From an optimization exercise on the open Yosys and OpenROAD flow, aimed at small area; shortcuts taken in it are not production practice. RTL that was checked went through simulation tests only; none was proved equivalent to the original. The series may have gaps, and a smaller design here may also do less where the tests do not look. Only the layout flow was run in runs 2 and 3; the RTL was not checked for function there.

===== design/flow/run.sh =====
#!/bin/bash
# synth_recipe.tcl (not shown) runs the flow's synth.tcl, then flattens the netlist and writes it again
# the make line also repeats each setting of config.mk as NAME=value (left out here)
make -C /OpenROAD-flow-scripts/flow DESIGN_CONFIG=/design/flow/config.mk WORK_HOME=/design/flow/orfs CLKGATE_MAP_FILE= SYNTH_SCRIPT=/design/flow/synth_recipe.tcl finish

===== design/flow/config.mk =====
export PLATFORM = sky130hd
export DESIGN_NAME = Top
export DESIGN_NICKNAME = Top
export VERILOG_FILES = /design/flow/design.v
export SDC_FILE = /design/flow/constraint.sdc
export NUM_CORES = 8
export LEC_CHECK = 0
export CAP_MARGIN = 20
export CORE_MARGIN = 2
export CORE_UTILIZATION = 35
export PLACE_DENSITY_LB_ADDON = 0.2
export SLEW_MARGIN = 20

===== design/flow/constraint.sdc =====
create_clock -name core_clock -period 10.0 [get_ports {clk}]
set_input_delay 2.0000 -clock core_clock [delete_from_list [all_inputs] [get_ports {clk}]]
set_output_delay 2.0000 -clock core_clock [all_outputs]
set_load 0.01 [all_outputs]

===== design/flow/design.v =====
module pe (input clk, trigger, rst,
       input 		       rsel_i, csel_i,  
       input               vga_rsel, vga_csel,  
       input [3-1:0]    cmd,
       output [1-1:0] status_out,  
       input [1-1:0]  state_in,
       output reg [1-1:0] state_out,  
       output reg [1-1:0] vga_out,
       output 		       active,  
       input [1-1:0]  w_i, e_i, n_i, s_i,  
       input [1-1:0]  nw_i, ne_i, sw_i, se_i,     
       output reg written  
       );
   logic sel_i, vga_sel, nwritten;
   assign sel_i = rsel_i & csel_i;
   assign vga_sel = vga_rsel & vga_csel;
   logic [1-1:0] 	      state, nstate, nstate_out, nvga_out;
    function [1-1:0] status_from_state;
        input [1-1:0] state;
        status_from_state = state;   
    endfunction  
    assign              status_out = status_from_state(state);
   logic [3*1:0] 			 neighbor_count;
   assign neighbor_count = w_i + n_i + e_i + s_i
      + nw_i + ne_i + sw_i + se_i;
    always_ff @(posedge clk)
        if (rst) begin 
            state <= 1'b0;
            state_out <= 1'b0;
            vga_out <= 1'b0;
            written <= 0;
        end
        else begin 
            state <= nstate;
            state_out <= nstate_out;
            vga_out <= nvga_out;
            written <= nwritten;
        end
    always_comb begin
        if(vga_sel)
            nvga_out = state;
        else
            nvga_out = 0;
       nstate_out = 0;
       nstate = state;
       nwritten = 0;
       case (cmd)
            3'd0: begin
                    nstate = state;   
                end
            3'd1: begin
                    if (!trigger) nstate = state;  
                    else if (neighbor_count < 2) nstate = 1'b0;
                    else if (neighbor_count == 2) nstate = state;
                    else if (neighbor_count == 3) nstate = 1'b1;
                    else nstate = 1'b0;
                end
            3'd3:
                if (sel_i) begin
                    nstate = state_in;
                    nwritten = 1;
                end
                else begin
                    nstate = state;
                    nwritten = 0;
                end
            3'd2:
                if(sel_i) begin
                    nstate_out = state;
                end
            default: begin
                nstate = state;
                nstate_out = 0;
            end
        endcase  
   end  
   assign active = nstate != state;
endmodule  
module pe_array ( input                       clk,
          input trigger,
 		  input [3-1:0]    cmd,
		  input [1-1:0]  state_in,
		  output logic [1-1:0] state_out,
		  output logic [1-1:0] vga_out,
		  output logic		      active,
		  output logic            written,
		  input [5-1:0]      adr_x_i,
		  input [5-1:0]      adr_y_i,
          input [5-1:0]      adr_x_vga,
          input [5-1:0]      adr_y_vga
		  );
   assign reset = (cmd == 3'd4);
   genvar i, j;
   logic [32+2-1:0][32+2-1:0][1-1:0] status_a;   
   logic [32-1:0][32-1:0] active_a;
   logic [32-1:0][32-1:0][1-1:0] state_out_a; 
   logic [32-1:0][32-1:0][1-1:0] vga_out_a; 
   logic [32-1:0][32-1:0] written_a; 
    logic [32-1:0] 		csel_i;
    logic [32-1:0] 		rsel_i;
    logic [32-1:0] 		csel_vga;
    logic [32-1:0] 		rsel_vga;
    generate
        for (i=0; i<32; i=i+1) begin
            assign csel_i[i] = (adr_x_i == i);
            assign csel_vga[i] = (adr_x_vga == i);
        end
    endgenerate
    generate
        for (i=0; i<32; i=i+1) begin
            assign rsel_i[i] = (adr_y_i == i);
            assign rsel_vga[i] = (adr_y_vga == i);
        end
    endgenerate
    generate
        for (i=1; i<32+1; i=i+1)  
	    begin: col
	        for (j=1; j<32+1; j=j+1)  
	        begin : row
		    pe PE_INST (
		                .clk(clk),
		                .trigger(trigger),
		                .rst(reset),
		                .rsel_i(rsel_i[(j-1)]),
		                .csel_i(csel_i[(i-1)]),
                        .vga_rsel(rsel_vga[(j-1)]),
                        .vga_csel(csel_vga[(i-1)]),
                        .cmd(cmd),
		      	        .status_out(status_a[(i)][(j)]),
		      	        .state_in(state_in),
		                .state_out(state_out_a[(i-1)][(j-1)]),
		      	        .active(active_a[(i-1)][(j-1)]),
		      	        .vga_out(vga_out_a[(i-1)][(j-1)]),
		      	        .w_i(status_a[i-1][j]),
		      	        .n_i(status_a[i][j-1]),
		      	        .e_i(status_a[i+1][j]),
		      	        .s_i(status_a[i][j+1]),
		      	        .nw_i(status_a[i-1][j-1]),
		      	        .ne_i(status_a[i+1][j-1]),
		      	        .se_i(status_a[i+1][j+1]),
		      	        .sw_i(status_a[i-1][j+1]),
		      	        .written(written_a[i-1][j-1])
	                    );
		  end
	    end
    endgenerate
    generate
        for (i=0; i<32+2; i=i+1) begin
            assign status_a[i][0] = 1'b0;    
	        assign status_a[i][32+1] = 1'b0;   
        end
    endgenerate
    generate
        for (j=1; j<32+2; j=j+1) begin
	       assign status_a[0][j] = 1'b0;    
	       assign status_a[32+1][j] = 1'b0;   
        end
    endgenerate
    always_comb
        begin
	       integer i, j;
	       active = 0;
	       state_out = 0;
	       written = 0;
	       for (i=0; i<32; i=i+1) begin
	           for (j=0; j<32; j=j+1) begin
	               active = active | active_a[i][j];
	               state_out = state_out | state_out_a[i][j];
	               written = written | written_a[i][j];
	           end
	       end
        end
     always_comb
         begin
            integer i, j;
            vga_out = 0;
            for (i=0; i<32; i=i+1) begin
                for (j=0; j<32; j=j+1) begin
                    vga_out = vga_out | vga_out_a[i][j];
                end
            end
         end
endmodule  
`timescale 1ns / 1ps
module Timer(
    input clk,
    input rst,
    output reg trigger
    );
    parameter COUNT_MAX = 1000;
    reg [31:0] count;
    always @(posedge clk) begin
      if (rst) begin
        count <= 0;
        trigger <= 0;
      end
      else begin
        count <= count + 1;
        if (count == COUNT_MAX) begin
            trigger <= 1;
            count <= 0;
        end
        else trigger <= 0;
      end
   end
endmodule
`timescale 1ns / 1ps
module VESADriver(
		  input clk,
		  input rst,
		  output reg Hsyncb,
		  output reg Vsyncb,
		  output [10:0] x,
		  output reg [10:0] y
		  );
   parameter 		 HLEN             = 11'd1280;
   parameter 		 HFRONT_PORCH_LEN = 11'd48;
   parameter 		 HSYNC_WIDTH      = 11'd112;
   parameter 		 HBACK_PORCH_LEN  = 11'd248;
   parameter 		 HTOTAL           = 11'd1688;
   parameter 		 VHEIGHT          = 11'd1024;
   parameter  		 VFRONT_PORCH_LEN = 11'd1;
   parameter 		 VSYNC_LEN        = 11'd3; 
   parameter 		 VBACK_PORCH_LEN  = 11'd38;
   parameter 		 VTOTAL           = 11'd1066;
   reg [10:0] 		 xinternal;
   assign 		 x = xinternal;
   assign 		 Hsync = ~((xinternal > HLEN + HFRONT_PORCH_LEN)
				   && (xinternal < HLEN + HFRONT_PORCH_LEN + HSYNC_WIDTH));
   assign 		 Vsync = ~((y > VHEIGHT + VFRONT_PORCH_LEN)
				   && (y < VHEIGHT + VFRONT_PORCH_LEN + VSYNC_LEN));
   assign 		 frame = (xinternal == HTOTAL-1 && y == VTOTAL-1);
   always @(posedge clk) begin
    if (rst) begin
      Hsyncb <= 1'b1;
      Vsyncb <= 1'b1;
      xinternal <= 0;
      y <= 0;
    end
    else begin
      Hsyncb <= Hsync;
      Vsyncb <= Vsync;
      if (xinternal == HTOTAL-1 && y != VTOTAL-1) begin
			 xinternal <= 0;
			 y <= y+1;
      end
      else xinternal<= xinternal+1;
      if (xinternal == HTOTAL-1 &&y == VTOTAL-1) begin
			 y <= 0;
			 xinternal <= 0;
      end
    end
   end
endmodule
`timescale 1ns / 1ps
module Display(
    input [10:0] x,
    input [10:0] y,
    input [1-1:0] state,
    output [11:0] rgb,
    output [5-1:0] x_array,
    output [5-1:0] y_array
    );
    logic [11:0] color;
    assign out_of_range = x[10] == 1'b1 || y[10] == 1'b1;
    assign rgb = ~out_of_range ? color : 0;
    assign x_array = x[9:9-5+1];
    assign y_array = y[9:9-5+1];
    always_comb begin
        case(state)
        1'b1:
            color = 12'hFFF;
        1'b0:
            color = 12'h000;
        default:
            color = 12'h000;
        endcase
    end
endmodule
`timescale 1ns / 1ps
module Top(
    input clk,
    input rst,
    input [5-1:0] adr_x,
    input [5-1:0] adr_y,
    input [3-1:0] opcode,
    input [1-1:0] vali,
    output [1-1:0] valo,
    output [3:0] red,
    output [3:0] green,
    output [3:0] blue,
    output Hsync, Vsync, written
    );
    logic [1:0] cmd;
    wire [10:0] x,y;
    wire [5-1:0] vga_x;
    wire [5-1:0] vga_y;
    wire [1-1:0] vga_out;
    Timer #(.COUNT_MAX(7)) timer (.clk(clk),.rst(rst),.trigger(trigger));
    pe_array ARRAY (.clk(clk),
                    .trigger(trigger),
                    .cmd(opcode),
                    .adr_x_i(adr_x),
                    .adr_y_i(adr_y),
                    .adr_x_vga(vga_x),
                    .adr_y_vga(vga_y),
                    .state_in(vali),
                    .active(active),
                    .state_out(valo),
                    .vga_out(vga_out),
                    .written(written)
                    );
    VESADriver vga_driver (.clk(clk),
                           .rst(rst),
                           .Hsyncb(Hsync),
                           .Vsyncb(Vsync),
                           .x(x),
                           .y(y)
                           );
    Display display (.x(x),
                     .y(y),
                     .state(vga_out),
                     .rgb({red,green,blue}),
                     .x_array(vga_x),
                     .y_array(vga_y)
                     );
endmodule

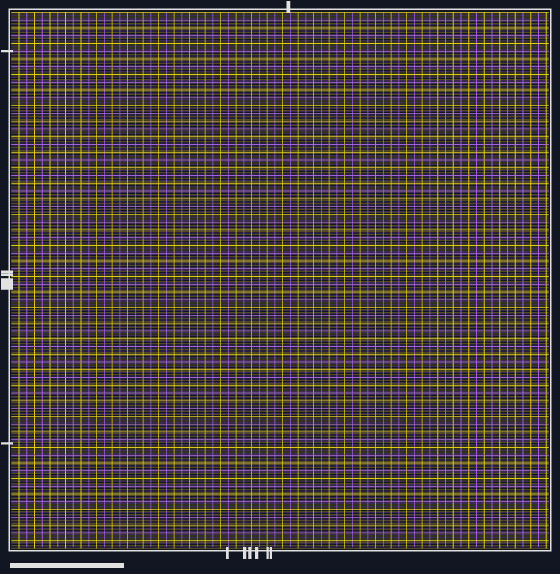
Fig. 1. Power grid (run 1).
Bar = 200 µm. Pins as bars on the die edge.
legend:
  VSS:
    colour: yellow
  VDD:
    colour: purple
signal pins: 32
met4 straps: 69

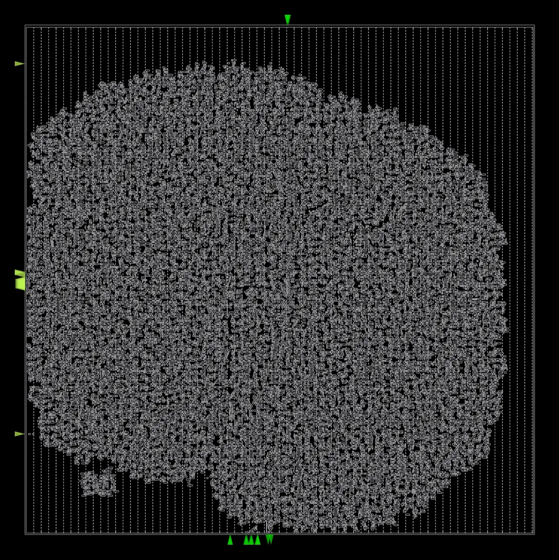
Fig. 2. Placement view (run 1).
TAP cells: 11798
FILL cells: 87455

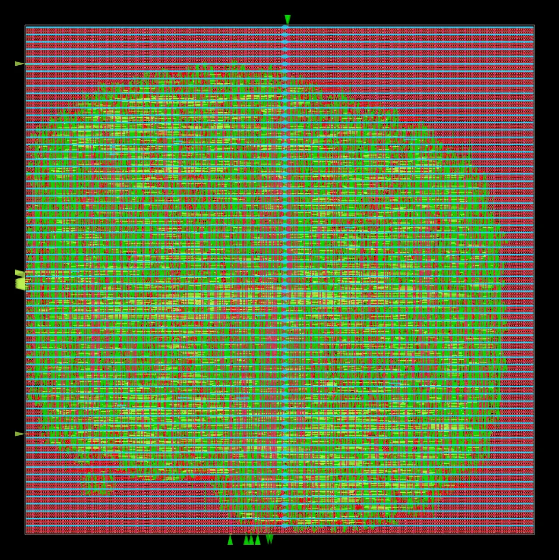
Fig. 3. Full-chip view from the flow's report step (run 1).
Util after Layout: 38.7%
Die Width: 945 µm
fin cells: 45134
num rows: 345
finished layout cell area: 342000 µm²

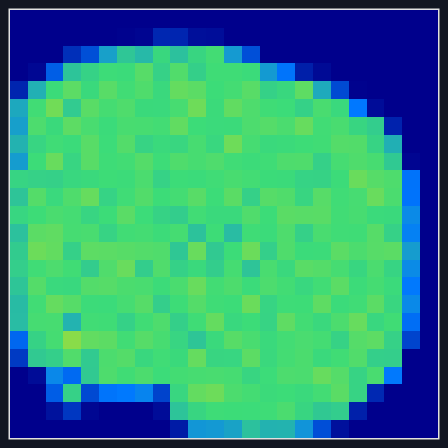
Fig. 4. Cell density map (run 1).
The die is cut into 24 by 24 equal tiles; dark blue is low, red is high, 0 to 100% covered.
nearly empty tiles: 21%
mean over tiles: 37%
emptiest ninth of the die: north-east
fullest tile: 60%

==> reports/results.ini, run 1 <==
[placed_design]
dp_cells = 44015
placed_area_um2 = 324000
dpl.hpwl_um = 836000
port_buffers = 31

[cts]
clockRootBuffer = clkbuf_16
cts_buffers = 477
postCtsSetupBuffers = 0
clk_pin_slew_worst_paths_ns = 0.06
cts_tree = done
clock_sinks = 4153

[detailed_routing]
met1_length_um = 486000
vias_per_cell = 5.45
post_drt_wl_per_cell_um = 25.7
routed.top_layer = met5
drt_iter0_markers = 20296

[setup_path]
cp-end-kind = output pin
r2r_start = ARRAY.col[31].row[14].PE_INST.state$_SDFFE_PP0P_
critical_path.top_delay_family = simple AND/OR/NAND/NOR gates
path_cells = nor4_1, nand4_1, nor4_2, nand4_1, or4_1, clkdlybuf4s50_1
crit_fanout = 8
crit_type = register to output pin
cp_num_buf_inv = 1
slowest_delay_ns = 1.18
startpoint = ARRAY.col[2].row[2].PE_INST.written$_SDFF_PP0_
cp.arrival_ns = 6.04

[synthesis]
synthSimpleGateAreaFrac_pct = 13.8
synth_edf_count = 0
synth_top_family_by_area = adder cells
ys_types = 54
synth_mux_area_share_pct = 1.87
synth_compound_area_share_pct = 10.8
yosysMostFrequentCell = inv_1
synth_area_per_cell_um2 = 9.34
synth_xor_area_share_pct = 0.116
synth_common_cells = inv_1 (6684), dfxtp_1 (4153), nor2_1 (3970), fa_1 (3844), ha_1 (2945)
synth-seq-cells = 4153
ys.flop_type = dfxtp_1

[global_route]
grt.met2_usage_pct = 41.9
grt_use_total_pct = 25.6
grt_pass1_wl_um = 1710000
grt_max_degree = 147

[timing]
grt_setup_unrepaired = false
setup_viol = 0
relSlewSlack_pct = 13.8
tightest_slew_ns = 1.29
drv_slew = 0
period_minus_slack_ns = 8.04
fmax_mhz = 124
clock_skew_ns = 0.0805
final_hold_viol_count = 0
hold-worst-slack_ns = 0.452
finalSetupTns_ns = 0

[final_layout]
layout_common_cells = inv_1 (6684), dfxtp_1 (4152), nor2_1 (3868), fa_1 (3844), ha_1 (2945)
final_common_cell = inv_1
design.seq.count = 4153
buf_share_pct = 1.10
final-clk-cell-share_pct = 5.04
n_all_buffers = 396
regArea_um2 = 83100
area_delta_synth_final_pct = 10.3
fin_nets = 39502
multi_input_area_share_pct = 57.7

[hold_path]
hp-start = ARRAY.col[32].row[32].PE_INST.state$_SDFFE_PP0P_
hold_path_class = register to register

[outcome]
outcome = complete, no violations

Fig. 5: run 1, clock distribution
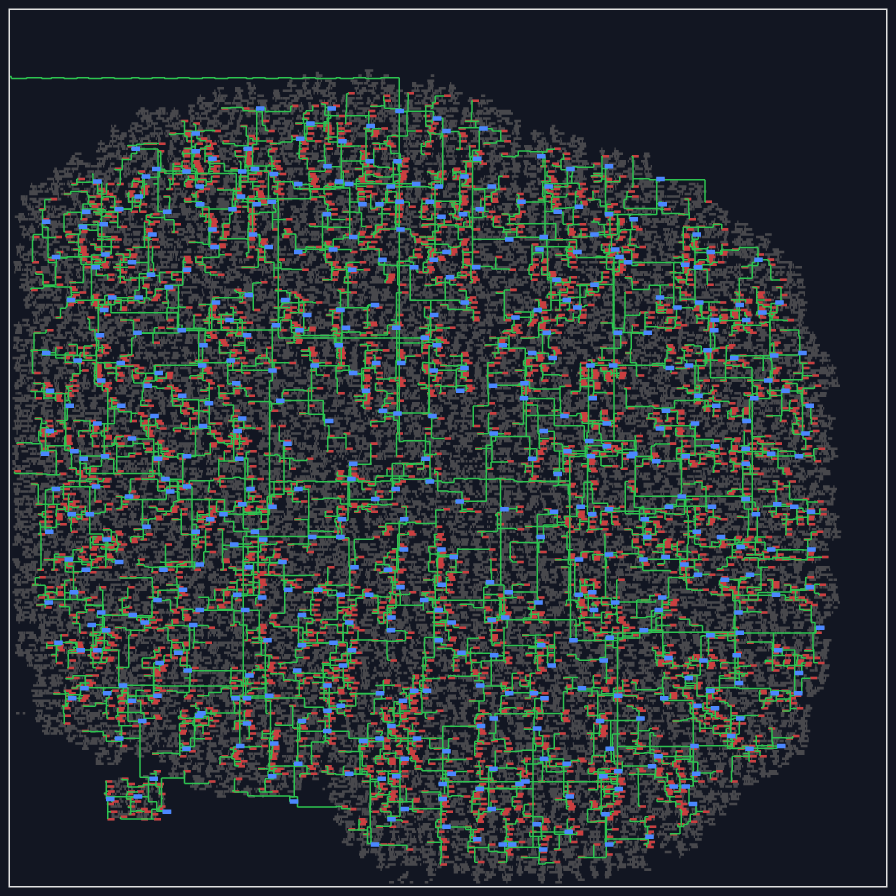

--- run 2 (changed files replaced; the others as in run 1) ---
==> design/flow/design.v <==
module Top(
    input clk,
    input rst,
    input [4:0] adr_x,
    input [4:0] adr_y,
    input [2:0] opcode,
    input [0:0] vali,
    output reg [0:0] valo,
    output [3:0] red,
    output [3:0] green,
    output [3:0] blue,
    output reg Hsync,
    output reg Vsync,
    output reg written
    );
    wire op_proc  = (opcode == 3'd1);
    wire op_read  = (opcode == 3'd2);
    wire op_write = (opcode == 3'd3);
    wire op_reset = (opcode == 3'd4);
    reg [2:0] cnt;
    reg trig;
    always @(posedge clk)
        if (rst) begin
            cnt <= 3'd0;
            trig <= 1'b0;
        end else begin
            cnt <= cnt + 3'd1;
            trig <= (cnt == 3'd7);
        end
    reg [10:0] x, y;
    always @(posedge clk)
        if (rst) begin
            x <= 11'd0;
            y <= 11'd0;
            Hsync <= 1'b1;
            Vsync <= 1'b1;
        end else begin
            Hsync <= ~((x > 11'd1328) && (x < 11'd1440));
            Vsync <= ~((y > 11'd1025) && (y < 11'd1028));
            if (x == 11'd1687) begin
                x <= 11'd0;
                y <= (y == 11'd1065) ? 11'd0 : y + 11'd1;
            end else
                x <= x + 11'd1;
        end
    wire gen = op_proc & trig;
    wire keep_all = ~gen & ~op_reset;
    wire [31:0] wset_c, keep_c, keep_r, row_r;
    genvar i, j;
    generate
        for (i = 0; i < 32; i = i + 1) begin : dec
            wire colh = op_write & (adr_x == i);
            assign wset_c[i] = colh & vali;
            assign keep_c[i] = keep_all & ~(colh & ~vali);
            assign row_r[i]  = (adr_y == i);
            assign keep_r[i] = keep_all & ~row_r[i];
        end
    endgenerate
    reg  [31:0] s [0:31];
    reg  [31:0] nxt [0:15];
    wire [31:0] life [0:15];         
    wire [31:0] d [0:31];
    wire [31:0] halo;                
    generate
        for (i = 0; i < 32; i = i + 1) begin : col
            for (j = 0; j < 32; j = j + 1) begin : row
                if (i < 16)
                    upd_a ua (.g(gen), .t(nxt[i][j]), .wc(wset_c[i]), .row(row_r[j]),
                              .kc(keep_c[i]), .kr(keep_r[j]), .s(s[i][j]), .d(d[i][j]));
                else
                    upd_a ub (.g(gen), .t(life[31-i][j]), .wc(wset_c[i]), .row(row_r[j]),
                              .kc(keep_c[i]), .kr(keep_r[j]), .s(s[i][j]), .d(d[i][j]));
            end
            always @(posedge clk)
                s[i] <= d[i];
        end
        for (j = 0; j < 32; j = j + 1) begin : hl
            upd_b uh (.gl(1'b0), .wc(wset_c[16]), .row(row_r[j]),
                      .kc(keep_c[16]), .kr(keep_r[j]), .s(s[16][j]), .d(halo[j]));
        end
    endgenerate
    wire [31:0] u [0:16];
    generate
        for (i = 0; i < 17; i = i + 1) begin : um
            for (j = 0; j < 32; j = j + 1) begin : r
                if (i < 16)
                    mux2 m (.s(trig), .a(d[i][j]), .b(s[31-i][j]), .y(u[i][j]));
                else
                    mux2 m (.s(trig), .a(halo[j]), .b(s[15][j]), .y(u[i][j]));
            end
        end
    endgenerate
    wire [31:0] v0 [0:17];
    wire [31:0] v1 [0:17];
    assign v0[0] = 32'd0;
    assign v1[0] = 32'd0;
    generate
        for (i = 0; i < 17; i = i + 1) begin : vs
            ha2 vt (.a(u[i][0]), .b(u[i][1]), .s(v0[i+1][0]), .co(v1[i+1][0]));
            for (j = 1; j < 31; j = j + 1) begin : r
                fa3 vf (.a(u[i][j-1]), .b(u[i][j]), .c(u[i][j+1]), .s(v0[i+1][j]), .co(v1[i+1][j]));
            end
            ha2 vb (.a(u[i][30]), .b(u[i][31]), .s(v0[i+1][31]), .co(v1[i+1][31]));
        end
    endgenerate
    generate
        for (i = 0; i < 16; i = i + 1) begin : lc
            for (j = 0; j < 32; j = j + 1) begin : lr
                wire up = (j > 0) ? u[i][j-1] : 1'b0;
                wire dn = (j < 31) ? u[i][j+1] : 1'b0;
                wire p0, p1, n0, q, d0, d1;
                if (i == 0) begin : e
                    ha2 f1 (.a(v0[i+2][j]), .b(up), .s(p0), .co(p1));
                    ha2 f2 (.a(p0), .b(dn), .s(n0), .co(q));
                    ha2 f3 (.a(v1[i+2][j]), .b(p1), .s(d0), .co(d1));
                end else begin : m
                    fa3 f1 (.a(v0[i][j]), .b(v0[i+2][j]), .c(up), .s(p0), .co(p1));
                    ha2 f2 (.a(p0), .b(dn), .s(n0), .co(q));
                    fa3 f3 (.a(v1[i][j]), .b(v1[i+2][j]), .c(p1), .s(d0), .co(d1));
                end
                lfin lf (.d0(d0), .d1(d1), .q(q), .n0(n0), .me(u[i][j]), .life(life[i][j]));
                always @(posedge clk)
                    nxt[i][j] <= life[i][j];
            end
        end
    endgenerate
    wire [1023:0] sflat;
    generate
        for (i = 0; i < 32; i = i + 1) begin : fl
            assign sflat[32*i+31:32*i] = s[i];
        end
    endgenerate
    wire rd;
    mux1k rmux (.c(sflat), .x(adr_x), .y(adr_y), .q(rd));
    always @(posedge clk) begin
        valo <= op_read & rd;
        written <= op_write;
    end
    wire pv;
    reg p;
    mux1k vmux (.c(sflat), .x(x[9:5]), .y(y[9:5]), .q(pv));
    always @(posedge clk)
        p <= ~op_reset & pv;
    wire vis = p & ~x[10] & ~y[10];
    assign red = {4{vis}};
    assign green = {4{vis}};
    assign blue = {4{vis}};
endmodule
module fa3(input a, b, c, output s, co);
    assign s = a ^ b ^ c;
    assign co = (a & b) | (a & c) | (b & c);
endmodule
module ha2(input a, b, output s, co);
    assign s = a ^ b;
    assign co = a & b;
endmodule
module mux2(input s, a, b, output y);
    assign y = s ? b : a;
endmodule
module mux4(input [1:0] s, input [3:0] a, output y);
    assign y = a[s];
endmodule
module lfin(input d0, d1, q, n0, me, output life);
    assign life = ~d1 & (d0 ^ q) & (n0 | me);
endmodule
module upd_a(input g, t, wc, row, kc, kr, s, output d);
    assign d = (g & t) | (wc & row) | (s & (kc | kr));
endmodule
module upd_b(input gl, wc, row, kc, kr, s, output d);
    assign d = gl | (wc & row) | (s & (kc | kr));
endmodule
module mux1k(input [1023:0] c, input [4:0] x, input [4:0] y, output q);
    wire [255:0] l1;
    wire [63:0] l2;
    wire [15:0] l3;
    wire [3:0] l4;
    genvar i, k;
    generate
        for (i = 0; i < 32; i = i + 1) begin : cl
            for (k = 0; k < 8; k = k + 1) begin : a
                mux4 m (.s(y[1:0]), .a(c[32*i+4*k+3:32*i+4*k]), .y(l1[8*i+k]));
            end
            for (k = 0; k < 2; k = k + 1) begin : b
                mux4 m (.s(y[3:2]), .a(l1[8*i+4*k+3:8*i+4*k]), .y(l2[2*i+k]));
            end
        end
        for (i = 0; i < 16; i = i + 1) begin : c3
            mux4 m (.s({x[0], y[4]}), .a(l2[4*i+3:4*i]), .y(l3[i]));
        end
        for (i = 0; i < 4; i = i + 1) begin : c4
            mux4 m (.s(x[2:1]), .a(l3[4*i+3:4*i]), .y(l4[i]));
        end
    endgenerate
    mux4 m5 (.s(x[4:3]), .a(l4), .y(q));
endmodule
==> design/flow/config.mk <==
export PLATFORM = sky130hd
export DESIGN_NAME = Top
export DESIGN_NICKNAME = Top
export VERILOG_FILES = /design/flow/design.v
export SDC_FILE = /design/flow/constraint.sdc
export NUM_CORES = 8
export LEC_CHECK = 0
export CAP_MARGIN = 20
export CORE_MARGIN = 2
export CORE_UTILIZATION = 35
export PLACE_DENSITY_LB_ADDON = 0.2
export SLEW_MARGIN = 20
export SYNTH_HIERARCHICAL = 1
export SYNTH_MINIMUM_KEEP_SIZE = 0
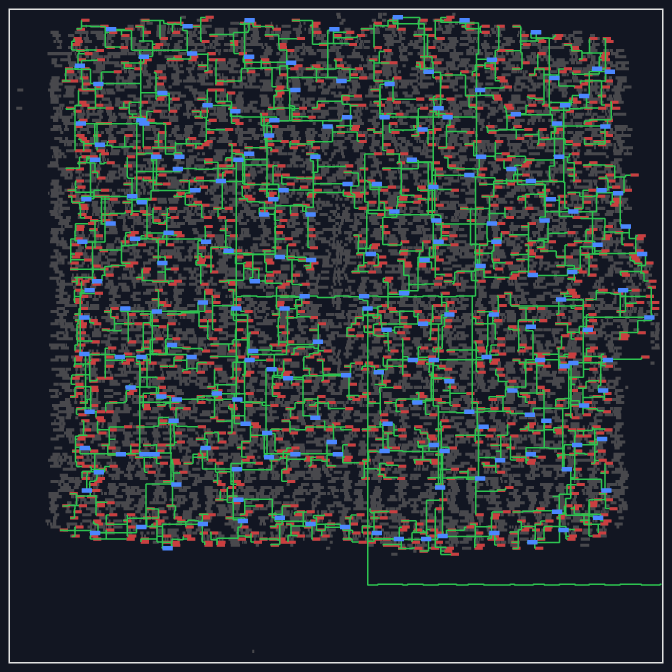
Fig. 6. Clock distribution (run 2).
legend:
  clock-net drivers:
    colour: blue
    count: 197
  flip-flops:
    colour: red
    count: 1567
  clock wires:
    colour: green
    length: 25.5 mm
routed clock nets: 198

==> run 2 against run 1 <==
Still clean. Sequential share of layout area fell by 0.75 points. First-iteration DRC count down 60%. Maximum frequency is 17% higher. Die area decreased by 62%. Clock skew fell by 0.044 ns. Via count decreased by 64%. Sequential cell count down 2586. Final area down 61%. Non-clock buffer count down 159. Hold slack got worse by 0.036 ns. Clock-buffer cell count fell by 329. Final cell count fell by 68%.
==> reports/results.ini, run 2 <==
[outcome]
outcome = complete, no violations

[setup_path]
r2r-end = s[29][4]$_DFF_P_
cp-end-kind = register
crit_fanout = 33  ; +25
cp_num_buf_inv = 2  ; +1
path_cells = clkdlybuf4s50_1, nor2_1, nand2_1, nor2_4, buf_4, a21oi_1, nand2_1, mux2_4, fa_1, fa_1, fa_1, o22ai_1, a211oi_1, a22oi_1, nand2_1
crit_type = input port to register
worst-path-stages = 15
startpoint = adr_x[2]
slowest_delay_ns = 0.95  ; -0.23 ns
critical_path.top_delay_family = simple AND/OR/NAND/NOR gates
rrSetupSlack_ns = 3.63
cpMaxStageDelayCell = clkdlybuf4s50_1
r2r_cells = 16
r2r_start = trig$_SDFF_PP0_
cp.arrival_ns = 7.71  ; +1.67 ns
startpoint_type = input port

[synthesis]
ys.flop_type = dfxtp_1
synth_common_cells = dfxtp_1 (1567), fa_1 (1470), nand2_1 (1076), o21ai_0 (1027), a22oi_1 (1024)
yosysMostFrequentCell = dfxtp_1
synth_top_family_by_area = adder cells
synth_edf_count = 0  ; unchanged
synth_xor_area_share_pct = 0.0891  ; -0.027 points
synthSimpleGateAreaFrac_pct = 4.33  ; -9.5 points
synth_compound_area_share_pct = 17.4  ; +6.5 points
yosys_warnings = 11
synth-seq-cells = 1567  ; -62%
synthArstFlopShare_pct = 0
synth_mux_area_share_pct = 20.0  ; +18 points
ys_types = 48  ; -11%
synth.area.top_cells = dfxtp_1 (27%), fa_1 (25%), mux4_2 (13%), mux2_4 (6.9%), ha_1 (6.5%)
synth_area_per_cell_um2 = 12.5  ; +34%
synth.largest_area_cell = dfxtp_1

[die]
die_h_um = 584
num_rows = 213  ; -38%
io_pins = 32
start_util_pct = 35.1
tapCellCount = 4515  ; -62%
dieArea_um2 = 342000
die_x_um = 584  ; -38%

[global_route]
grt_use_total_pct = 24.1  ; -1.5 points
use_met3_pct = 3.47
grt_max_degree = 137  ; -6.8%
antenna_found_initial = 40
overflow = 0
grt.met2_usage_pct = 40.0  ; -1.9 points
use_met1_pct = 32.2
busiest_layer = met2
grt_pass1_wl_um = 619000  ; -64%

[final_layout]
design.seq.count = 1567  ; -62%
final-clk-cell-share_pct = 5.05  ; +0.0098 points
clkbuf_count = 280
fin_nets = 11973  ; -70%
multi_input_area_share_pct = 65.5  ; +7.7 points
multiInputGateArea_um2 = 87200
buf_share_pct = 1.63  ; +0.54 points
fillers = 31625  ; -64%
regMostFlops = s
multi_input_cells = 7862
area_delta_synth_final_pct = 13.0
utilization_pct = 39.6  ; +0.90 points
drive_above_1_share_pct = 18.9
stdcell_count = 14532  ; -68%
inv_count = 6
regArea_um2 = 31400  ; -62%
largest_reg_flops = 1024
n_antenna_cell = 4
layout_common_cells = dfxtp_1 (1561), fa_1 (1469), nand2_1 (1076), o21ai_0 (1027), a22oi_1 (1024)
largest_cell_class = multi-input gates
largestRegisters = s x1024, nxt x512
final_common_cell = dfxtp_1
n_all_buffers = 237  ; -40%

[timing]
period_minus_slack_ns = 6.89  ; -1.15 ns
hold-worst-slack_ns = 0.417  ; -0.0355 ns
setup_viol = 0  ; unchanged
relSlewSlack_pct = 20.1  ; +6.3 points
tightest_slew_ns = 1.20  ; -0.0946 ns
grt_setup_unrepaired = false
final_hold_viol_count = 0  ; unchanged
fmax_mhz = 145  ; +17%
finalCritPeriodShare_pct = 68.9
clock_skew_ns = 0.0365  ; -0.0441 ns
drv_slew = 0  ; unchanged
finalSetupTns_ns = 0  ; unchanged

[detailed_routing]
drt_iter0_markers = 8129  ; -60%
met1_length_um = 169000  ; -65%
ant_nets = 0
wl_met3_um = 30000
met2_length_um = 199000
drt-pass1-iter-count = 6
dr_total_vias = 88934
post_drt_wl_per_cell_um = 28.4  ; +10%
vias_per_cell = 6.12  ; +12%
routed.top_layer = met5
drc_errors = 0

[placed_design]
dpl.hpwl_um = 318000  ; -62%
port_buffers = 31  ; unchanged
routabilityCongestion = 0.930
placed_area_um2 = 126000  ; -61%
dp_cells = 14182  ; -68%

[cts]
clk_pin_slew_worst_paths_ns = 0.06  ; about the same
cts_buffers = 197  ; -59%
cts.htree.levels = 4
cts.repair.resized = 0
cts_buffer_depth = 4
clock_sinks = 1567  ; -62%
postCtsSetupBuffers = 0  ; unchanged
clk_latency_ns = 0.88
cts_tree = done
clockRootBuffer = clkbuf_16

[hold_path]
hp-start = cnt[0]$_SDFF_PP0_
hold_path_class = register to register
min_path_cells = 1

[run]
maxCapViolations = 0

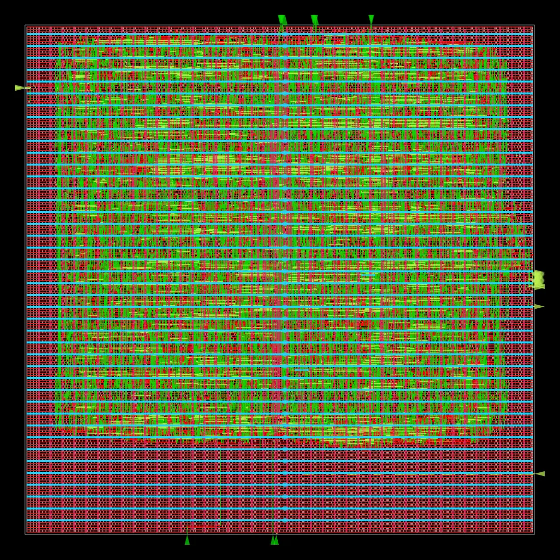
Fig. 7. Full-chip view from the flow's report step (run 2).
drt total wl: 412000 µm
finished layout cell area: 133000 µm²

Fig. 8: run 2, placement view
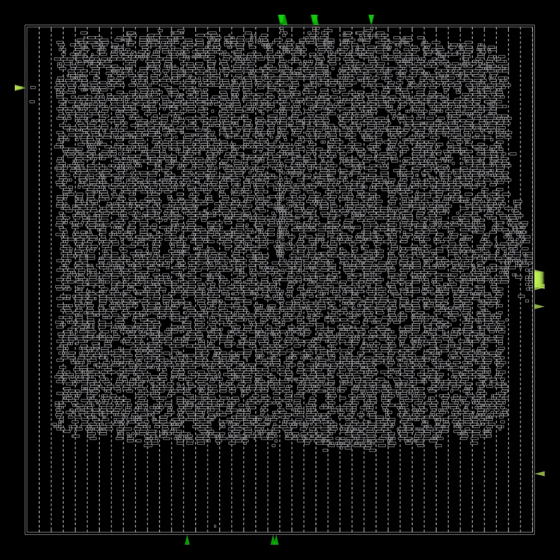

--- run 3 (diff from run 2) ---
--- a/design/flow/design.v
+++ b/design/flow/design.v
@@ -77,3 +77,3 @@
         for (j = 0; j < 32; j = j + 1) begin : hl
-            upd_b uh (.gl(1'b0), .wc(wset_c[16]), .row(row_r[j]),
+            upd_h uh (.wc(wset_c[16]), .row(row_r[j]),
                       .kc(keep_c[16]), .kr(keep_r[j]), .s(s[16][j]), .d(halo[j]));
@@ -94,4 +94,2 @@
     wire [31:0] v1 [0:17];
-    assign v0[0] = 32'd0;
-    assign v1[0] = 32'd0;
     generate
@@ -108,15 +106,31 @@
             for (j = 0; j < 32; j = j + 1) begin : lr
-                wire up = (j > 0) ? u[i][j-1] : 1'b0;
-                wire dn = (j < 31) ? u[i][j+1] : 1'b0;
                 wire p0, p1, n0, q, d0, d1;
-                if (i == 0) begin : e
-                    ha2 f1 (.a(v0[i+2][j]), .b(up), .s(p0), .co(p1));
-                    ha2 f2 (.a(p0), .b(dn), .s(n0), .co(q));
+                if (i == 0 && j == 0) begin : p_a
+                    assign p0 = v0[i+2][j];
+                end else if (i == 0) begin : p_b
+                    ha2 f1 (.a(v0[i+2][j]), .b(u[i][j-1]), .s(p0), .co(p1));
+                end else if (j == 0) begin : p_c
+                    ha2 f1 (.a(v0[i][j]), .b(v0[i+2][j]), .s(p0), .co(p1));
+                end else begin : p_d
+                    fa3 f1 (.a(v0[i][j]), .b(v0[i+2][j]), .c(u[i][j-1]), .s(p0), .co(p1));
+                end
+                if (j < 31) begin : n_a
+                    ha2 f2 (.a(p0), .b(u[i][j+1]), .s(n0), .co(q));
+                end else begin : n_b
+                    assign n0 = p0;
+                end
+                if (i == 0 && j == 0) begin : d_a
+                    assign d0 = v1[i+2][j];
+                end else if (i == 0) begin : d_b
                     ha2 f3 (.a(v1[i+2][j]), .b(p1), .s(d0), .co(d1));
-                end else begin : m
-                    fa3 f1 (.a(v0[i][j]), .b(v0[i+2][j]), .c(up), .s(p0), .co(p1));
-                    ha2 f2 (.a(p0), .b(dn), .s(n0), .co(q));
+                end else begin : d_c
                     fa3 f3 (.a(v1[i][j]), .b(v1[i+2][j]), .c(p1), .s(d0), .co(d1));
                 end
-                lfin lf (.d0(d0), .d1(d1), .q(q), .n0(n0), .me(u[i][j]), .life(life[i][j]));
+                if (i == 0 && j == 0) begin : f_a
+                    lfin_d q0 (.d0(d0), .q(q), .n0(n0), .me(u[i][j]), .life(life[i][j]));
+                end else if (j == 31) begin : f_b
+                    lfin_q lf (.d0(d0), .d1(d1), .n0(n0), .me(u[i][j]), .life(life[i][j]));
+                end else begin : f_c
+                    lfin lf (.d0(d0), .d1(d1), .q(q), .n0(n0), .me(u[i][j]), .life(life[i][j]));
+                end
                 always @(posedge clk)
@@ -168,4 +182,10 @@
 endmodule
-module upd_b(input gl, wc, row, kc, kr, s, output d);
-    assign d = gl | (wc & row) | (s & (kc | kr));
+module upd_h(input wc, row, kc, kr, s, output d);
+    assign d = (wc & row) | (s & (kc | kr));
+endmodule
+module lfin_d(input d0, q, n0, me, output life);
+    assign life = (d0 ^ q) & (n0 | me);
+endmodule
+module lfin_q(input d0, d1, n0, me, output life);
+    assign life = ~d1 & d0 & (n0 | me);
 endmodule
--- a/design/flow/config.mk
+++ b/design/flow/config.mk
@@ -9,3 +9,4 @@
 export CORE_MARGIN = 2
-export CORE_UTILIZATION = 35
+export CORE_UTILIZATION = 50
+export CTS_BUF_LIST = sky130_fd_sc_hd__clkbuf_4 sky130_fd_sc_hd__clkbuf_8
 export PLACE_DENSITY_LB_ADDON = 0.2
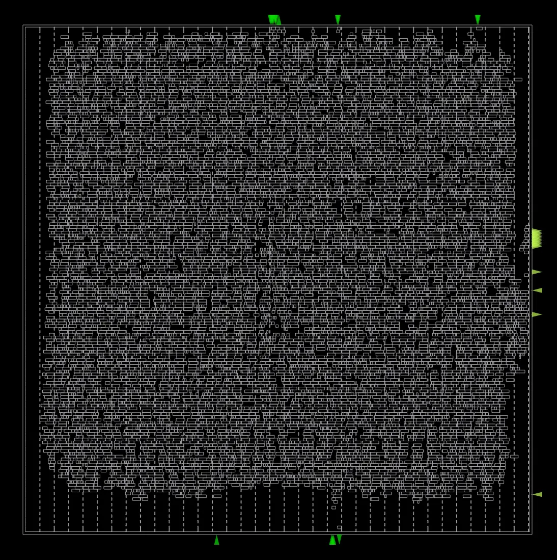
Fig. 9. Placement view (run 3).
Util after Layout: 55.6%
count of flip-flops and latches: 1567
fin cells: 13249

==> run 3 against run 2 <==
Clock skew grew 0.014 ns. Clock-buffer cell count grew 216. Routed wire length shrank 5.2%. Synthesized area shrank 0.29%. First-iteration DRC count grew 19%. Final cell count shrank 8.8%. Highest routed layer unchanged. Still clean.
==> reports/results.ini, run 3 <==
[synthesis]
synth.area.top_cells = dfxtp_1 (27%), fa_1 (25%), mux4_2 (13%), mux2_4 (6.9%), a22oi_1 (6.5%)
synth_edf_count = 0  ; unchanged
ys.flop_type = dfxtp_1
yosys_warnings = 11  ; unchanged
yosysMostFrequentCell = dfxtp_1
seq_area_frac_synth_pct = 26.7
synth_top_cell_area_share_pct = 26.7
synth_mux_area_share_pct = 20.0  ; +0.058 points
synth_top_family_by_area = adder cells
synth_compound_area_share_pct = 17.1  ; -0.27 points
synthArstFlopShare_pct = 0  ; unchanged
synth_area_um2 = 118000
synth_common_cells = dfxtp_1 (1567), fa_1 (1455), nand2_1 (1108), o21ai_0 (1027), a22oi_1 (1024)
synthCells = 9386
synth-seq-cells = 1567  ; unchanged
synthSimpleGateAreaFrac_pct = 4.67  ; +0.34 points
ys_types = 48  ; unchanged
synth_xor_area_share_pct = 0.0894  ; +0.00026 points
synth_fa_ha_area_share_pct = 31.3
synth.largest_area_cell = dfxtp_1
synth_area_per_cell_um2 = 12.5  ; about the same

[setup_path]
startpoint_type = input port
r2r_start = trig$_SDFF_PP0_
cp_common_cell = fa_1
cp.arrival_ns = 7.69  ; -0.02 ns
cp-end-kind = register
r2r-end = s[16][21]$_DFF_P_
critical_path.top_delay_family = simple AND/OR/NAND/NOR gates
worst-path-stages = 17  ; +2
crit_fanout = 17  ; -48%
slowest_delay_ns = 0.94  ; about the same
endpoint = s[24][24]$_DFF_P_
rrSetupSlack_ns = 3.91  ; +0.28 ns
worstPathRequired_ns = 10.97
cp_num_buf_inv = 4  ; +2
path_cells = clkdlybuf4s50_1, nand3b_1, inv_1, nand3b_1, buf_4, nor2_2, buf_4, a22oi_1, nand2_1, mux2_4, fa_1, fa_1, fa_1, o22ai_1, a211oi_1, a22oi_1, nand2_1
startpoint = opcode[1]
crit_type = input port to register
cpMaxStageDelayCell = nor2_2
r2r_cells = 11  ; -5

[final_layout]
n_all_buffers = 227  ; -4.2%
regArea_um2 = 31400  ; unchanged
multi_input_cells = 7780  ; -1.0%
clkbuf_count = 496  ; +77%
buf_share_pct = 1.68  ; +0.050 points
fillers = 19270  ; -39%
multi_input_area_share_pct = 66.4  ; +0.94 points
regMostFlops = s
largestRegisters = s x1024, nxt x512
inv_count = 6  ; unchanged
largest_reg_flops = 1024  ; unchanged
sh_seq_area_pct = 24.1
multiInputGateArea_um2 = 86700  ; -0.63%
largest_cell_class = multi-input gates
area_delta_synth_final_pct = 11.0
fin_nets = 11972  ; -0.0084%
final_area_um2 = 130000  ; -2.0%
drive_above_1_share_pct = 20.9  ; +2.0 points
final_common_cell = dfxtp_1
n_antenna_cell = 5  ; +1
layout_common_cells = dfxtp_1 (1561), fa_1 (1454), nand2_1 (1108), o21ai_0 (1027), a22oi_1 (1024)
final-clk-cell-share_pct = 4.79  ; -0.26 points

[cts]
clockRootBuffer = clkbuf_8
cts.htree.levels = 5  ; +1
clk_pin_slew_worst_paths_ns = 0.06  ; about the same
cts_hold_repair.buffers = 0
postCtsSetupBuffers = 0  ; unchanged
cts_tree = done
clk_latency_ns = 1.07  ; +0.19 ns
cts_buffers = 306  ; +55%
cts_buffer_depth = 4  ; unchanged
clock_sinks = 1567  ; unchanged
cts.repair.resized = 0  ; unchanged

[timing]
final_hold_viol_count = 0  ; unchanged
relSlewSlack_pct = 19.9  ; -0.25 points
clock_skew_ns = 0.0509  ; +0.0144 ns
tightest_slew_ns = 1.20  ; +0.00249 ns
fmax_mhz = 149  ; +2.5%
finalCritPeriodShare_pct = 67.2  ; -1.7 points
fin_ws_ns = 3.28
setup_viol = 0  ; unchanged
grt_setup_unrepaired = false
finalSetupTns_ns = 0  ; unchanged
hold-worst-slack_ns = 0.429  ; +0.0126 ns
drv_slew = 0  ; unchanged
period_minus_slack_ns = 6.72  ; -0.170 ns

[die]
die_h_um = 489  ; -16%
start_util_pct = 50.1  ; +15 points
dieArea_um2 = 239000  ; -30%
io_pins = 32  ; unchanged
coreArea_um2 = 235000
die_x_um = 489  ; -16%
tapCellCount = 3150  ; -30%
num_rows = 178  ; -16%

[global_route]
antenna_found_initial = 27  ; -33%
grt_pass1_vias = 94885
grt.met2_usage_pct = 54.5  ; +14 points
use_met3_pct = 6.04  ; +2.6 points
grt_pass1_wl_um = 593000  ; -4.2%
use_met1_pct = 42.1  ; +9.8 points
overflow = 0  ; unchanged
grt_use_total_pct = 32.9  ; +8.8 points
grt_max_degree = 146  ; +6.6%
busiest_layer = met2

[hold_path]
min_path_cells = 1  ; unchanged
holdPathEnd = cnt[0]$_SDFF_PP0_
hp-start = cnt[0]$_SDFF_PP0_
hold_path_class = register to register

[detailed_routing]
routed.top_layer = met5
met1_length_um = 145000  ; -14%
met2_length_um = 191000  ; -4.1%
ant_nets = 0  ; unchanged
drc_errors = 0  ; unchanged
post_drt_wl_per_cell_um = 29.5  ; +4.0%
routed_wl_um = 391000  ; -5.2%
dr_total_vias = 90351  ; +1.6%
wl_met3_um = 36300  ; +21%
drt-pass1-iter-count = 8  ; +2
vias_per_cell = 6.82  ; +11%
drt_iter0_markers = 9641  ; +19%

[run]
maxCapViolations = 0  ; unchanged

[placed_design]
dpl.hpwl_um = 298000  ; -6.2%
dp_slack_ns = 2.35
routabilityCongestion = 0.931  ; +0.16%
port_buffers = 31  ; unchanged
placed_area_um2 = 124000  ; -1.8%
dp_cells = 12726  ; -10%

[outcome]
outcome = complete, no violations

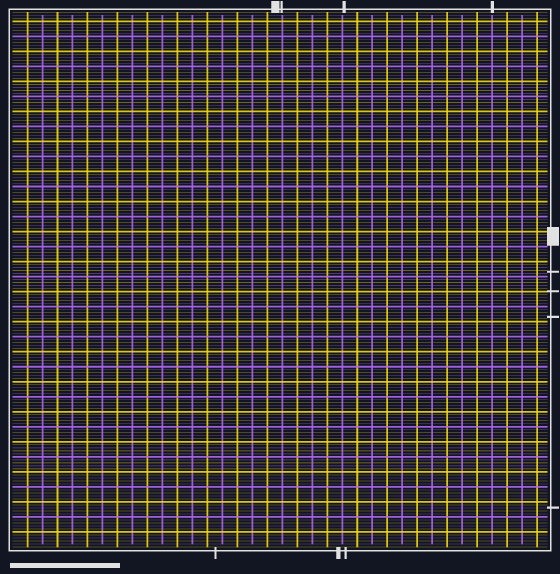
Fig. 10. Power grid (run 3).
Bar = 100 µm. Pins as bars on the die edge.
legend:
  VSS:
    colour: yellow
  VDD:
    colour: purple
signal pins: 32
met5 straps: 35
rows: 178
met1 rails: 179
met4 straps: 35

Fig. 11: run 3, full-chip view from the flow's report step
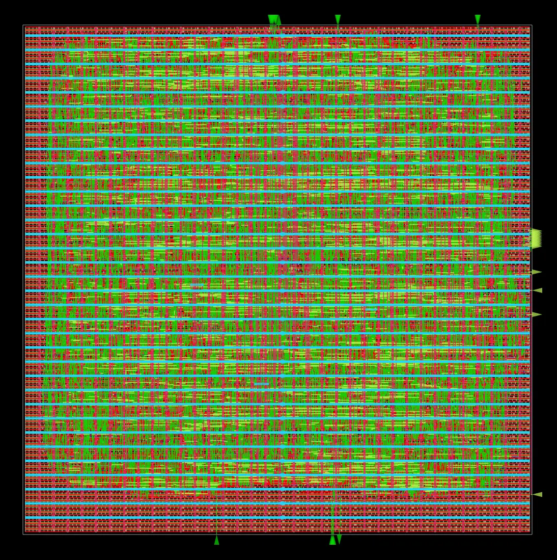

--- run 4 (changed files replaced; the others as in run 3) ---
removed: design/flow/run.sh
==> design/flow/design.v <==
module Top(
    input clk,
    input rst,
    input [4:0] adr_x,
    input [4:0] adr_y,
    input [2:0] opcode,
    input [0:0] vali,
    output reg [0:0] valo,
    output [3:0] red,
    output [3:0] green,
    output [3:0] blue,
    output reg Hsync,
    output reg Vsync,
    output reg written
    );
    wire op_proc  = (opcode == 3'd1);
    wire op_read  = (opcode == 3'd2);
    wire op_write = (opcode == 3'd3);
    wire op_reset = (opcode == 3'd4);
    reg [2:0] cnt;
    reg trig;
    always @(posedge clk)
        if (rst) begin
            cnt <= 3'd0;
            trig <= 1'b0;
        end else begin
            cnt <= cnt + 3'd1;
            trig <= (cnt == 3'd7);
        end
    reg [10:0] x, y;
    always @(posedge clk)
        if (rst) begin
            x <= 11'd0;
            y <= 11'd0;
            Hsync <= 1'b1;
            Vsync <= 1'b1;
        end else begin
            Hsync <= ~((x > 11'd1328) && (x < 11'd1440));
            Vsync <= ~((y > 11'd1025) && (y < 11'd1028));
            if (x == 11'd1687) begin
                x <= 11'd0;
                y <= (y == 11'd1065) ? 11'd0 : y + 11'd1;
            end else
                x <= x + 11'd1;
        end
    wire gen = op_proc & trig;
    wire keep_all = ~gen & ~op_reset;
    wire [31:0] wset_c, nkeep_c, nkeep_r, row_r, col_r, vrow, vcol;
    genvar i, j;
    generate
        for (i = 0; i < 32; i = i + 1) begin : dec
            wire colh = op_write & (adr_x == i);
            assign wset_c[i] = colh & vali;
            assign nkeep_c[i] = ~(keep_all & ~(colh & ~vali));
            assign row_r[i]  = (adr_y == i);
            assign col_r[i]  = (adr_x == i);
            assign vrow[i]   = (y[9:5] == i);
            assign vcol[i]   = (x[9:5] == i);
            assign nkeep_r[i] = ~(keep_all & ~row_r[i]);
        end
    endgenerate
    reg  [31:0] sn [0:31];
    reg  [31:0] nxt [0:15];
    wire [31:0] life [0:15];         
    wire [31:0] dn [0:31];
    wire [31:0] halon;               
    generate
        for (i = 0; i < 32; i = i + 1) begin : col
            for (j = 0; j < 32; j = j + 1) begin : row
                if (i < 16)
                    upd_n ua (.g(gen), .t(nxt[i][j]), .wc(wset_c[i]), .row(row_r[j]),
                              .nkc(nkeep_c[i]), .nkr(nkeep_r[j]), .sn(sn[i][j]), .dn(dn[i][j]));
                else
                    upd_n ub (.g(gen), .t(life[31-i][j]), .wc(wset_c[i]), .row(row_r[j]),
                              .nkc(nkeep_c[i]), .nkr(nkeep_r[j]), .sn(sn[i][j]), .dn(dn[i][j]));
            end
            always @(posedge clk)
                sn[i] <= dn[i];
        end
        for (j = 0; j < 32; j = j + 1) begin : hl
            upd_hn uh (.wc(wset_c[16]), .row(row_r[j]),
                       .nkc(nkeep_c[16]), .nkr(nkeep_r[j]), .sn(sn[16][j]), .dn(halon[j]));
        end
    endgenerate
    wire ntrig = ~trig;
    wire [31:0] u [0:16];
    generate
        for (i = 0; i < 17; i = i + 1) begin : um
            for (j = 0; j < 32; j = j + 1) begin : r
                if (i < 16)
                    aoi22 m (.a1(trig), .a2(sn[31-i][j]), .b1(ntrig), .b2(dn[i][j]), .y(u[i][j]));
                else
                    aoi22 m (.a1(trig), .a2(sn[15][j]), .b1(ntrig), .b2(halon[j]), .y(u[i][j]));
            end
        end
    endgenerate
    wire [31:0] v0 [0:17];
    wire [31:0] v1 [0:17];
    generate
        for (i = 0; i < 17; i = i + 1) begin : vs
            ha2 vt (.a(u[i][0]), .b(u[i][1]), .s(v0[i+1][0]), .co(v1[i+1][0]));
            for (j = 1; j < 31; j = j + 1) begin : r
                fa3 vf (.a(u[i][j-1]), .b(u[i][j]), .c(u[i][j+1]), .s(v0[i+1][j]), .co(v1[i+1][j]));
            end
            ha2 vb (.a(u[i][30]), .b(u[i][31]), .s(v0[i+1][31]), .co(v1[i+1][31]));
        end
    endgenerate
    generate
        for (i = 0; i < 16; i = i + 1) begin : lc
            for (j = 0; j < 32; j = j + 1) begin : lr
                wire p0, p1, n0, q, d0, d1;
                if (i == 0 && j == 0) begin : p_a
                    assign p0 = v0[i+2][j];
                end else if (i == 0) begin : p_b
                    ha2 f1 (.a(v0[i+2][j]), .b(u[i][j-1]), .s(p0), .co(p1));
                end else if (j == 0) begin : p_c
                    ha2 f1 (.a(v0[i][j]), .b(v0[i+2][j]), .s(p0), .co(p1));
                end else begin : p_d
                    fa3 f1 (.a(v0[i][j]), .b(v0[i+2][j]), .c(u[i][j-1]), .s(p0), .co(p1));
                end
                if (j < 31) begin : n_a
                    ha2 f2 (.a(p0), .b(u[i][j+1]), .s(n0), .co(q));
                end else begin : n_b
                    assign n0 = p0;
                end
                if (i == 0 && j == 0) begin : d_a
                    assign d0 = v1[i+2][j];
                end else if (i == 0) begin : d_b
                    ha2 f3 (.a(v1[i+2][j]), .b(p1), .s(d0), .co(d1));
                end else begin : d_c
                    fa3 f3 (.a(v1[i][j]), .b(v1[i+2][j]), .c(p1), .s(d0), .co(d1));
                end
                if (i == 0 && j == 0) begin : f_a
                    lfin_d q0 (.d0(d0), .q(q), .n0(n0), .me(u[i][j]), .life(life[i][j]));
                end else if (j == 31) begin : f_b
                    lfin_q lf (.d0(d0), .d1(d1), .n0(n0), .me(u[i][j]), .life(life[i][j]));
                end else begin : f_c
                    lfin lf (.d0(d0), .d1(d1), .q(q), .n0(n0), .me(u[i][j]), .life(life[i][j]));
                end
                always @(posedge clk)
                    nxt[i][j] <= life[i][j];
            end
        end
    endgenerate
    wire [31:0] rcol, vcolv;
    generate
        for (i = 0; i < 32; i = i + 1) begin : rp
            aomux32 rm (.d(sn[i]), .sel(row_r), .y(rcol[i]));
            aomux32 vm (.d(sn[i]), .sel(vrow), .y(vcolv[i]));
        end
    endgenerate
    wire rdn, pvn;            
    aomux32 rmf (.d(rcol), .sel(col_r), .y(rdn));
    aomux32 vmf (.d(vcolv), .sel(vcol), .y(pvn));
    always @(posedge clk) begin
        valo <= op_read & ~rdn;
        written <= op_write;
    end
    reg p;
    always @(posedge clk)
        p <= ~op_reset & ~pvn;
    wire vis = p & ~x[10] & ~y[10];
    assign red = {4{vis}};
    assign green = {4{vis}};
    assign blue = {4{vis}};
endmodule
module fa3(input a, b, c, output s, co);
    assign s = a ^ b ^ c;
    assign co = (a & b) | (a & c) | (b & c);
endmodule
module ha2(input a, b, output s, co);
    assign s = a ^ b;
    assign co = a & b;
endmodule
module aoi22(input a1, a2, b1, b2, output y);
    assign y = ~((a1 & a2) | (b1 & b2));
endmodule
module aomux32(input [31:0] d, input [31:0] sel, output y);
    assign y = |(d & sel);
endmodule
module lfin(input d0, d1, q, n0, me, output life);
    assign life = ~d1 & (d0 ^ q) & (n0 | me);
endmodule
module upd_n(input g, t, wc, row, nkc, nkr, sn, output dn);
    assign dn = ~((g & t) | (wc & row) | (~sn & ~(nkc & nkr)));
endmodule
module upd_hn(input wc, row, nkc, nkr, sn, output dn);
    assign dn = ~((wc & row) | (~sn & ~(nkc & nkr)));
endmodule
module lfin_d(input d0, q, n0, me, output life);
    assign life = (d0 ^ q) & (n0 | me);
endmodule
module lfin_q(input d0, d1, n0, me, output life);
    assign life = ~d1 & d0 & (n0 | me);
endmodule
==> design/flow/flow/run.sh <==
#!/bin/bash
set -euo pipefail
cd "$(dirname "$0")/.."
R=orfs/results/${FLOW_PLATFORM:-sky130hd}/Top/base
LIB=$FLOW_HOME/platforms/sky130hd/lib/sky130_fd_sc_hd__tt_025C_1v80.lib
bash standard.sh synth > synth.log 2>&1
python3 flow/downsize.py $R/1_2_yosys.v $LIB > downsize.log 2>&1
rm -f $R/1_synth.odb
bash standard.sh > layout.log 2>&1
==> design/flow/flow/downsize.py <==
#!/usr/bin/env python3
"""Rewrite a mapped sky130hd netlist so that every combinational cell uses the
smallest-area variant of its own family (same function and pin names).
Flip-flops, adders, tie cells and buffers/inverters are left alone.
usage: downsize.py NETLIST LIBERTY DONT_USE..."""
import re, sys

net, lib = sys.argv[1], sys.argv[2]
dont_use = set(sys.argv[3:])
txt = open(lib).read()

cells = {}
for m in re.finditer(r'\n\s*cell\s*\(\s*"?(sky130_fd_sc_hd__\w+)"?\s*\)\s*\{', txt):
    name = m.group(1)
    start = m.end()
    depth, i = 1, start
    while depth:
        c = txt[i]
        if c == '{': depth += 1
        elif c == '}': depth -= 1
        i += 1
    body = txt[start:i]
    area = float(re.search(r'\barea\s*:\s*([\d.]+)', body).group(1))
    pins = {}
    for pm in re.finditer(r'\bpin\s*\(\s*"?(\w+)"?\s*\)\s*\{([^{}]*)', body):
        d = re.search(r'direction\s*:\s*"?(\w+)', pm.group(2))
        f = re.search(r'function\s*:\s*"([^"]*)"', pm.group(2))
        pins[pm.group(1)] = (d.group(1) if d else '', f.group(1).replace(' ', '') if f else '')
    seq = bool(re.search(r'\b(ff|latch|statetable)\s*\(', body))
    cells[name] = (area, pins, seq)

def family(n):
    return re.sub(r'_\d+$', '', n)

keep_fam = re.compile(r'__(dfxtp|dfxbp|dfrtp|dfstp|dfbbp|edfxtp|sdf|dl|fa|ha|conb|buf|clkbuf|inv|clkinv|bufinv|clkdly|dlygate|dlymetal|tap|fill|decap|diode|lpflow|probe)')
best = {}
for n, (a, pins, seq) in cells.items():
    if seq or n in dont_use or keep_fam.search(n):
        continue
    f = family(n)
    if f not in best or a < cells[best[f]][0] or (a == cells[best[f]][0] and n < best[f]):
        best[f] = n

src = open(net).read()
count = {}
saved = 0.0
def sub(n, line):
    global saved
    if n not in cells or n not in best.values() and family(n) not in best:
        return line
    b = best.get(family(n))
    if b is None or b == n or keep_fam.search(n):
        return line
    if cells[b][1] != cells[n][1] or cells[b][0] >= cells[n][0]:
        return line
    count[(n, b)] = count.get((n, b), 0) + 1
    saved += cells[n][0] - cells[b][0]
    return line.replace(n, b, 1)

lines = src.split('\n')
for k, line in enumerate(lines):
    m = re.match(r'^(\s*)(sky130_fd_sc_hd__\w+)(\s.*)$', line)
    if m:
        lines[k] = sub(m.group(2), line)
open(net, 'w').write('\n'.join(lines))
for (a, b), c in sorted(count.items()):
    print(f"{c:6d} {a} -> {b}")
print(f"saved {saved:.1f} um2")
==> design/flow/standard.sh <==
#!/bin/bash
# synth_recipe.tcl (not shown) runs the flow's synth.tcl, then flattens the netlist and writes it again
# the make line also repeats each setting of config.mk as NAME=value (left out here)
make -C /OpenROAD-flow-scripts/flow DESIGN_CONFIG=/design/flow/config.mk WORK_HOME=/design/flow/orfs CLKGATE_MAP_FILE= SYNTH_SCRIPT=/design/flow/synth_recipe.tcl "${@:-finish}"
==> design/flow/config.mk <==
export PLATFORM = sky130hd
export DESIGN_NAME = Top
export DESIGN_NICKNAME = Top
export VERILOG_FILES = /design/flow/design.v
export SDC_FILE = /design/flow/constraint.sdc
export NUM_CORES = 8
export LEC_CHECK = 0
export CAP_MARGIN = 20
export CORE_MARGIN = 2
export CORE_UTILIZATION = 50
export CTS_BUF_LIST = sky130_fd_sc_hd__clkbuf_8
export CTS_CLUSTER_DIAMETER = 60
export CTS_CLUSTER_SIZE = 16
export PLACE_DENSITY_LB_ADDON = 0.2
export SLEW_MARGIN = 20
export SYNTH_HIERARCHICAL = 1
export SYNTH_MINIMUM_KEEP_SIZE = 0
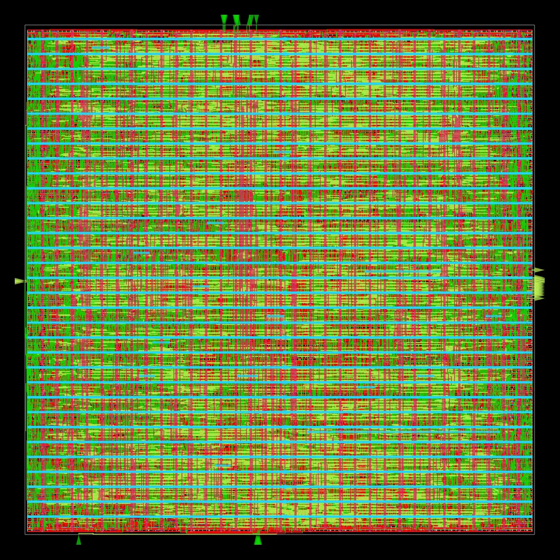
Fig. 12. Full-chip view from the flow's report step (run 4).
area of the die: 216000 µm²
finished layout cell area: 118000 µm²
I/O pins: 32
num rows: 168

==> run 4 against run 3 <==
Synthesized cell count fell by 2.4%. Routed wire length rose by 33%. Synthesized area decreased by 9.9%. Final cell count fell by 4.2%. Die area fell by 9.8%. Clock skew fell by 0.0062 ns. Critical path depth shrank 3. Final area shrank 9.7%.
==> reports/results.ini, run 4 <==
[detailed_routing]
wl_met3_um = 91600  ; +150%
ant_nets = 0  ; unchanged
met1_length_um = 195000  ; +35%
routed.top_layer = met5
vias_per_cell = 7.90  ; +16%
dr_total_vias = 100327  ; +11%
routed_wl_um = 520000  ; +33%
drt-pass1-iter-count = 10  ; +2
post_drt_wl_per_cell_um = 41.0  ; +39%

[global_route]
grt_use_total_pct = 47.1  ; +14 points
antenna_found_initial = 34  ; +26%
grt_pass1_vias = 96848  ; +2.1%
grt_pass1_wl_um = 726000  ; +22%
overflow = 0  ; unchanged

[cts]
cts_hold_repair.buffers = 0  ; unchanged
clockRootBuffer = clkbuf_8
clock_sinks = 1567  ; unchanged
cts.htree.levels = 4  ; -1
cts.repair.resized = 0  ; unchanged

[synthesis]
synth_area_um2 = 106000  ; -9.9%
synthCells = 9159  ; -2.4%
synth_area_per_cell_um2 = 11.6  ; -7.6%

[setup_path]
rrSetupSlack_ns = 3.72  ; -0.19 ns
startpoint_type = input port
slowest_delay_ns = 1.21  ; +0.27 ns
r2r_start = trig$_SDFF_PP0_
startpoint = opcode[1]
r2r-end = sn[25][6]$_DFF_P_
cpMaxStageDelayCell = nor2_2
crit_type = input port to register
cp.arrival_ns = 8.37  ; +0.68 ns
r2r_cells = 14  ; +3
worstPathRequired_ns = 10.86  ; -0.11 ns
cp-end-kind = register
critical_path.top_delay_family = simple AND/OR/NAND/NOR gates

[final_layout]
regArea_um2 = 31400  ; about the same
final-clk-cell-share_pct = 2.93  ; -1.9 points
multi_input_area_share_pct = 63.9  ; -2.5 points
inv_count = 11  ; +5
design.seq.count = 1567  ; unchanged
largest_reg_flops = 1024  ; unchanged
multiInputGateArea_um2 = 75300  ; -13%
n_all_buffers = 490  ; +120%
n_antenna_cell = 17  ; +12
buf_share_pct = 3.53  ; +1.8 points
utilization_pct = 56.1  ; +0.44 points
final_common_cell = a22oi_1
largestRegisters = sn x1024, nxt x512
area_delta_synth_final_pct = 11.3
drive_above_1_share_pct = 9.18  ; -12 points
regMostFlops = sn

[hold_path]
hp-start = nxt[11][7]$_DFF_P_
min_path_cells = 1  ; unchanged
holdPathEnd = sn[11][7]$_DFF_P_
hold_path_class = register to register

[timing]
finalCritPeriodShare_pct = 75.1  ; +8.0 points
fin_ws_ns = 2.49  ; -0.796 ns
fmax_mhz = 133  ; -11%
hold-worst-slack_ns = 0.420  ; -0.00951 ns
drv_slew = 0  ; unchanged
tightest_slew_ns = 1.22  ; +0.0189 ns
finalSetupTns_ns = 0  ; unchanged
grt_setup_unrepaired = false
clock_skew_ns = 0.0446  ; -0.00625 ns

[die]
start_util_pct = 50.4  ; +0.27 points
coreArea_um2 = 210000  ; -10%

[placed_design]
dp_cells = 12392  ; -2.6%
routabilityCongestion = 1.10  ; +18%
dpl.hpwl_um = 398000  ; +34%
port_buffers = 31  ; unchanged
dp_slack_ns = 1.64  ; -0.703 ns

[outcome]
outcome = complete, no violations

[run]
maxCapViolations = 0  ; unchanged

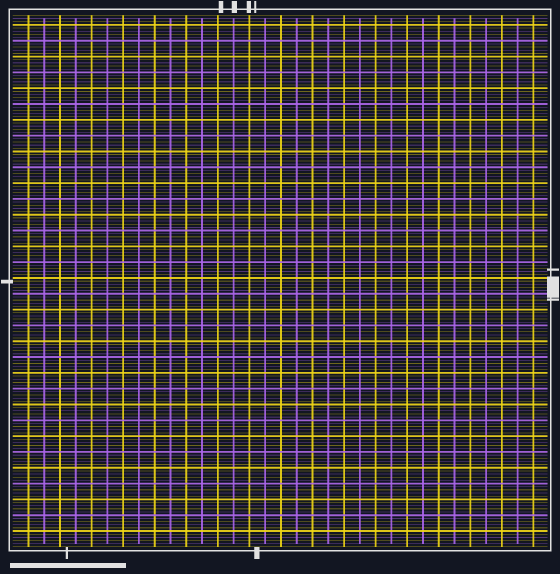
Fig. 13. Power grid (run 4).
Bar = 100 µm. Pins as bars on the die edge.
legend:
  VDD:
    colour: purple
  VSS:
    colour: yellow
met4 straps: 33
rows: 168
met5 straps: 33
signal pins: 32
met1 rails: 169

Fig. 14: run 4, metal 2
Cells faint in the background.
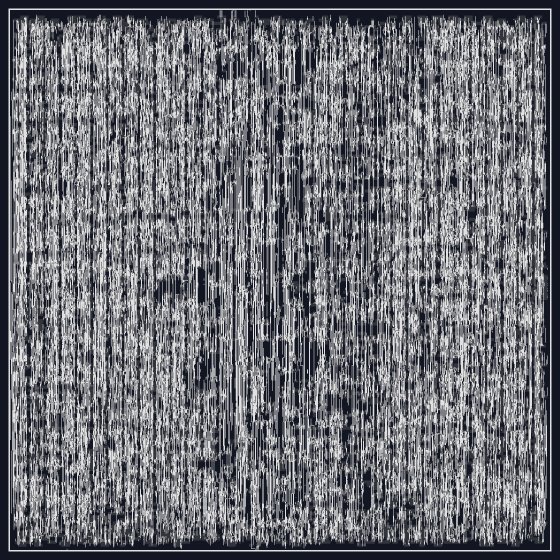

--- run 5 (diff from run 4) ---
--- a/design/flow/flow/run.sh
+++ b/design/flow/flow/run.sh
@@ -8,2 +8,3 @@
 rm -f $R/1_synth.odb
-bash standard.sh > layout.log 2>&1
+CTS='-sink_clustering_enable -repair_clock_nets -dont_use_dummy_load -sink_clustering_size 12 -sink_clustering_max_diameter 50 -buf_list {sky130_fd_sc_hd__clkbuf_4 sky130_fd_sc_hd__clkbuf_8}'
+bash standard.sh "CTS_ARGS=$CTS" finish > layout.log 2>&1
--- a/design/flow/config.mk
+++ b/design/flow/config.mk
@@ -9,6 +9,3 @@
 export CORE_MARGIN = 2
-export CORE_UTILIZATION = 50
-export CTS_BUF_LIST = sky130_fd_sc_hd__clkbuf_8
-export CTS_CLUSTER_DIAMETER = 60
-export CTS_CLUSTER_SIZE = 16
+export CORE_UTILIZATION = 65
 export PLACE_DENSITY_LB_ADDON = 0.2
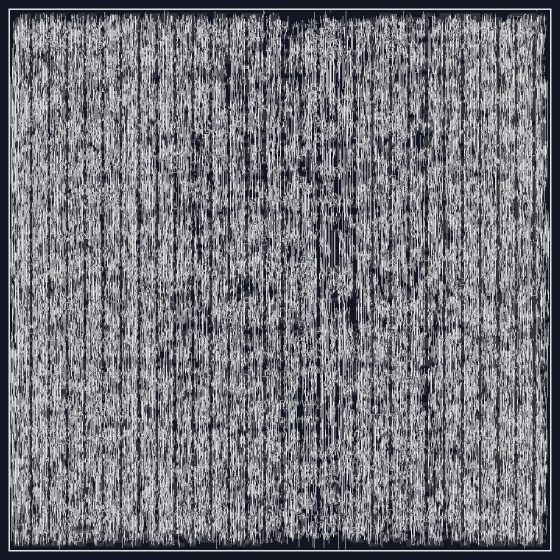
Fig. 15. Metal 2 (run 5).
Cells faint in the background.
share of all routed wire: 38%
wire length on this layer: 191 mm
nets with wire on the layer: 10649
longest straight run: 88.7 µm
main direction: vertical

==> run 5 against run 4 <==
Routed wire length down 3.3%. Final cell count down 6.0%. Non-clock buffer count down 48.
==> reports/results.ini, run 5 <==
[outcome]
outcome = complete, no violations

[final_layout]
design.seq.count = 1567  ; unchanged
multi_input_area_share_pct = 65.0  ; +1.2 points
final-clk-cell-share_pct = 2.15  ; -0.78 points
drive_above_1_share_pct = 7.96  ; -1.2 points
inv_count = 11  ; unchanged
largestRegisters = sn x1024, nxt x512
largest_reg_flops = 1024  ; unchanged
area_delta_synth_final_pct = 9.11
regMostFlops = sn
n_antenna_cell = 32  ; +15
multiInputGateArea_um2 = 75200  ; -0.14%
regArea_um2 = 31400  ; unchanged
final_common_cell = a22oi_1
n_all_buffers = 442  ; -9.8%
buf_share_pct = 3.21  ; -0.32 points
clkbuf_count = 181
final_area_um2 = 116000  ; -1.9%

[timing]
tightest_slew_ns = 1.33  ; +0.107 ns
fin_ws_ns = 2.04  ; -0.447 ns
clock_skew_ns = 0.102  ; +0.0576 ns
hold-worst-slack_ns = 0.355  ; -0.0646 ns
drv_slew = 0  ; unchanged
fmax_mhz = 126  ; -5.6%
finalCritPeriodShare_pct = 79.6  ; +4.5 points
grt_setup_unrepaired = false

[die]
dieArea_um2 = 166000  ; -23%
start_util_pct = 65.2  ; +15 points
io_pins = 32  ; unchanged

[synthesis]
synthCells = 9159  ; unchanged
synth_area_um2 = 106000  ; unchanged

[run]
maxCapViolations = 0  ; unchanged

[cts]
clock_sinks = 1567  ; unchanged
cts.repair.resized = 0  ; unchanged
clockRootBuffer = clkbuf_8
cts_hold_repair.buffers = 0  ; unchanged
cts.htree.levels = 4  ; unchanged

[hold_path]
min_path_cells = 1  ; unchanged
hp-start = nxt[1][9]$_DFF_P_
hold_path_class = register to register

[detailed_routing]
met1_length_um = 167000  ; -15%
wl_met3_um = 110000  ; +20%
vias_per_cell = 8.86  ; +12%
drt-pass1-iter-count = 12  ; +2
dr_total_vias = 105806  ; +5.5%
post_drt_wl_per_cell_um = 42.2  ; +2.9%
routed.top_layer = met5

[global_route]
grt_use_total_pct = 58.9  ; +12 points
antenna_found_initial = 33  ; -2.9%
grt_pass1_vias = 103333  ; +6.7%
grt_pass1_wl_um = 709000  ; -2.3%

[placed_design]
dp_slack_ns = 1.63  ; -0.0115 ns
dp_cells = 11712  ; -5.5%
port_buffers = 31  ; unchanged
routabilityCongestion = 1.17  ; +6.3%
dpl.hpwl_um = 382000  ; -4.2%

[setup_path]
cp-end-kind = register
startpoint = opcode[2]
critical_path.top_delay_family = compound AO/OA/AOI/OAI gates
cp.arrival_ns = 8.78  ; +0.41 ns
r2r_start = trig$_SDFF_PP0_
slowest_delay_ns = 0.91  ; -0.30 ns
crit_type = input port to register
worstPathRequired_ns = 10.82  ; -0.04 ns
startpoint_type = input port
rrSetupSlack_ns = 3.10  ; -0.62 ns
r2r-end = sn[30][4]$_DFF_P_

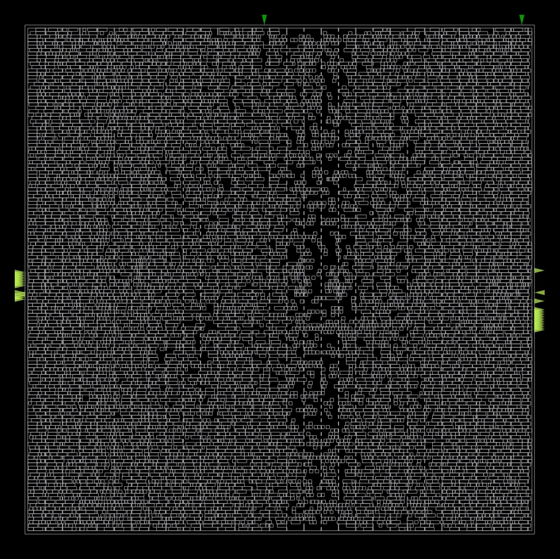
Fig. 16. Placement view (run 5).
num rows: 148
Util after Layout: 71.2%
TAP cells: 2175
core box area: 162000 µm²
sequential cell area share: 27.1%

Fig. 17: run 5, cell density map
The die is cut into 20 by 20 equal tiles; dark blue is low, red is high, 0 to 100% covered.
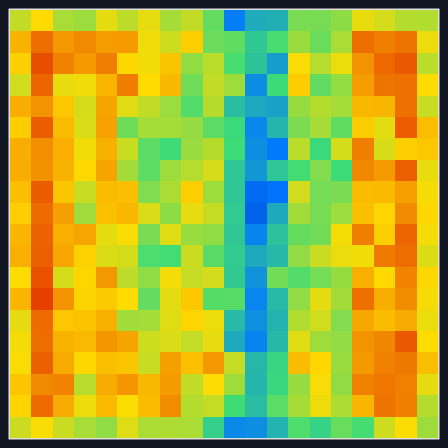

--- run 6 (diff from run 5) ---
--- a/design/flow/config.mk
+++ b/design/flow/config.mk
@@ -7,3 +7,3 @@
 export LEC_CHECK = 0
-export CAP_MARGIN = 20
+export CAP_MARGIN = 5
 export CORE_MARGIN = 2
@@ -11,3 +11,3 @@
 export PLACE_DENSITY_LB_ADDON = 0.2
-export SLEW_MARGIN = 20
+export SLEW_MARGIN = 5
 export SYNTH_HIERARCHICAL = 1
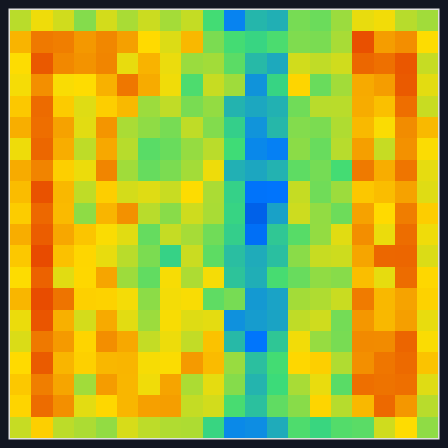
Fig. 18. Cell density map (run 6).
The die is cut into 20 by 20 equal tiles; dark blue is low, red is high, 0 to 100% covered.
fullest tile: 92%
tiles over 75% full: 37%
mean over tiles: 68%

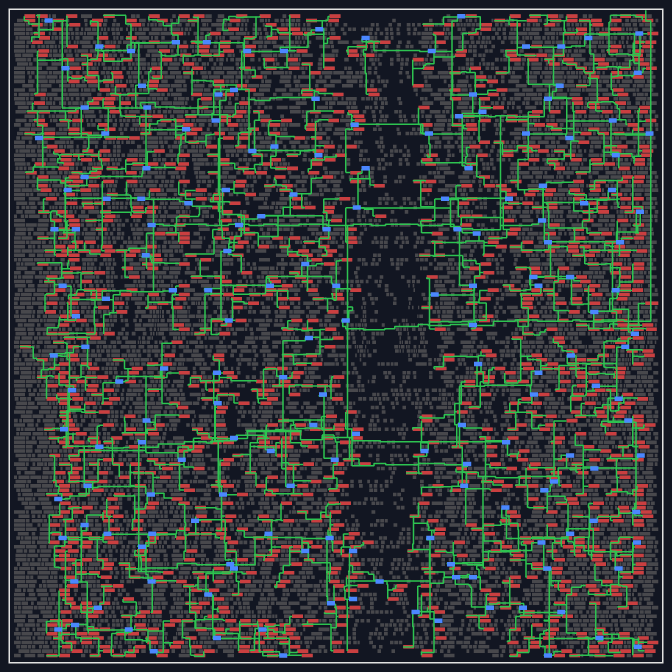
Fig. 19. Clock distribution (run 6).
legend:
  flip-flops:
    colour: red
    count: 1567
  clock-net drivers:
    colour: blue
    count: 180
  clock wires:
    colour: green
    length: 20.1 mm
flops lie: widely spread

==> run 6 against run 5 <==
Die area stayed put. Synthesized area is the same. Via count is 0.15% higher. Final area is essentially flat. Routed wire length decreased by 0.11%. Hold slack gained 0.022 ns. Core utilization shrank 0.068 points. Non-clock buffer count decreased by 9. Largest cell class unchanged. Clock-buffer cell count shrank 1. Final cell count decreased by 0.11%. Maximum frequency is 0.69% higher.
==> reports/results.ini, run 6 <==
[cts]
cts.htree.levels = 4  ; unchanged
clock_sinks = 1567  ; unchanged
cts.repair.resized = 0  ; unchanged
cts_buffers = 180
cts_hold_repair.buffers = 0  ; unchanged

[final_layout]
largest_reg_flops = 1024  ; unchanged
regMostFlops = sn
multiInputGateArea_um2 = 75200  ; about the same
final_area_um2 = 116000  ; about the same
utilization_pct = 71.1  ; about the same
n_antenna_cell = 29  ; -9.4%
design.seq.count = 1567  ; unchanged
inv_count = 11  ; unchanged
final-clk-cell-share_pct = 2.14  ; -0.0099 points
regArea_um2 = 31400  ; unchanged
area_delta_synth_final_pct = 9.00  ; about the same
drive_above_1_share_pct = 7.85  ; -0.10 points
largestRegisters = sn x1024, nxt x512
multi_input_area_share_pct = 65.1  ; about the same
n_all_buffers = 433  ; -2.0%
buf_share_pct = 3.14  ; -0.065 points
sh_seq_area_pct = 27.2  ; about the same

[hold_path]
hold_path_class = register to register
min_path_cells = 1  ; unchanged
hp-start = nxt[1][26]$_DFF_P_

[synthesis]
synth_area_um2 = 106000  ; unchanged

[setup_path]
cp.arrival_ns = 8.75  ; -0.03 ns
slowest_delay_ns = 0.87  ; -0.04 ns
critical_path.top_delay_family = compound AO/OA/AOI/OAI gates
worstPathRequired_ns = 10.85  ; +0.03 ns
crit_type = input port to register
rrSetupSlack_ns = 3.14  ; +0.04 ns
startpoint = opcode[2]
cp-end-kind = register
r2r-end = sn[30][4]$_DFF_P_

[die]
dieArea_um2 = 166000  ; unchanged
io_pins = 32  ; unchanged
coreArea_um2 = 162000  ; unchanged
start_util_pct = 65.2  ; unchanged
die_h_um = 408
num_rows = 148  ; unchanged

[timing]
fin_ws_ns = 2.09  ; +0.0549 ns
grt_setup_unrepaired = false
fmax_mhz = 126  ; +0.69%
hold-worst-slack_ns = 0.377  ; +0.0217 ns
tightest_slew_ns = 1.44  ; +0.118 ns
clock_skew_ns = 0.0971  ; -0.00523 ns

[detailed_routing]
drt-pass1-iter-count = 15  ; +3
vias_per_cell = 8.89  ; +0.26%
routed.top_layer = met5
post_drt_wl_per_cell_um = 42.2  ; about the same
wl_met3_um = 109000  ; -0.53%

[placed_design]
routabilityCongestion = 1.17  ; unchanged
dp_cells = 11710  ; -0.017%
dpl.hpwl_um = 381000  ; about the same
port_buffers = 31  ; unchanged
dp_slack_ns = 1.54  ; -0.0927 ns

[global_route]
grt_pass1_vias = 103228  ; -0.10%
antenna_found_initial = 37  ; +12%
grt_use_total_pct = 58.9  ; about the same

[outcome]
outcome = complete, no violations

[run]
maxCapViolations = 0  ; unchanged

Fig. 20: run 6, metal 2
Cells faint in the background.
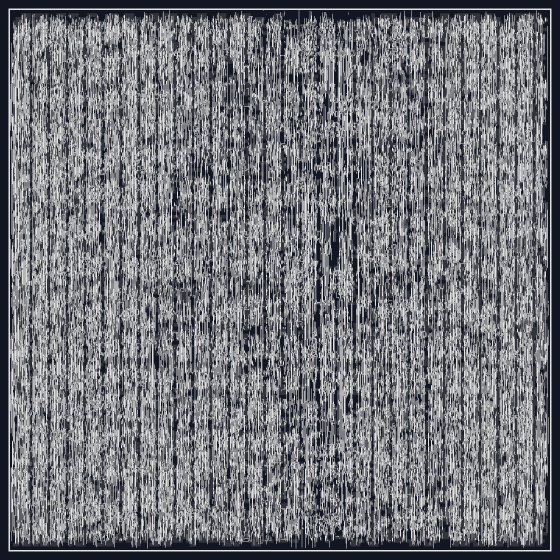

--- run 7 (diff from run 6) ---
--- a/design/flow/design.v
+++ b/design/flow/design.v
@@ -178,3 +178,18 @@
 module aomux32(input [31:0] d, input [31:0] sel, output y);
-    assign y = |(d & sel);
+    wire [10:0] t;           
+    genvar k;
+    generate
+        for (k = 0; k < 10; k = k + 1) begin : g
+            aoi222 a (.a1(d[3*k]), .a2(sel[3*k]), .b1(d[3*k+1]), .b2(sel[3*k+1]),
+                      .c1(d[3*k+2]), .c2(sel[3*k+2]), .y(t[k]));
+        end
+    endgenerate
+    aoi22 a10 (.a1(d[30]), .a2(sel[30]), .b1(d[31]), .b2(sel[31]), .y(t[10]));
+    nand11 n (.a(t), .y(y));
+endmodule
+module aoi222(input a1, a2, b1, b2, c1, c2, output y);
+    assign y = ~((a1 & a2) | (b1 & b2) | (c1 & c2));
+endmodule
+module nand11(input [10:0] a, output y);
+    assign y = ~&a;
 endmodule
--- a/design/flow/config.mk
+++ b/design/flow/config.mk
@@ -10,2 +10,3 @@
 export CORE_UTILIZATION = 65
+export GPL_TIMING_DRIVEN = 0
 export PLACE_DENSITY_LB_ADDON = 0.2
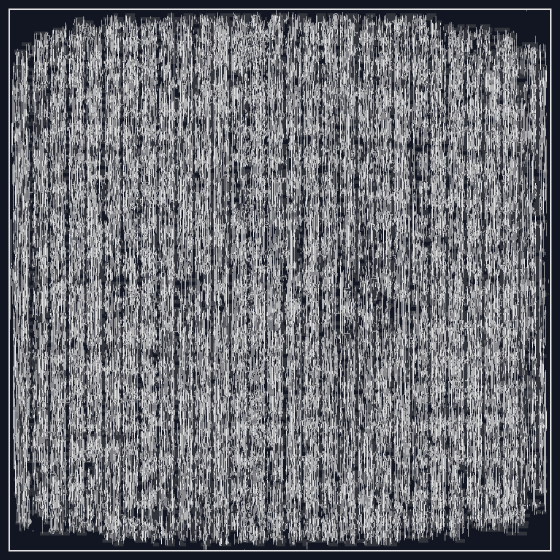
Fig. 21. Metal 2 (run 7).
Cells faint in the background.
wire length on this layer: 175 mm
share of all routed wire: 43%

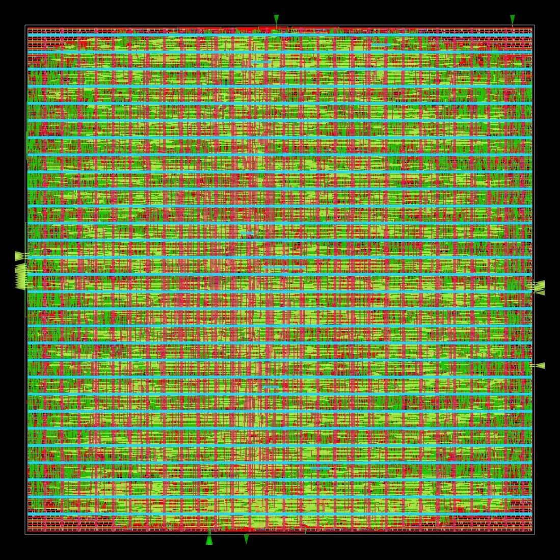
Fig. 22. Full-chip view from the flow's report step (run 7).
Die Width: 405 µm
num rows: 147
Die H: 405 µm
drt total wl: 405000 µm
area of the die: 164000 µm²

==> run 7 against run 6 <==
Now fails the layout checks on max-slew violations. First-iteration DRC count decreased by 7.9%. Setup slack lost 0.65 ns. Die area decreased by 1.3%. Final area is 0.93% higher. Clock-buffer cell count shrank 1. Sequential cell count unchanged. Critical path depth unchanged. Synthesized area decreased by 1.3%. Routed wire length fell by 19%. Register-to-register slack got worse by 0.68 ns. Sequential share of layout area decreased by 0.25 points. Critical path type unchanged. Largest cell class unchanged.
==> reports/results.ini, run 7 <==
[placed_design]
dpl.hpwl_um = 306000  ; -20%
dp_cells = 11187  ; -4.5%
routabilityCongestion = 1.12  ; -4.4%
port_buffers = 30  ; -3.2%

[global_route]
grt_use_total_pct = 48.8  ; -10 points
antenna_found_initial = 17  ; -54%
grt_pass1_vias = 96840  ; -6.2%

[cts]
clockRootBuffer = clkbuf_8
cts_buffers = 179  ; -0.56%
cts.repair.resized = 0  ; unchanged
clock_sinks = 1567  ; unchanged
cts.htree.levels = 4  ; unchanged
cts_hold_repair.buffers = 0  ; unchanged

[synthesis]
synth_area_um2 = 105000  ; -1.3%

[final_layout]
design.seq.count = 1567  ; unchanged
layout_common_cells = dfxtp_1 (1566), fa_1 (1455), a21oi_1 (1099), a221oi_1 (1024), a222oi_1 (660)
buf_share_pct = 4.83  ; +1.7 points
utilization_pct = 72.8  ; +1.6 points
sh_seq_area_pct = 26.9  ; -0.25 points
area_delta_synth_final_pct = 11.5
multi_input_area_share_pct = 63.8  ; -1.3 points
largestRegisters = sn x1024, nxt x512
n_antenna_cell = 11  ; -62%
final_area_um2 = 117000  ; +0.93%
inv_count = 11  ; unchanged
multiInputGateArea_um2 = 74300  ; -1.1%
regMostFlops = sn
largest_reg_flops = 1024  ; unchanged
final-clk-cell-share_pct = 2.11  ; -0.032 points

[detailed_routing]
wl_met3_um = 72500  ; -34%
routed.top_layer = met5
post_drt_wl_per_cell_um = 35.5  ; -16%
met2_length_um = 175000
vias_per_cell = 8.52  ; -4.1%
dr_total_vias = 97087

[setup_path]
r2r_start = trig$_SDFF_PP0_
cpMaxStageDelayCell = a22oi_1
r2r-end = sn[25][5]$_DFF_P_
slowest_delay_ns = 1.21  ; +0.34 ns
crit_type = input port to register
startpoint = opcode[1]
rrSetupSlack_ns = 2.46  ; -0.68 ns
cp.arrival_ns = 9.41  ; +0.66 ns
worstPathRequired_ns = 10.86  ; about the same
critical_path.top_delay_family = buffers and inverters

[hold_path]
hold_path_class = register to register

[timing]
clock_skew_ns = 0.0963  ; -0.000777 ns
fin_ws_ns = 1.45  ; -0.647 ns
grt_setup_unrepaired = false
drv_slew = 6
hold-worst-slack_ns = 0.374  ; -0.00295 ns
tightest_slew_ns = 1.55  ; +0.110 ns

[die]
coreArea_um2 = 160000  ; -1.4%
start_util_pct = 65.3  ; about the same
io_pins = 32  ; unchanged

[run]
maxCapViolations = 0  ; unchanged

[outcome]
outcome = failed layout checks
so.violations = max-slew violations

Fig. 23: run 7, cell density map
The die is cut into 20 by 20 equal tiles; dark blue is low, red is high, 0 to 100% covered.
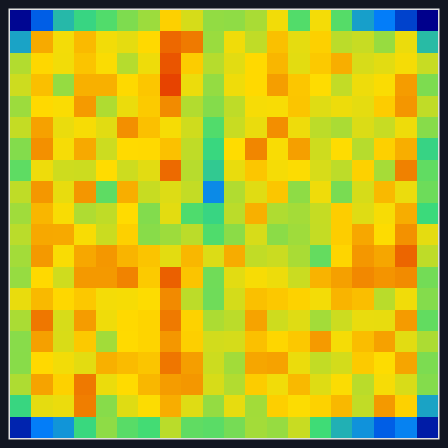

--- run 8 (diff from run 7) ---
--- a/design/flow/config.mk
+++ b/design/flow/config.mk
@@ -10,3 +10,2 @@
 export CORE_UTILIZATION = 65
-export GPL_TIMING_DRIVEN = 0
 export PLACE_DENSITY_LB_ADDON = 0.2
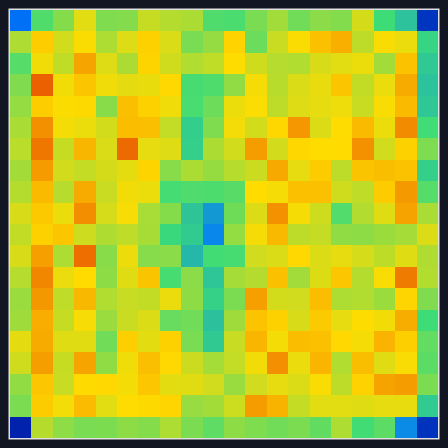
Fig. 24. Cell density map (run 8).
The die is cut into 20 by 20 equal tiles; dark blue is low, red is high, 0 to 100% covered.
tiles over 75% full: 25%
mean over tiles: 67%
fullest tile: 89%

==> run 8 against run 7 <==
Still fails the layout checks on max-slew violations. Setup slack better by 0.60 ns. Critical path depth is 1 lower. Clock-buffer cell count grew 1. Critical path type unchanged. Critical endpoint is now sn[18][14]$_DFF_P_.
==> reports/results.ini, run 8 <==
[timing]
drv_slew = 6  ; unchanged
clock_skew_ns = 0.0789  ; -0.0174 ns
hold-worst-slack_ns = 0.375  ; +0.000885 ns
tightest_slew_ns = 1.52  ; -0.0381 ns
grt_setup_unrepaired = false
fin_ws_ns = 2.05  ; +0.604 ns

[final_layout]
area_delta_synth_final_pct = 8.46
final-clk-cell-share_pct = 2.18  ; +0.071 points
n_all_buffers = 368
sh_seq_area_pct = 27.7  ; +0.75 points
design.seq.count = 1567  ; unchanged
utilization_pct = 70.8  ; -2.0 points
multiInputGateArea_um2 = 73600  ; -0.93%
buf_share_pct = 2.76  ; -2.1 points
inv_count = 11  ; unchanged
final_area_um2 = 113000  ; -2.7%
largest_reg_flops = 1024  ; unchanged
largestRegisters = sn x1024, nxt x512
layout_common_cells = dfxtp_1 (1566), fa_1 (1455), a21oi_1 (1099), a221oi_1 (1024), a222oi_1 (660)
multi_input_area_share_pct = 64.9  ; +1.2 points
regMostFlops = sn
n_antenna_cell = 13  ; +2

[synthesis]
synth_area_um2 = 105000  ; unchanged

[setup_path]
critical_path.top_delay_family = simple AND/OR/NAND/NOR gates
r2r_cells = 10
worst-path-stages = 14
slowest_delay_ns = 1.02  ; -0.19 ns
rrSetupSlack_ns = 3.48  ; +1.02 ns
r2r-end = sn[30][8]$_DFF_P_
crit_type = input port to register
cpMaxStageDelayCell = a22oi_1
cp.arrival_ns = 8.79  ; -0.62 ns
startpoint_type = input port
r2r_start = trig$_SDFF_PP0_
startpoint = opcode[1]
worstPathRequired_ns = 10.84  ; -0.02 ns

[global_route]
overflow = 0
antenna_found_initial = 23  ; +6
grt_pass1_vias = 96271  ; -0.59%
use_met3_pct = 21.2
grt_use_total_pct = 49.2  ; +0.39 points

[placed_design]
dpl.hpwl_um = 308000  ; +0.75%
port_buffers = 31  ; +3.3%
dp_cells = 11238  ; +0.46%
routabilityCongestion = 1.09  ; -2.4%

[cts]
cts_buffers = 180  ; +0.56%
cts_hold_repair.buffers = 0  ; unchanged
clock_sinks = 1567  ; unchanged
cts.htree.levels = 4  ; unchanged
clockRootBuffer = clkbuf_8
cts.repair.resized = 0  ; unchanged

[detailed_routing]
dr_total_vias = 97308  ; +0.23%
wl_met3_um = 71400  ; -1.5%
vias_per_cell = 8.51  ; about the same
met2_length_um = 177000  ; +1.1%
drc_errors = 0
routed.top_layer = met5
routed_wl_um = 410000  ; +1.2%
post_drt_wl_per_cell_um = 35.8  ; +0.83%

[die]
start_util_pct = 65.3  ; unchanged
dieArea_um2 = 164000  ; unchanged
coreArea_um2 = 160000  ; unchanged
die_x_um = 405  ; unchanged
tapCellCount = 2160
io_pins = 32  ; unchanged
num_rows = 147  ; unchanged
die_h_um = 405  ; unchanged

[hold_path]
holdPathEnd = sn[3][25]$_DFF_P_
hold_path_class = register to register

[outcome]
outcome = failed layout checks
so.violations = max-slew violations

[run]
maxCapViolations = 0  ; unchanged

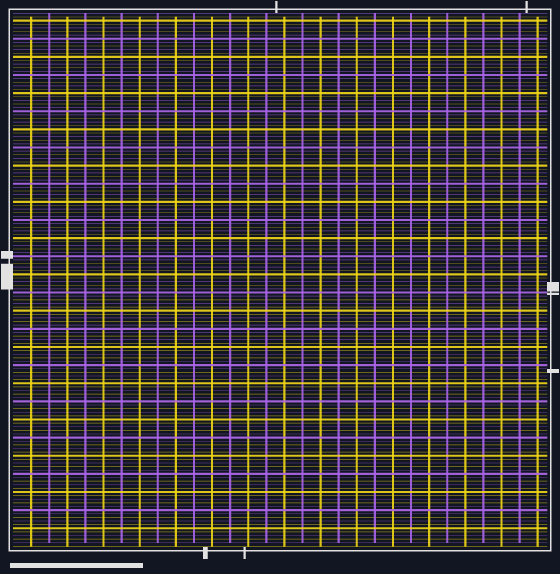
Fig. 25. Power grid (run 8).
Bar = 100 µm. Pins as bars on the die edge.
legend:
  VDD:
    colour: purple
  VSS:
    colour: yellow
met1 rails: 148
met5 straps: 29
rows: 147
signal pins: 32
met4 straps: 29

Fig. 26: run 8, clock distribution
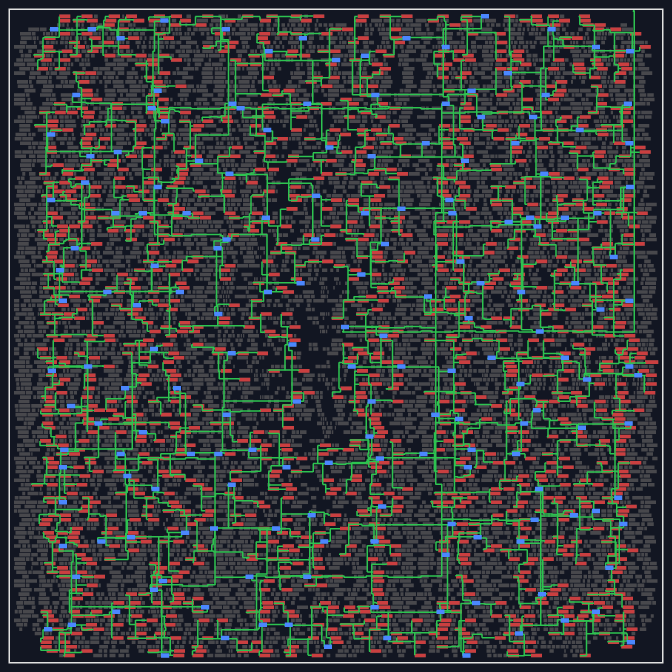

--- run 9 (diff from run 8) ---
--- a/design/flow/config.mk
+++ b/design/flow/config.mk
@@ -9,3 +9,3 @@
 export CORE_MARGIN = 2
-export CORE_UTILIZATION = 65
+export CORE_UTILIZATION = 72
 export PLACE_DENSITY_LB_ADDON = 0.2
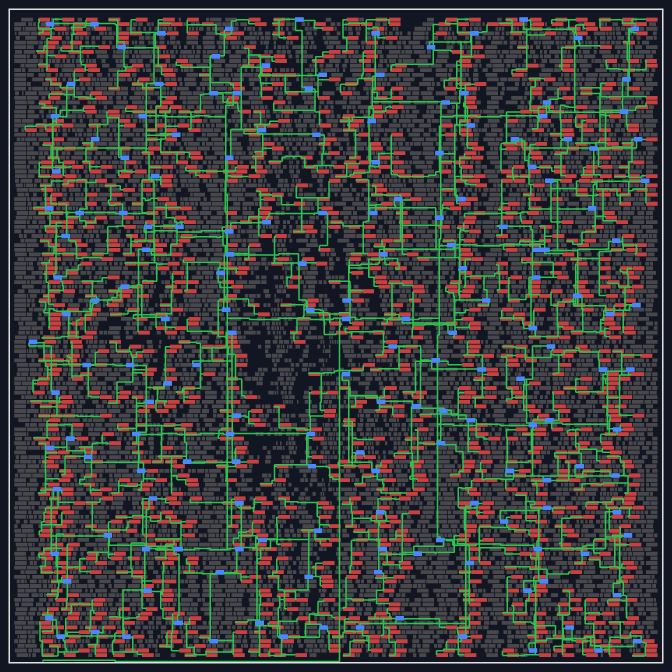
Fig. 27. Clock distribution (run 9).
legend:
  clock wires:
    colour: green
    length: 19200 µm
  flip-flops:
    colour: red
    count: 1567
  clock-net drivers:
    colour: blue
    count: 177
routed clock nets: 178
flops lie: widely spread

==> run 9 against run 8 <==
The layout still fails its checks (max-slew violations). Critical path type unchanged. Global-route usage increased by 4.8 points. Hold slack better by 0.0038 ns. Clock skew increased by 0.035 ns. Die area decreased by 9.6%.
==> reports/results.ini, run 9 <==
[placed_design]
dp_cells = 10947  ; -2.6%
dpl.hpwl_um = 300000  ; -2.7%
routabilityCongestion = 1.17  ; +7.3%
dp_slack_ns = 1.76
placed_area_um2 = 110000
port_buffers = 31  ; unchanged

[synthesis]
synth_area_um2 = 105000  ; unchanged
synth_area_per_cell_um2 = 11.9
yosys_warnings = 11
synthCells = 8763

[setup_path]
startpoint_type = input port
crit_fanout = 30
slowest_delay_ns = 1.49  ; +0.47 ns
endpoint = sn[24][29]$_DFF_P_
startpoint = adr_y[2]
cp-end-kind = register
cpMaxStageDelayCell = o21ai_4
cp_num_buf_inv = 1
critical_path.top_delay_family = compound AO/OA/AOI/OAI gates
rrSetupSlack_ns = 2.88  ; -0.60 ns
cp_common_cell = fa_1
crit_type = input port to register
r2r-end = sn[24][13]$_DFF_P_
r2r_start = trig$_SDFF_PP0_
r2r_cells = 10  ; unchanged
worstPathRequired_ns = 10.78  ; -0.06 ns
cp.arrival_ns = 8.51  ; -0.28 ns
path_cells = clkdlybuf4s50_1, nand3_1, o21ai_4, a21oi_1, a221oi_1, a22oi_1, fa_1, fa_1, fa_1, o22ai_1, a211oi_1, a221oi_1
worst-path-stages = 12  ; -2

[timing]
finalSetupTns_ns = 0
relSlewSlack_pct = -0.592
hold-worst-slack_ns = 0.379  ; +0.00381 ns
grt_setup_unrepaired = false
finalCritPeriodShare_pct = 77.3
drv_slew = 1  ; -5
period_minus_slack_ns = 7.73
fin_ws_ns = 2.27  ; +0.219 ns
final_hold_viol_count = 0
fmax_mhz = 129
clock_skew_ns = 0.113  ; +0.0345 ns
setup_viol = 0
tightest_slew_ns = 1.51  ; -0.00709 ns

[detailed_routing]
drt-pass1-iter-count = 17
dr_total_vias = 99137  ; +1.9%
routed.top_layer = met5
drt_iter0_markers = 22417
post_drt_wl_per_cell_um = 36.4  ; +1.5%
wl_met3_um = 77700  ; +8.8%
drc_errors = 0  ; unchanged
met1_length_um = 129000
vias_per_cell = 8.90  ; +4.5%
met2_length_um = 170000  ; -3.5%
ant_nets = 0
routed_wl_um = 405000  ; -1.1%

[final_layout]
design.seq.count = 1567  ; unchanged
multi_input_area_share_pct = 65.3  ; +0.36 points
largest_reg_flops = 1024  ; unchanged
drive_above_1_share_pct = 7.14
layout_common_cells = dfxtp_1 (1566), fa_1 (1455), a21oi_1 (1099), a221oi_1 (1024), a222oi_1 (660)
multiInputGateArea_um2 = 73600  ; about the same
sh_seq_area_pct = 27.8  ; +0.16 points
final-clk-cell-share_pct = 2.16  ; -0.024 points
largest_cell_class = multi-input gates
n_antenna_cell = 18  ; +5
final_area_um2 = 113000  ; -0.56%
fillers = 9155
utilization_pct = 78.4  ; +7.6 points
buf_share_pct = 2.52  ; -0.24 points
area_delta_synth_final_pct = 7.85
stdcell_count = 11145
multi_input_cells = 7132
regMostFlops = sn
largestRegisters = sn x1024, nxt x512
final_common_cell = dfxtp_1
fin_nets = 11310
n_all_buffers = 337  ; -8.4%
inv_count = 11  ; unchanged

[hold_path]
holdPathEnd = sn[9][9]$_DFF_P_
min_path_cells = 1
hold_path_class = register to register
hp-start = nxt[9][9]$_DFF_P_

[global_route]
grt.met2_usage_pct = 78.2
antenna_found_initial = 26  ; +13%
busiest_layer = met2
use_met3_pct = 27.3  ; +6.0 points
grt_max_degree = 167
grt_pass1_wl_um = 604000
grt_use_total_pct = 54.0  ; +4.8 points
grt_pass1_vias = 99288  ; +3.1%
use_met1_pct = 66.6
overflow = 0  ; unchanged

[cts]
cts_buffer_depth = 3
cts_tree = done
clockRootBuffer = clkbuf_8
cts_buffers = 177  ; -1.7%
cts.htree.levels = 4  ; unchanged
cts.repair.resized = 0  ; unchanged
clk_latency_ns = 1.00
clock_sinks = 1567  ; unchanged
clk_pin_slew_worst_paths_ns = 0.08
postCtsSetupBuffers = 0
cts_hold_repair.buffers = 0  ; unchanged

[die]
die_x_um = 385  ; -4.9%
io_pins = 32  ; unchanged
start_util_pct = 72.7  ; +7.4 points
dieArea_um2 = 148000  ; -9.6%
die_h_um = 385  ; -4.9%
coreArea_um2 = 144000  ; -10%
tapCellCount = 1903  ; -12%
num_rows = 139  ; -5.4%

[outcome]
outcome = failed layout checks
so.violations = max-slew violations

[run]
maxCapViolations = 0  ; unchanged

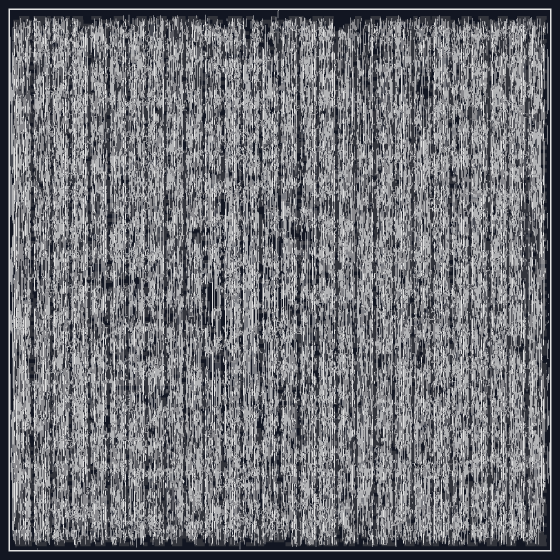
Fig. 28. Metal 2 (run 9).
Cells faint in the background.
longest straight run: 87.0 µm
share of all routed wire: 42%

Fig. 29: run 9, cell density map
The die is cut into 39 by 39 equal tiles; dark blue is low, red is high, 0 to 100% covered.
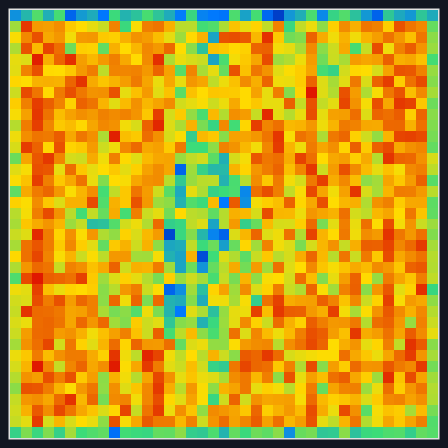

--- run 10 (diff from run 9) ---
--- a/design/flow/config.mk
+++ b/design/flow/config.mk
@@ -7,3 +7,3 @@
 export LEC_CHECK = 0
-export CAP_MARGIN = 5
+export CAP_MARGIN = 20
 export CORE_MARGIN = 2
@@ -11,3 +11,3 @@
 export PLACE_DENSITY_LB_ADDON = 0.2
-export SLEW_MARGIN = 5
+export SLEW_MARGIN = 20
 export SYNTH_HIERARCHICAL = 1
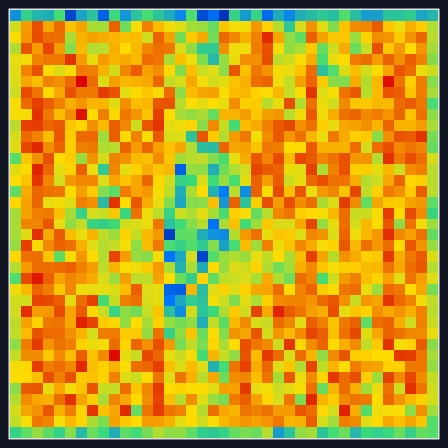
Fig. 30. Cell density map (run 10).
The die is cut into 39 by 39 equal tiles; dark blue is low, red is high, 0 to 100% covered.
tiles over 75% full: 59%
mean over tiles: 75%
fullest tile: 100%

==> run 10 against run 9 <==
Now clean on timing, DRC and antenna. Critical path type unchanged. Setup slack improved by 0.062 ns. Sequential cell count unchanged. Final area increased by 0.24%. Largest cell class unchanged. Core utilization increased by 0.19 points.
==> reports/results.ini, run 10 <==
[synthesis]
synthCells = 8763  ; unchanged
synth_area_um2 = 105000  ; unchanged
yosys_warnings = 11  ; unchanged

[final_layout]
layout_common_cells = dfxtp_1 (1566), fa_1 (1455), a21oi_1 (1099), a221oi_1 (1024), a222oi_1 (660)
utilization_pct = 78.6  ; +0.19 points
largest_cell_class = multi-input gates
drive_above_1_share_pct = 7.52  ; +0.37 points
largest_reg_flops = 1024  ; unchanged
final_common_cell = dfxtp_1
inv_count = 11  ; unchanged
design.seq.count = 1567  ; unchanged
fillers = 9167  ; +0.13%
stdcell_count = 11179  ; +0.31%
largestRegisters = sn x1024, nxt x512
sh_seq_area_pct = 27.8  ; -0.067 points
fin_nets = 11346  ; +0.32%

[setup_path]
critical_path.top_delay_family = compound AO/OA/AOI/OAI gates
crit_type = input port to register
endpoint = sn[29][17]$_DFF_P_
cp_num_buf_inv = 2  ; +1
startpoint_type = input port
r2r-end = sn[28][8]$_DFF_P_
slowest_delay_ns = 1.10  ; -0.39 ns
cpMaxStageDelayCell = o21ai_2
r2r_cells = 10  ; unchanged
startpoint = adr_x[3]
crit_fanout = 18  ; -40%

[detailed_routing]
vias_per_cell = 8.90  ; +0.11%
routed_wl_um = 407000  ; +0.32%
met2_length_um = 171000  ; +0.39%
drt-pass1-iter-count = 17  ; unchanged
ant_nets = 0  ; unchanged

[die]
dieArea_um2 = 148000  ; unchanged
tapCellCount = 1903  ; unchanged
coreArea_um2 = 144000  ; unchanged
io_pins = 32  ; unchanged
num_rows = 139  ; unchanged

[global_route]
grt.met2_usage_pct = 78.2  ; about the same
overflow = 0  ; unchanged
grt_use_total_pct = 54.0  ; about the same
grt_max_degree = 167  ; unchanged

[placed_design]
port_buffers = 31  ; unchanged

[timing]
final_hold_viol_count = 0  ; unchanged
clock_skew_ns = 0.0996  ; -0.0138 ns
grt_setup_unrepaired = false
hold-worst-slack_ns = 0.395  ; +0.0163 ns
relSlewSlack_pct = 7.61  ; +8.2 points
setup_viol = 0  ; unchanged
period_minus_slack_ns = 7.67  ; -0.0621 ns

[hold_path]
hp-start = nxt[2][22]$_DFF_P_
min_path_cells = 1  ; unchanged

[cts]
cts.htree.levels = 4  ; unchanged
cts.repair.resized = 0  ; unchanged
cts_buffer_depth = 3  ; unchanged

[outcome]
outcome = complete, no violations

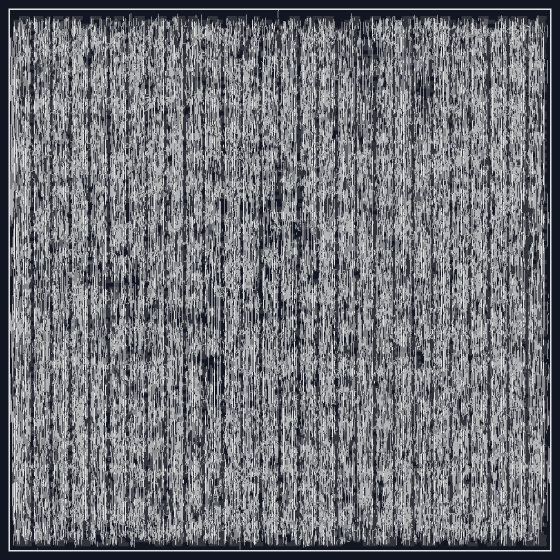
Fig. 31. Metal 2 (run 10).
Cells faint in the background.
longest straight run: 73.6 µm
nets with wire on the layer: 10347

Fig. 32: run 10, clock distribution
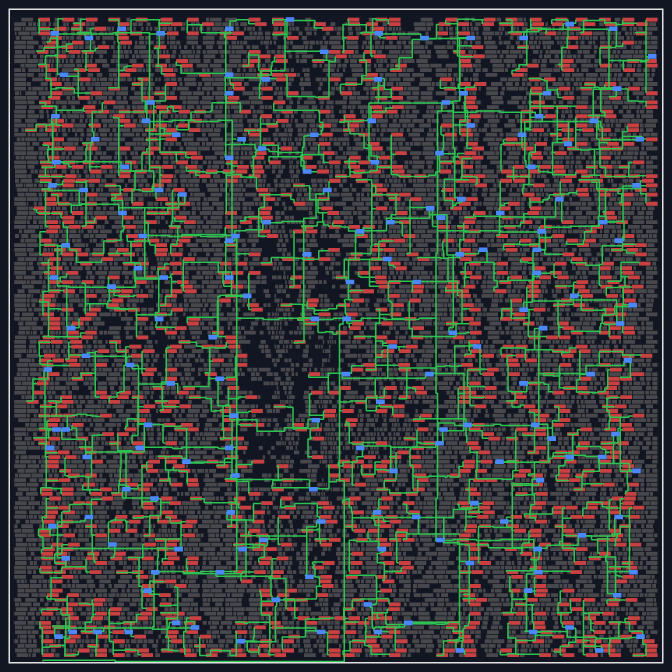

--- run 11 (diff from run 10) ---
--- a/design/flow/config.mk
+++ b/design/flow/config.mk
@@ -9,3 +9,3 @@
 export CORE_MARGIN = 2
-export CORE_UTILIZATION = 72
+export CORE_UTILIZATION = 78
 export PLACE_DENSITY_LB_ADDON = 0.2
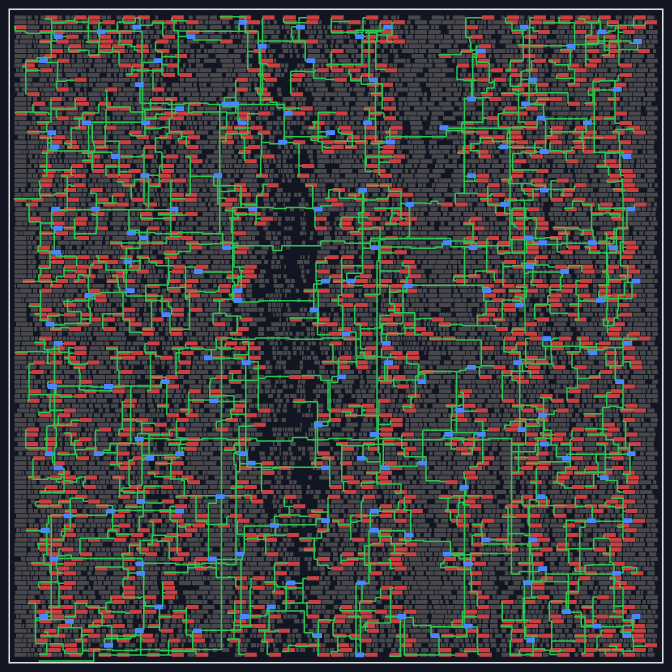
Fig. 33. Clock distribution (run 11).
legend:
  clock-net drivers:
    colour: blue
    count: 174
  flip-flops:
    colour: red
    count: 1567
  clock wires:
    colour: green
    length: 18800 µm
flops lie: widely spread
routed clock nets: 175

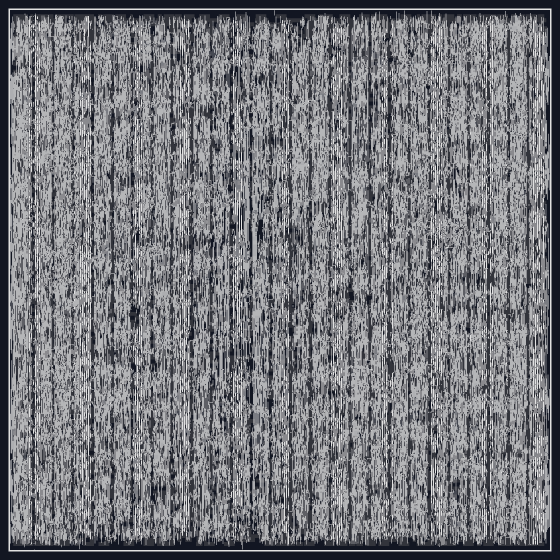
Fig. 34. Metal 2 (run 11).
Cells faint in the background.
longest straight run: 78.0 µm
nets with wire on the layer: 10520
wire length on this layer: 172 mm
share of all routed wire: 40%
main direction: vertical

==> run 11 against run 10 <==
Maximum frequency is 2.5% lower. Global-route usage up 7.4 points. Core utilization rose by 6.1 points. Synthesized area unchanged. Routed wire length up 4.9%. Final area is essentially flat. Die area fell by 7.6%.
==> reports/results.ini, run 11 <==
[outcome]
outcome = complete, no violations

[final_layout]
largestRegisters = sn x1024, nxt x512
drive_above_1_share_pct = 7.54  ; +0.022 points
multi_input_area_share_pct = 65.2
sh_seq_area_pct = 27.8  ; about the same
clkbuf_count = 174
largest_reg_flops = 1024  ; unchanged
regArea_um2 = 31400
inv_count = 11  ; unchanged
area_delta_synth_final_pct = 8.03
layout_common_cells = dfxtp_1 (1566), fa_1 (1455), a21oi_1 (1099), a221oi_1 (1024), a222oi_1 (660)
n_antenna_cell = 32
largest_cell_class = multi-input gates
regMostFlops = sn
stdcell_count = 11060  ; -1.1%
buf_share_pct = 2.80
design.seq.count = 1567  ; unchanged
multi_input_cells = 7132
fin_nets = 11346  ; unchanged
fillers = 6873  ; -25%
utilization_pct = 84.7  ; +6.1 points
multiInputGateArea_um2 = 73700
final_area_um2 = 113000
final_common_cell = dfxtp_1

[placed_design]
placed_area_um2 = 110000
dpl.hpwl_um = 304000
routabilityCongestion = 1.19
port_buffers = 31  ; unchanged
dp_slack_ns = 1.77
dp_cells = 10827

[detailed_routing]
routed_wl_um = 426000  ; +4.9%
dr_total_vias = 104681
wl_met3_um = 85900
met2_length_um = 172000  ; +0.67%
drt-pass1-iter-count = 17  ; unchanged
ant_nets = 0  ; unchanged
drt_iter0_markers = 28194
post_drt_wl_per_cell_um = 38.6
vias_per_cell = 9.46  ; +6.3%
drc_errors = 0

[setup_path]
critical_path.top_delay_family = compound AO/OA/AOI/OAI gates
cpMaxStageDelayCell = o21ai_2
crit_fanout = 18  ; unchanged
r2r-end = sn[21][30]$_DFF_P_
startpoint = opcode[1]
cp_common_cell = fa_1
cp-end-kind = register
cp.arrival_ns = 8.62
rrSetupSlack_ns = 2.96
r2r_cells = 10  ; unchanged
startpoint_type = input port
crit_type = input port to register
worst-path-stages = 15
slowest_delay_ns = 0.84  ; -0.26 ns
worstPathRequired_ns = 10.75
endpoint = sn[26][20]$_DFF_P_
cp_num_buf_inv = 3  ; +1

[timing]
tightest_slew_ns = 1.35
period_minus_slack_ns = 7.86  ; +0.198 ns
hold-worst-slack_ns = 0.390  ; -0.00552 ns
fmax_mhz = 127
final_hold_viol_count = 0  ; unchanged
clock_skew_ns = 0.0956  ; -0.00402 ns
finalSetupTns_ns = 0
grt_setup_unrepaired = false
finalCritPeriodShare_pct = 78.6
setup_viol = 0  ; unchanged
relSlewSlack_pct = 10.1  ; +2.5 points
fin_ws_ns = 2.14
drv_slew = 0

[hold_path]
holdPathEnd = sn[12][23]$_DFF_P_
hp-start = nxt[12][23]$_DFF_P_
hold_path_class = register to register
min_path_cells = 1  ; unchanged

[cts]
cts_hold_repair.buffers = 0
clk_pin_slew_worst_paths_ns = 0.08
cts_buffer_depth = 3  ; unchanged
cts.htree.levels = 4  ; unchanged
postCtsSetupBuffers = 0
cts_tree = done
cts.repair.resized = 0  ; unchanged
clockRootBuffer = clkbuf_8
cts_buffers = 174
clk_latency_ns = 1.01
clock_sinks = 1567

[global_route]
grt_max_degree = 156  ; -6.6%
antenna_found_initial = 36
use_met3_pct = 34.2
grt.met2_usage_pct = 85.8  ; +7.6 points
use_met1_pct = 71.9
grt_pass1_vias = 105933
overflow = 0  ; unchanged
grt_use_total_pct = 61.5  ; +7.4 points

[die]
io_pins = 32  ; unchanged
dieArea_um2 = 137000  ; -7.6%
num_rows = 134  ; -3.6%
tapCellCount = 1768  ; -7.1%
die_x_um = 370
start_util_pct = 78.4
coreArea_um2 = 133000  ; -7.3%

[synthesis]
synth_area_per_cell_um2 = 11.9
synthCells = 8763  ; unchanged
yosys_warnings = 11  ; unchanged
synth_area_um2 = 105000  ; unchanged

[run]
maxCapViolations = 0

Fig. 35: run 11, power grid
Bar = 100 µm. Pins as bars on the die edge.
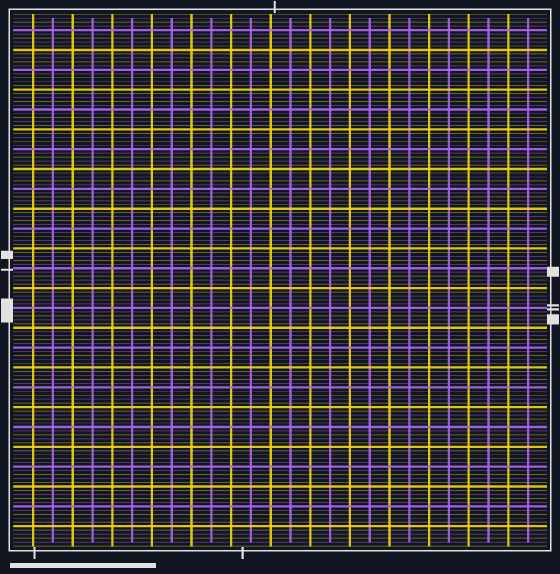

--- run 12 (diff from run 11) ---
--- a/design/flow/config.mk
+++ b/design/flow/config.mk
@@ -9,3 +9,3 @@
 export CORE_MARGIN = 2
-export CORE_UTILIZATION = 78
+export CORE_UTILIZATION = 75
 export PLACE_DENSITY_LB_ADDON = 0.2
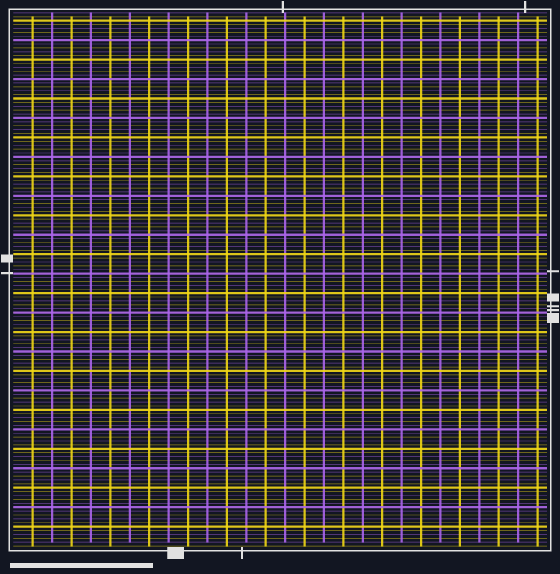
Fig. 36. Power grid (run 12).
Bar = 100 µm. Pins as bars on the die edge.
legend:
  VDD:
    colour: purple
  VSS:
    colour: yellow
met1 rails: 138
rows: 137

==> run 12 against run 11 <==
Still clean on timing, DRC and antenna. Synthesized cell count is the same. Maximum frequency about the same. Register-to-register slack improved by 0.54 ns. Final cell count rose by 0.87%. Sequential share of layout area hardly changed. Final area rose by 0.13%. Sequential cell count unchanged. Highest routed layer unchanged.
==> reports/results.ini, run 12 <==
[outcome]
outcome = complete, no violations

[die]
io_pins = 32  ; unchanged
die_x_um = 377  ; +2.0%

[global_route]
use_met3_pct = 31.5  ; -2.8 points
overflow = 0  ; unchanged
grt_pass1_vias = 102548  ; -3.2%
grt_use_total_pct = 58.3  ; -3.1 points
use_met1_pct = 70.2  ; -1.7 points

[detailed_routing]
post_drt_wl_per_cell_um = 37.7  ; -2.2%
wl_met3_um = 83100  ; -3.3%
vias_per_cell = 9.16  ; -3.3%
drt_iter0_markers = 24765  ; -12%
routed_wl_um = 421000  ; -1.4%

[cts]
cts_buffer_depth = 3  ; unchanged
postCtsSetupBuffers = 0  ; unchanged
cts_buffers = 172  ; -1.1%
clk_latency_ns = 1.02  ; about the same
cts.htree.levels = 4  ; unchanged
cts_hold_repair.buffers = 0  ; unchanged

[synthesis]
synth_area_um2 = 105000  ; unchanged

[timing]
fmax_mhz = 127  ; about the same
tightest_slew_ns = 1.44  ; +0.0980 ns
relSlewSlack_pct = 3.69  ; -6.4 points
final_hold_viol_count = 0  ; unchanged
finalSetupTns_ns = 0  ; unchanged
fin_ws_ns = 2.14  ; +0.00400 ns
grt_setup_unrepaired = false

[setup_path]
slowest_delay_ns = 0.89  ; +0.05 ns
endpoint = sn[22][17]$_DFF_P_
cp.arrival_ns = 8.68  ; +0.06 ns
cp_common_cell = fa_1
cp-end-kind = register
worst-path-stages = 14  ; -1
r2r-end = sn[17][28]$_DFF_P_
r2r_cells = 13  ; +3
startpoint_type = input port

[final_layout]
fin_nets = 11354  ; +0.071%
final_area_um2 = 113000  ; +0.13%
regMostFlops = sn
largestRegisters = sn x1024, nxt x512
stdcell_count = 11156  ; +0.87%
fillers = 7923  ; +15%
inv_count = 11  ; unchanged
multi_input_area_share_pct = 65.1  ; -0.11 points
layout_common_cells = dfxtp_1 (1566), fa_1 (1455), a21oi_1 (1099), a221oi_1 (1024), a222oi_1 (660)
largest_cell_class = multi-input gates
buf_share_pct = 2.90  ; +0.10 points
utilization_pct = 81.4  ; -3.4 points
regArea_um2 = 31400  ; unchanged
largest_reg_flops = 1024  ; unchanged

[hold_path]
hold_path_class = register to register
min_path_cells = 1  ; unchanged

[placed_design]
dpl.hpwl_um = 306000  ; +0.51%

[run]
maxCapViolations = 0  ; unchanged

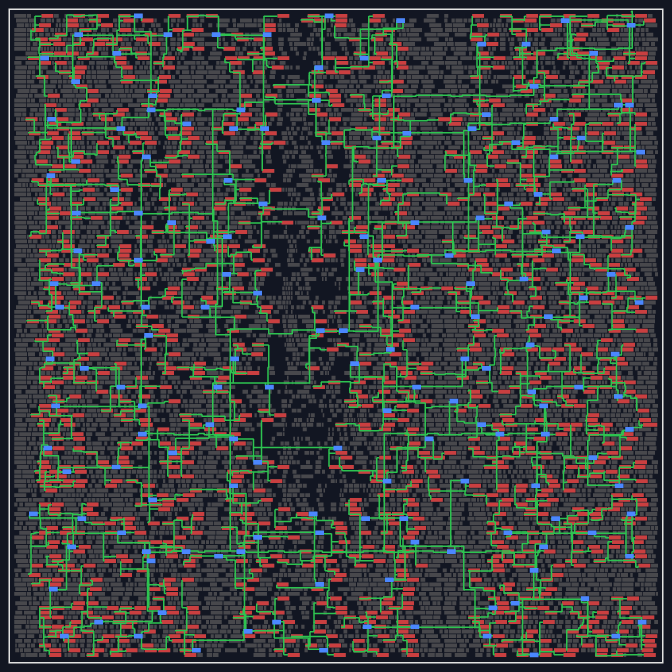
Fig. 37. Clock distribution (run 12).
legend:
  clock-net drivers:
    colour: blue
    count: 172
  clock wires:
    colour: green
    length: 19100 µm
  flip-flops:
    colour: red
    count: 1567
routed clock nets: 173


==> layout pictures side by side <==
Metal 2.
Cells faint in the background.
picture 1
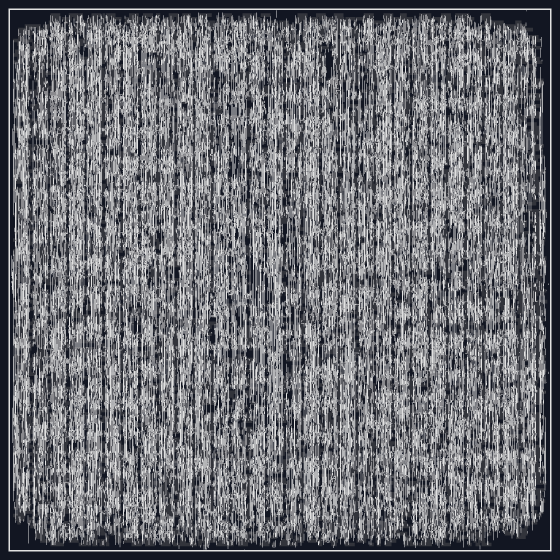
picture 2
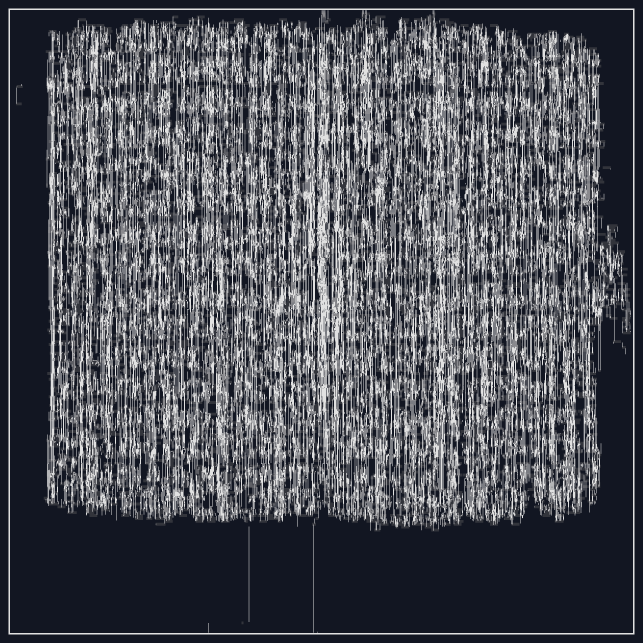
picture 3
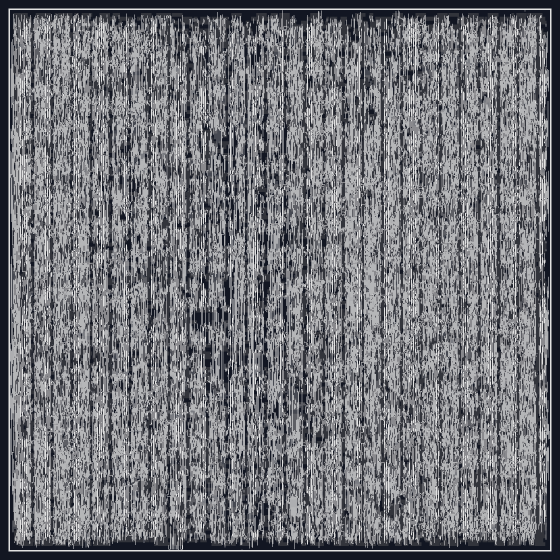
picture 4
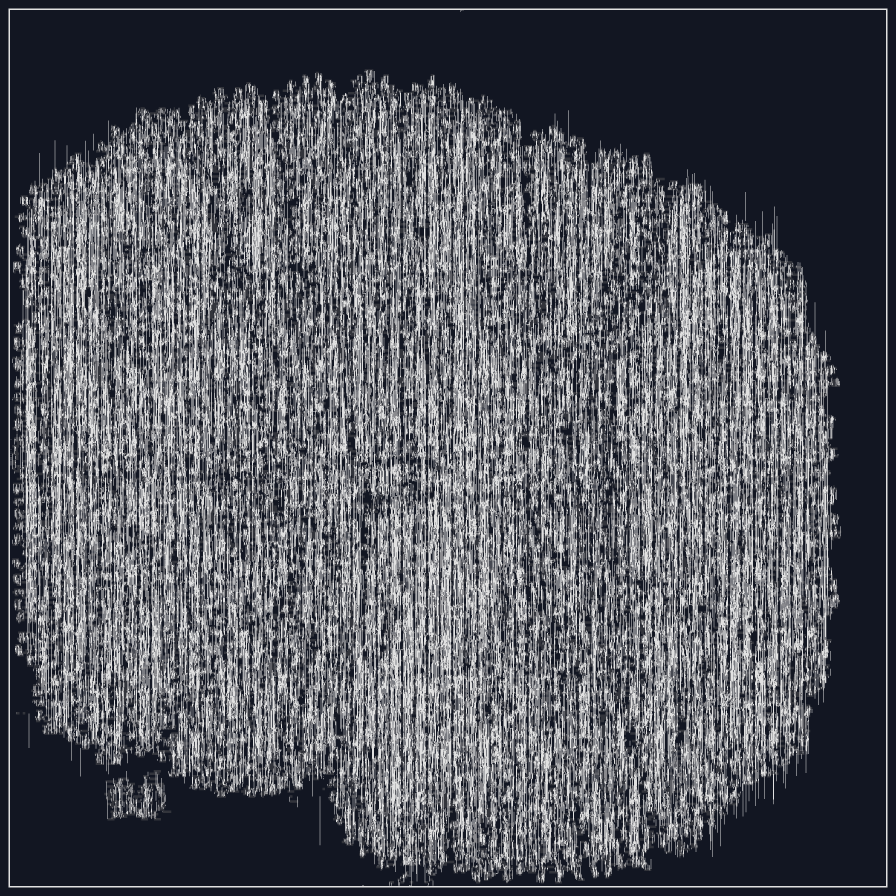
Picture 1 is run 8.
Picture 4 is run 1.
Picture 3 is run 12.
Picture 2 is run 2.


==> screenshots <==
Cell density map.
panel A
The die is cut into 24 by 24 equal tiles; dark blue is low, red is high, 0 to 100% covered.
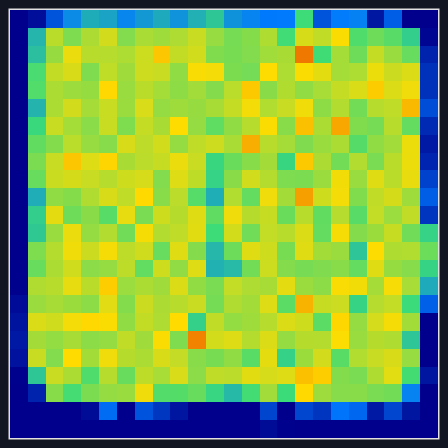
panel B
The die is cut into 29 by 29 equal tiles; dark blue is low, red is high, 0 to 100% covered.
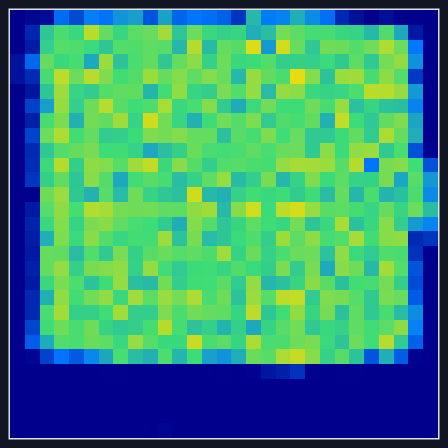
panel C
The die is cut into 38 by 38 equal tiles; dark blue is low, red is high, 0 to 100% covered.
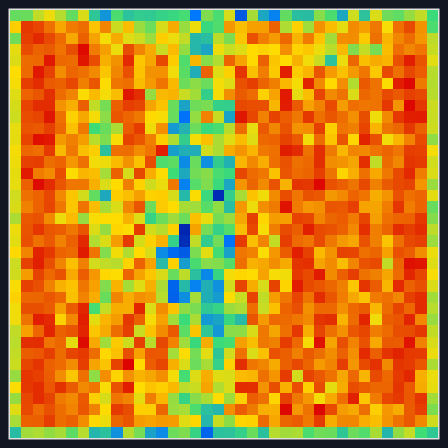
panel D
The die is cut into 23 by 23 equal tiles; dark blue is low, red is high, 0 to 100% covered.
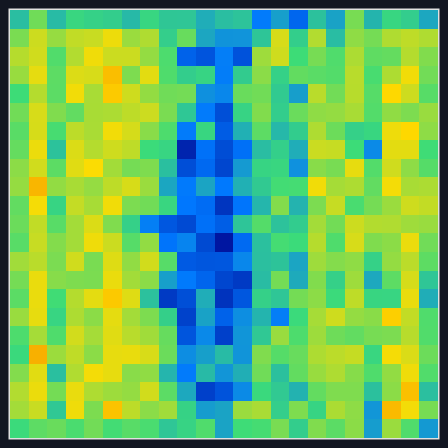
panel E
The die is cut into 37 by 37 equal tiles; dark blue is low, red is high, 0 to 100% covered.
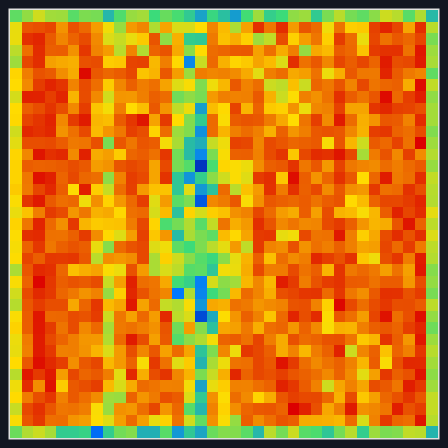
| from | picture |
|---|---|
| run 12 | panel C |
| run 4 | panel D |
| run 2 | panel B |
| run 11 | panel E |
| run 3 | panel A |

Key to panel C:
mean over tiles: 78%
fullest tile: 100%
tiles over 75% full: 67%

[afterwards: timing with drivers on the ports]
The results above use ideal ports. As a check the final layouts listed here were re-extracted and re-timed, cells and wires unchanged.
Step 1, drivers: a clkbuf_16 drives clk and a buf_2 each remaining input, both assumed.
Step 2 moves the port delays by t, midway between the first and last clock arrival at a register: inputs arrive t later, outputs are due t later. That takes back most of the time a late clock gives input paths.
Slacks: ideal / step 1 / step 2; pairs: ideal / step 1.
run	shift t [ns]	slack for setup (ns)	worst setup path at the end	worst data-port slew with drivers (ns)
run 1	1.258	1.959 / 1.810 / 3.068	register to output	0.50
run 2	0.963	3.113 / 3.193 / 2.230	input to register	0.25
run 3	1.119	3.283 / 3.331 / 2.212	input to register	0.14
run 4	1.077	2.487 / 2.542 / 1.465	input to register	0.16
run 5	1.058	2.040 / 2.093 / 1.035	input to register	0.11
run 6	1.111	2.095 / 2.169 / 1.058	input to register	0.12
run 7	1.066	1.448 / 1.504 / 0.439	input to register	0.12
run 8	1.089	2.052 / 2.117 / 1.028	input to register	0.06
run 9	1.022	2.271 / 2.312 / 1.291	input to register	0.04
run 10	1.027	2.333 / 2.389 / 1.362	input to register	0.04
run 11	1.056	2.135 / 2.188 / 1.132	input to register	0.21
run 12	1.062	2.139 / 2.203 / 1.141	input to register	0.19
For run 3, which loses most, drivers alone change the setup slack by +0.048 ns; drivers and shift together by -1.071 ns.
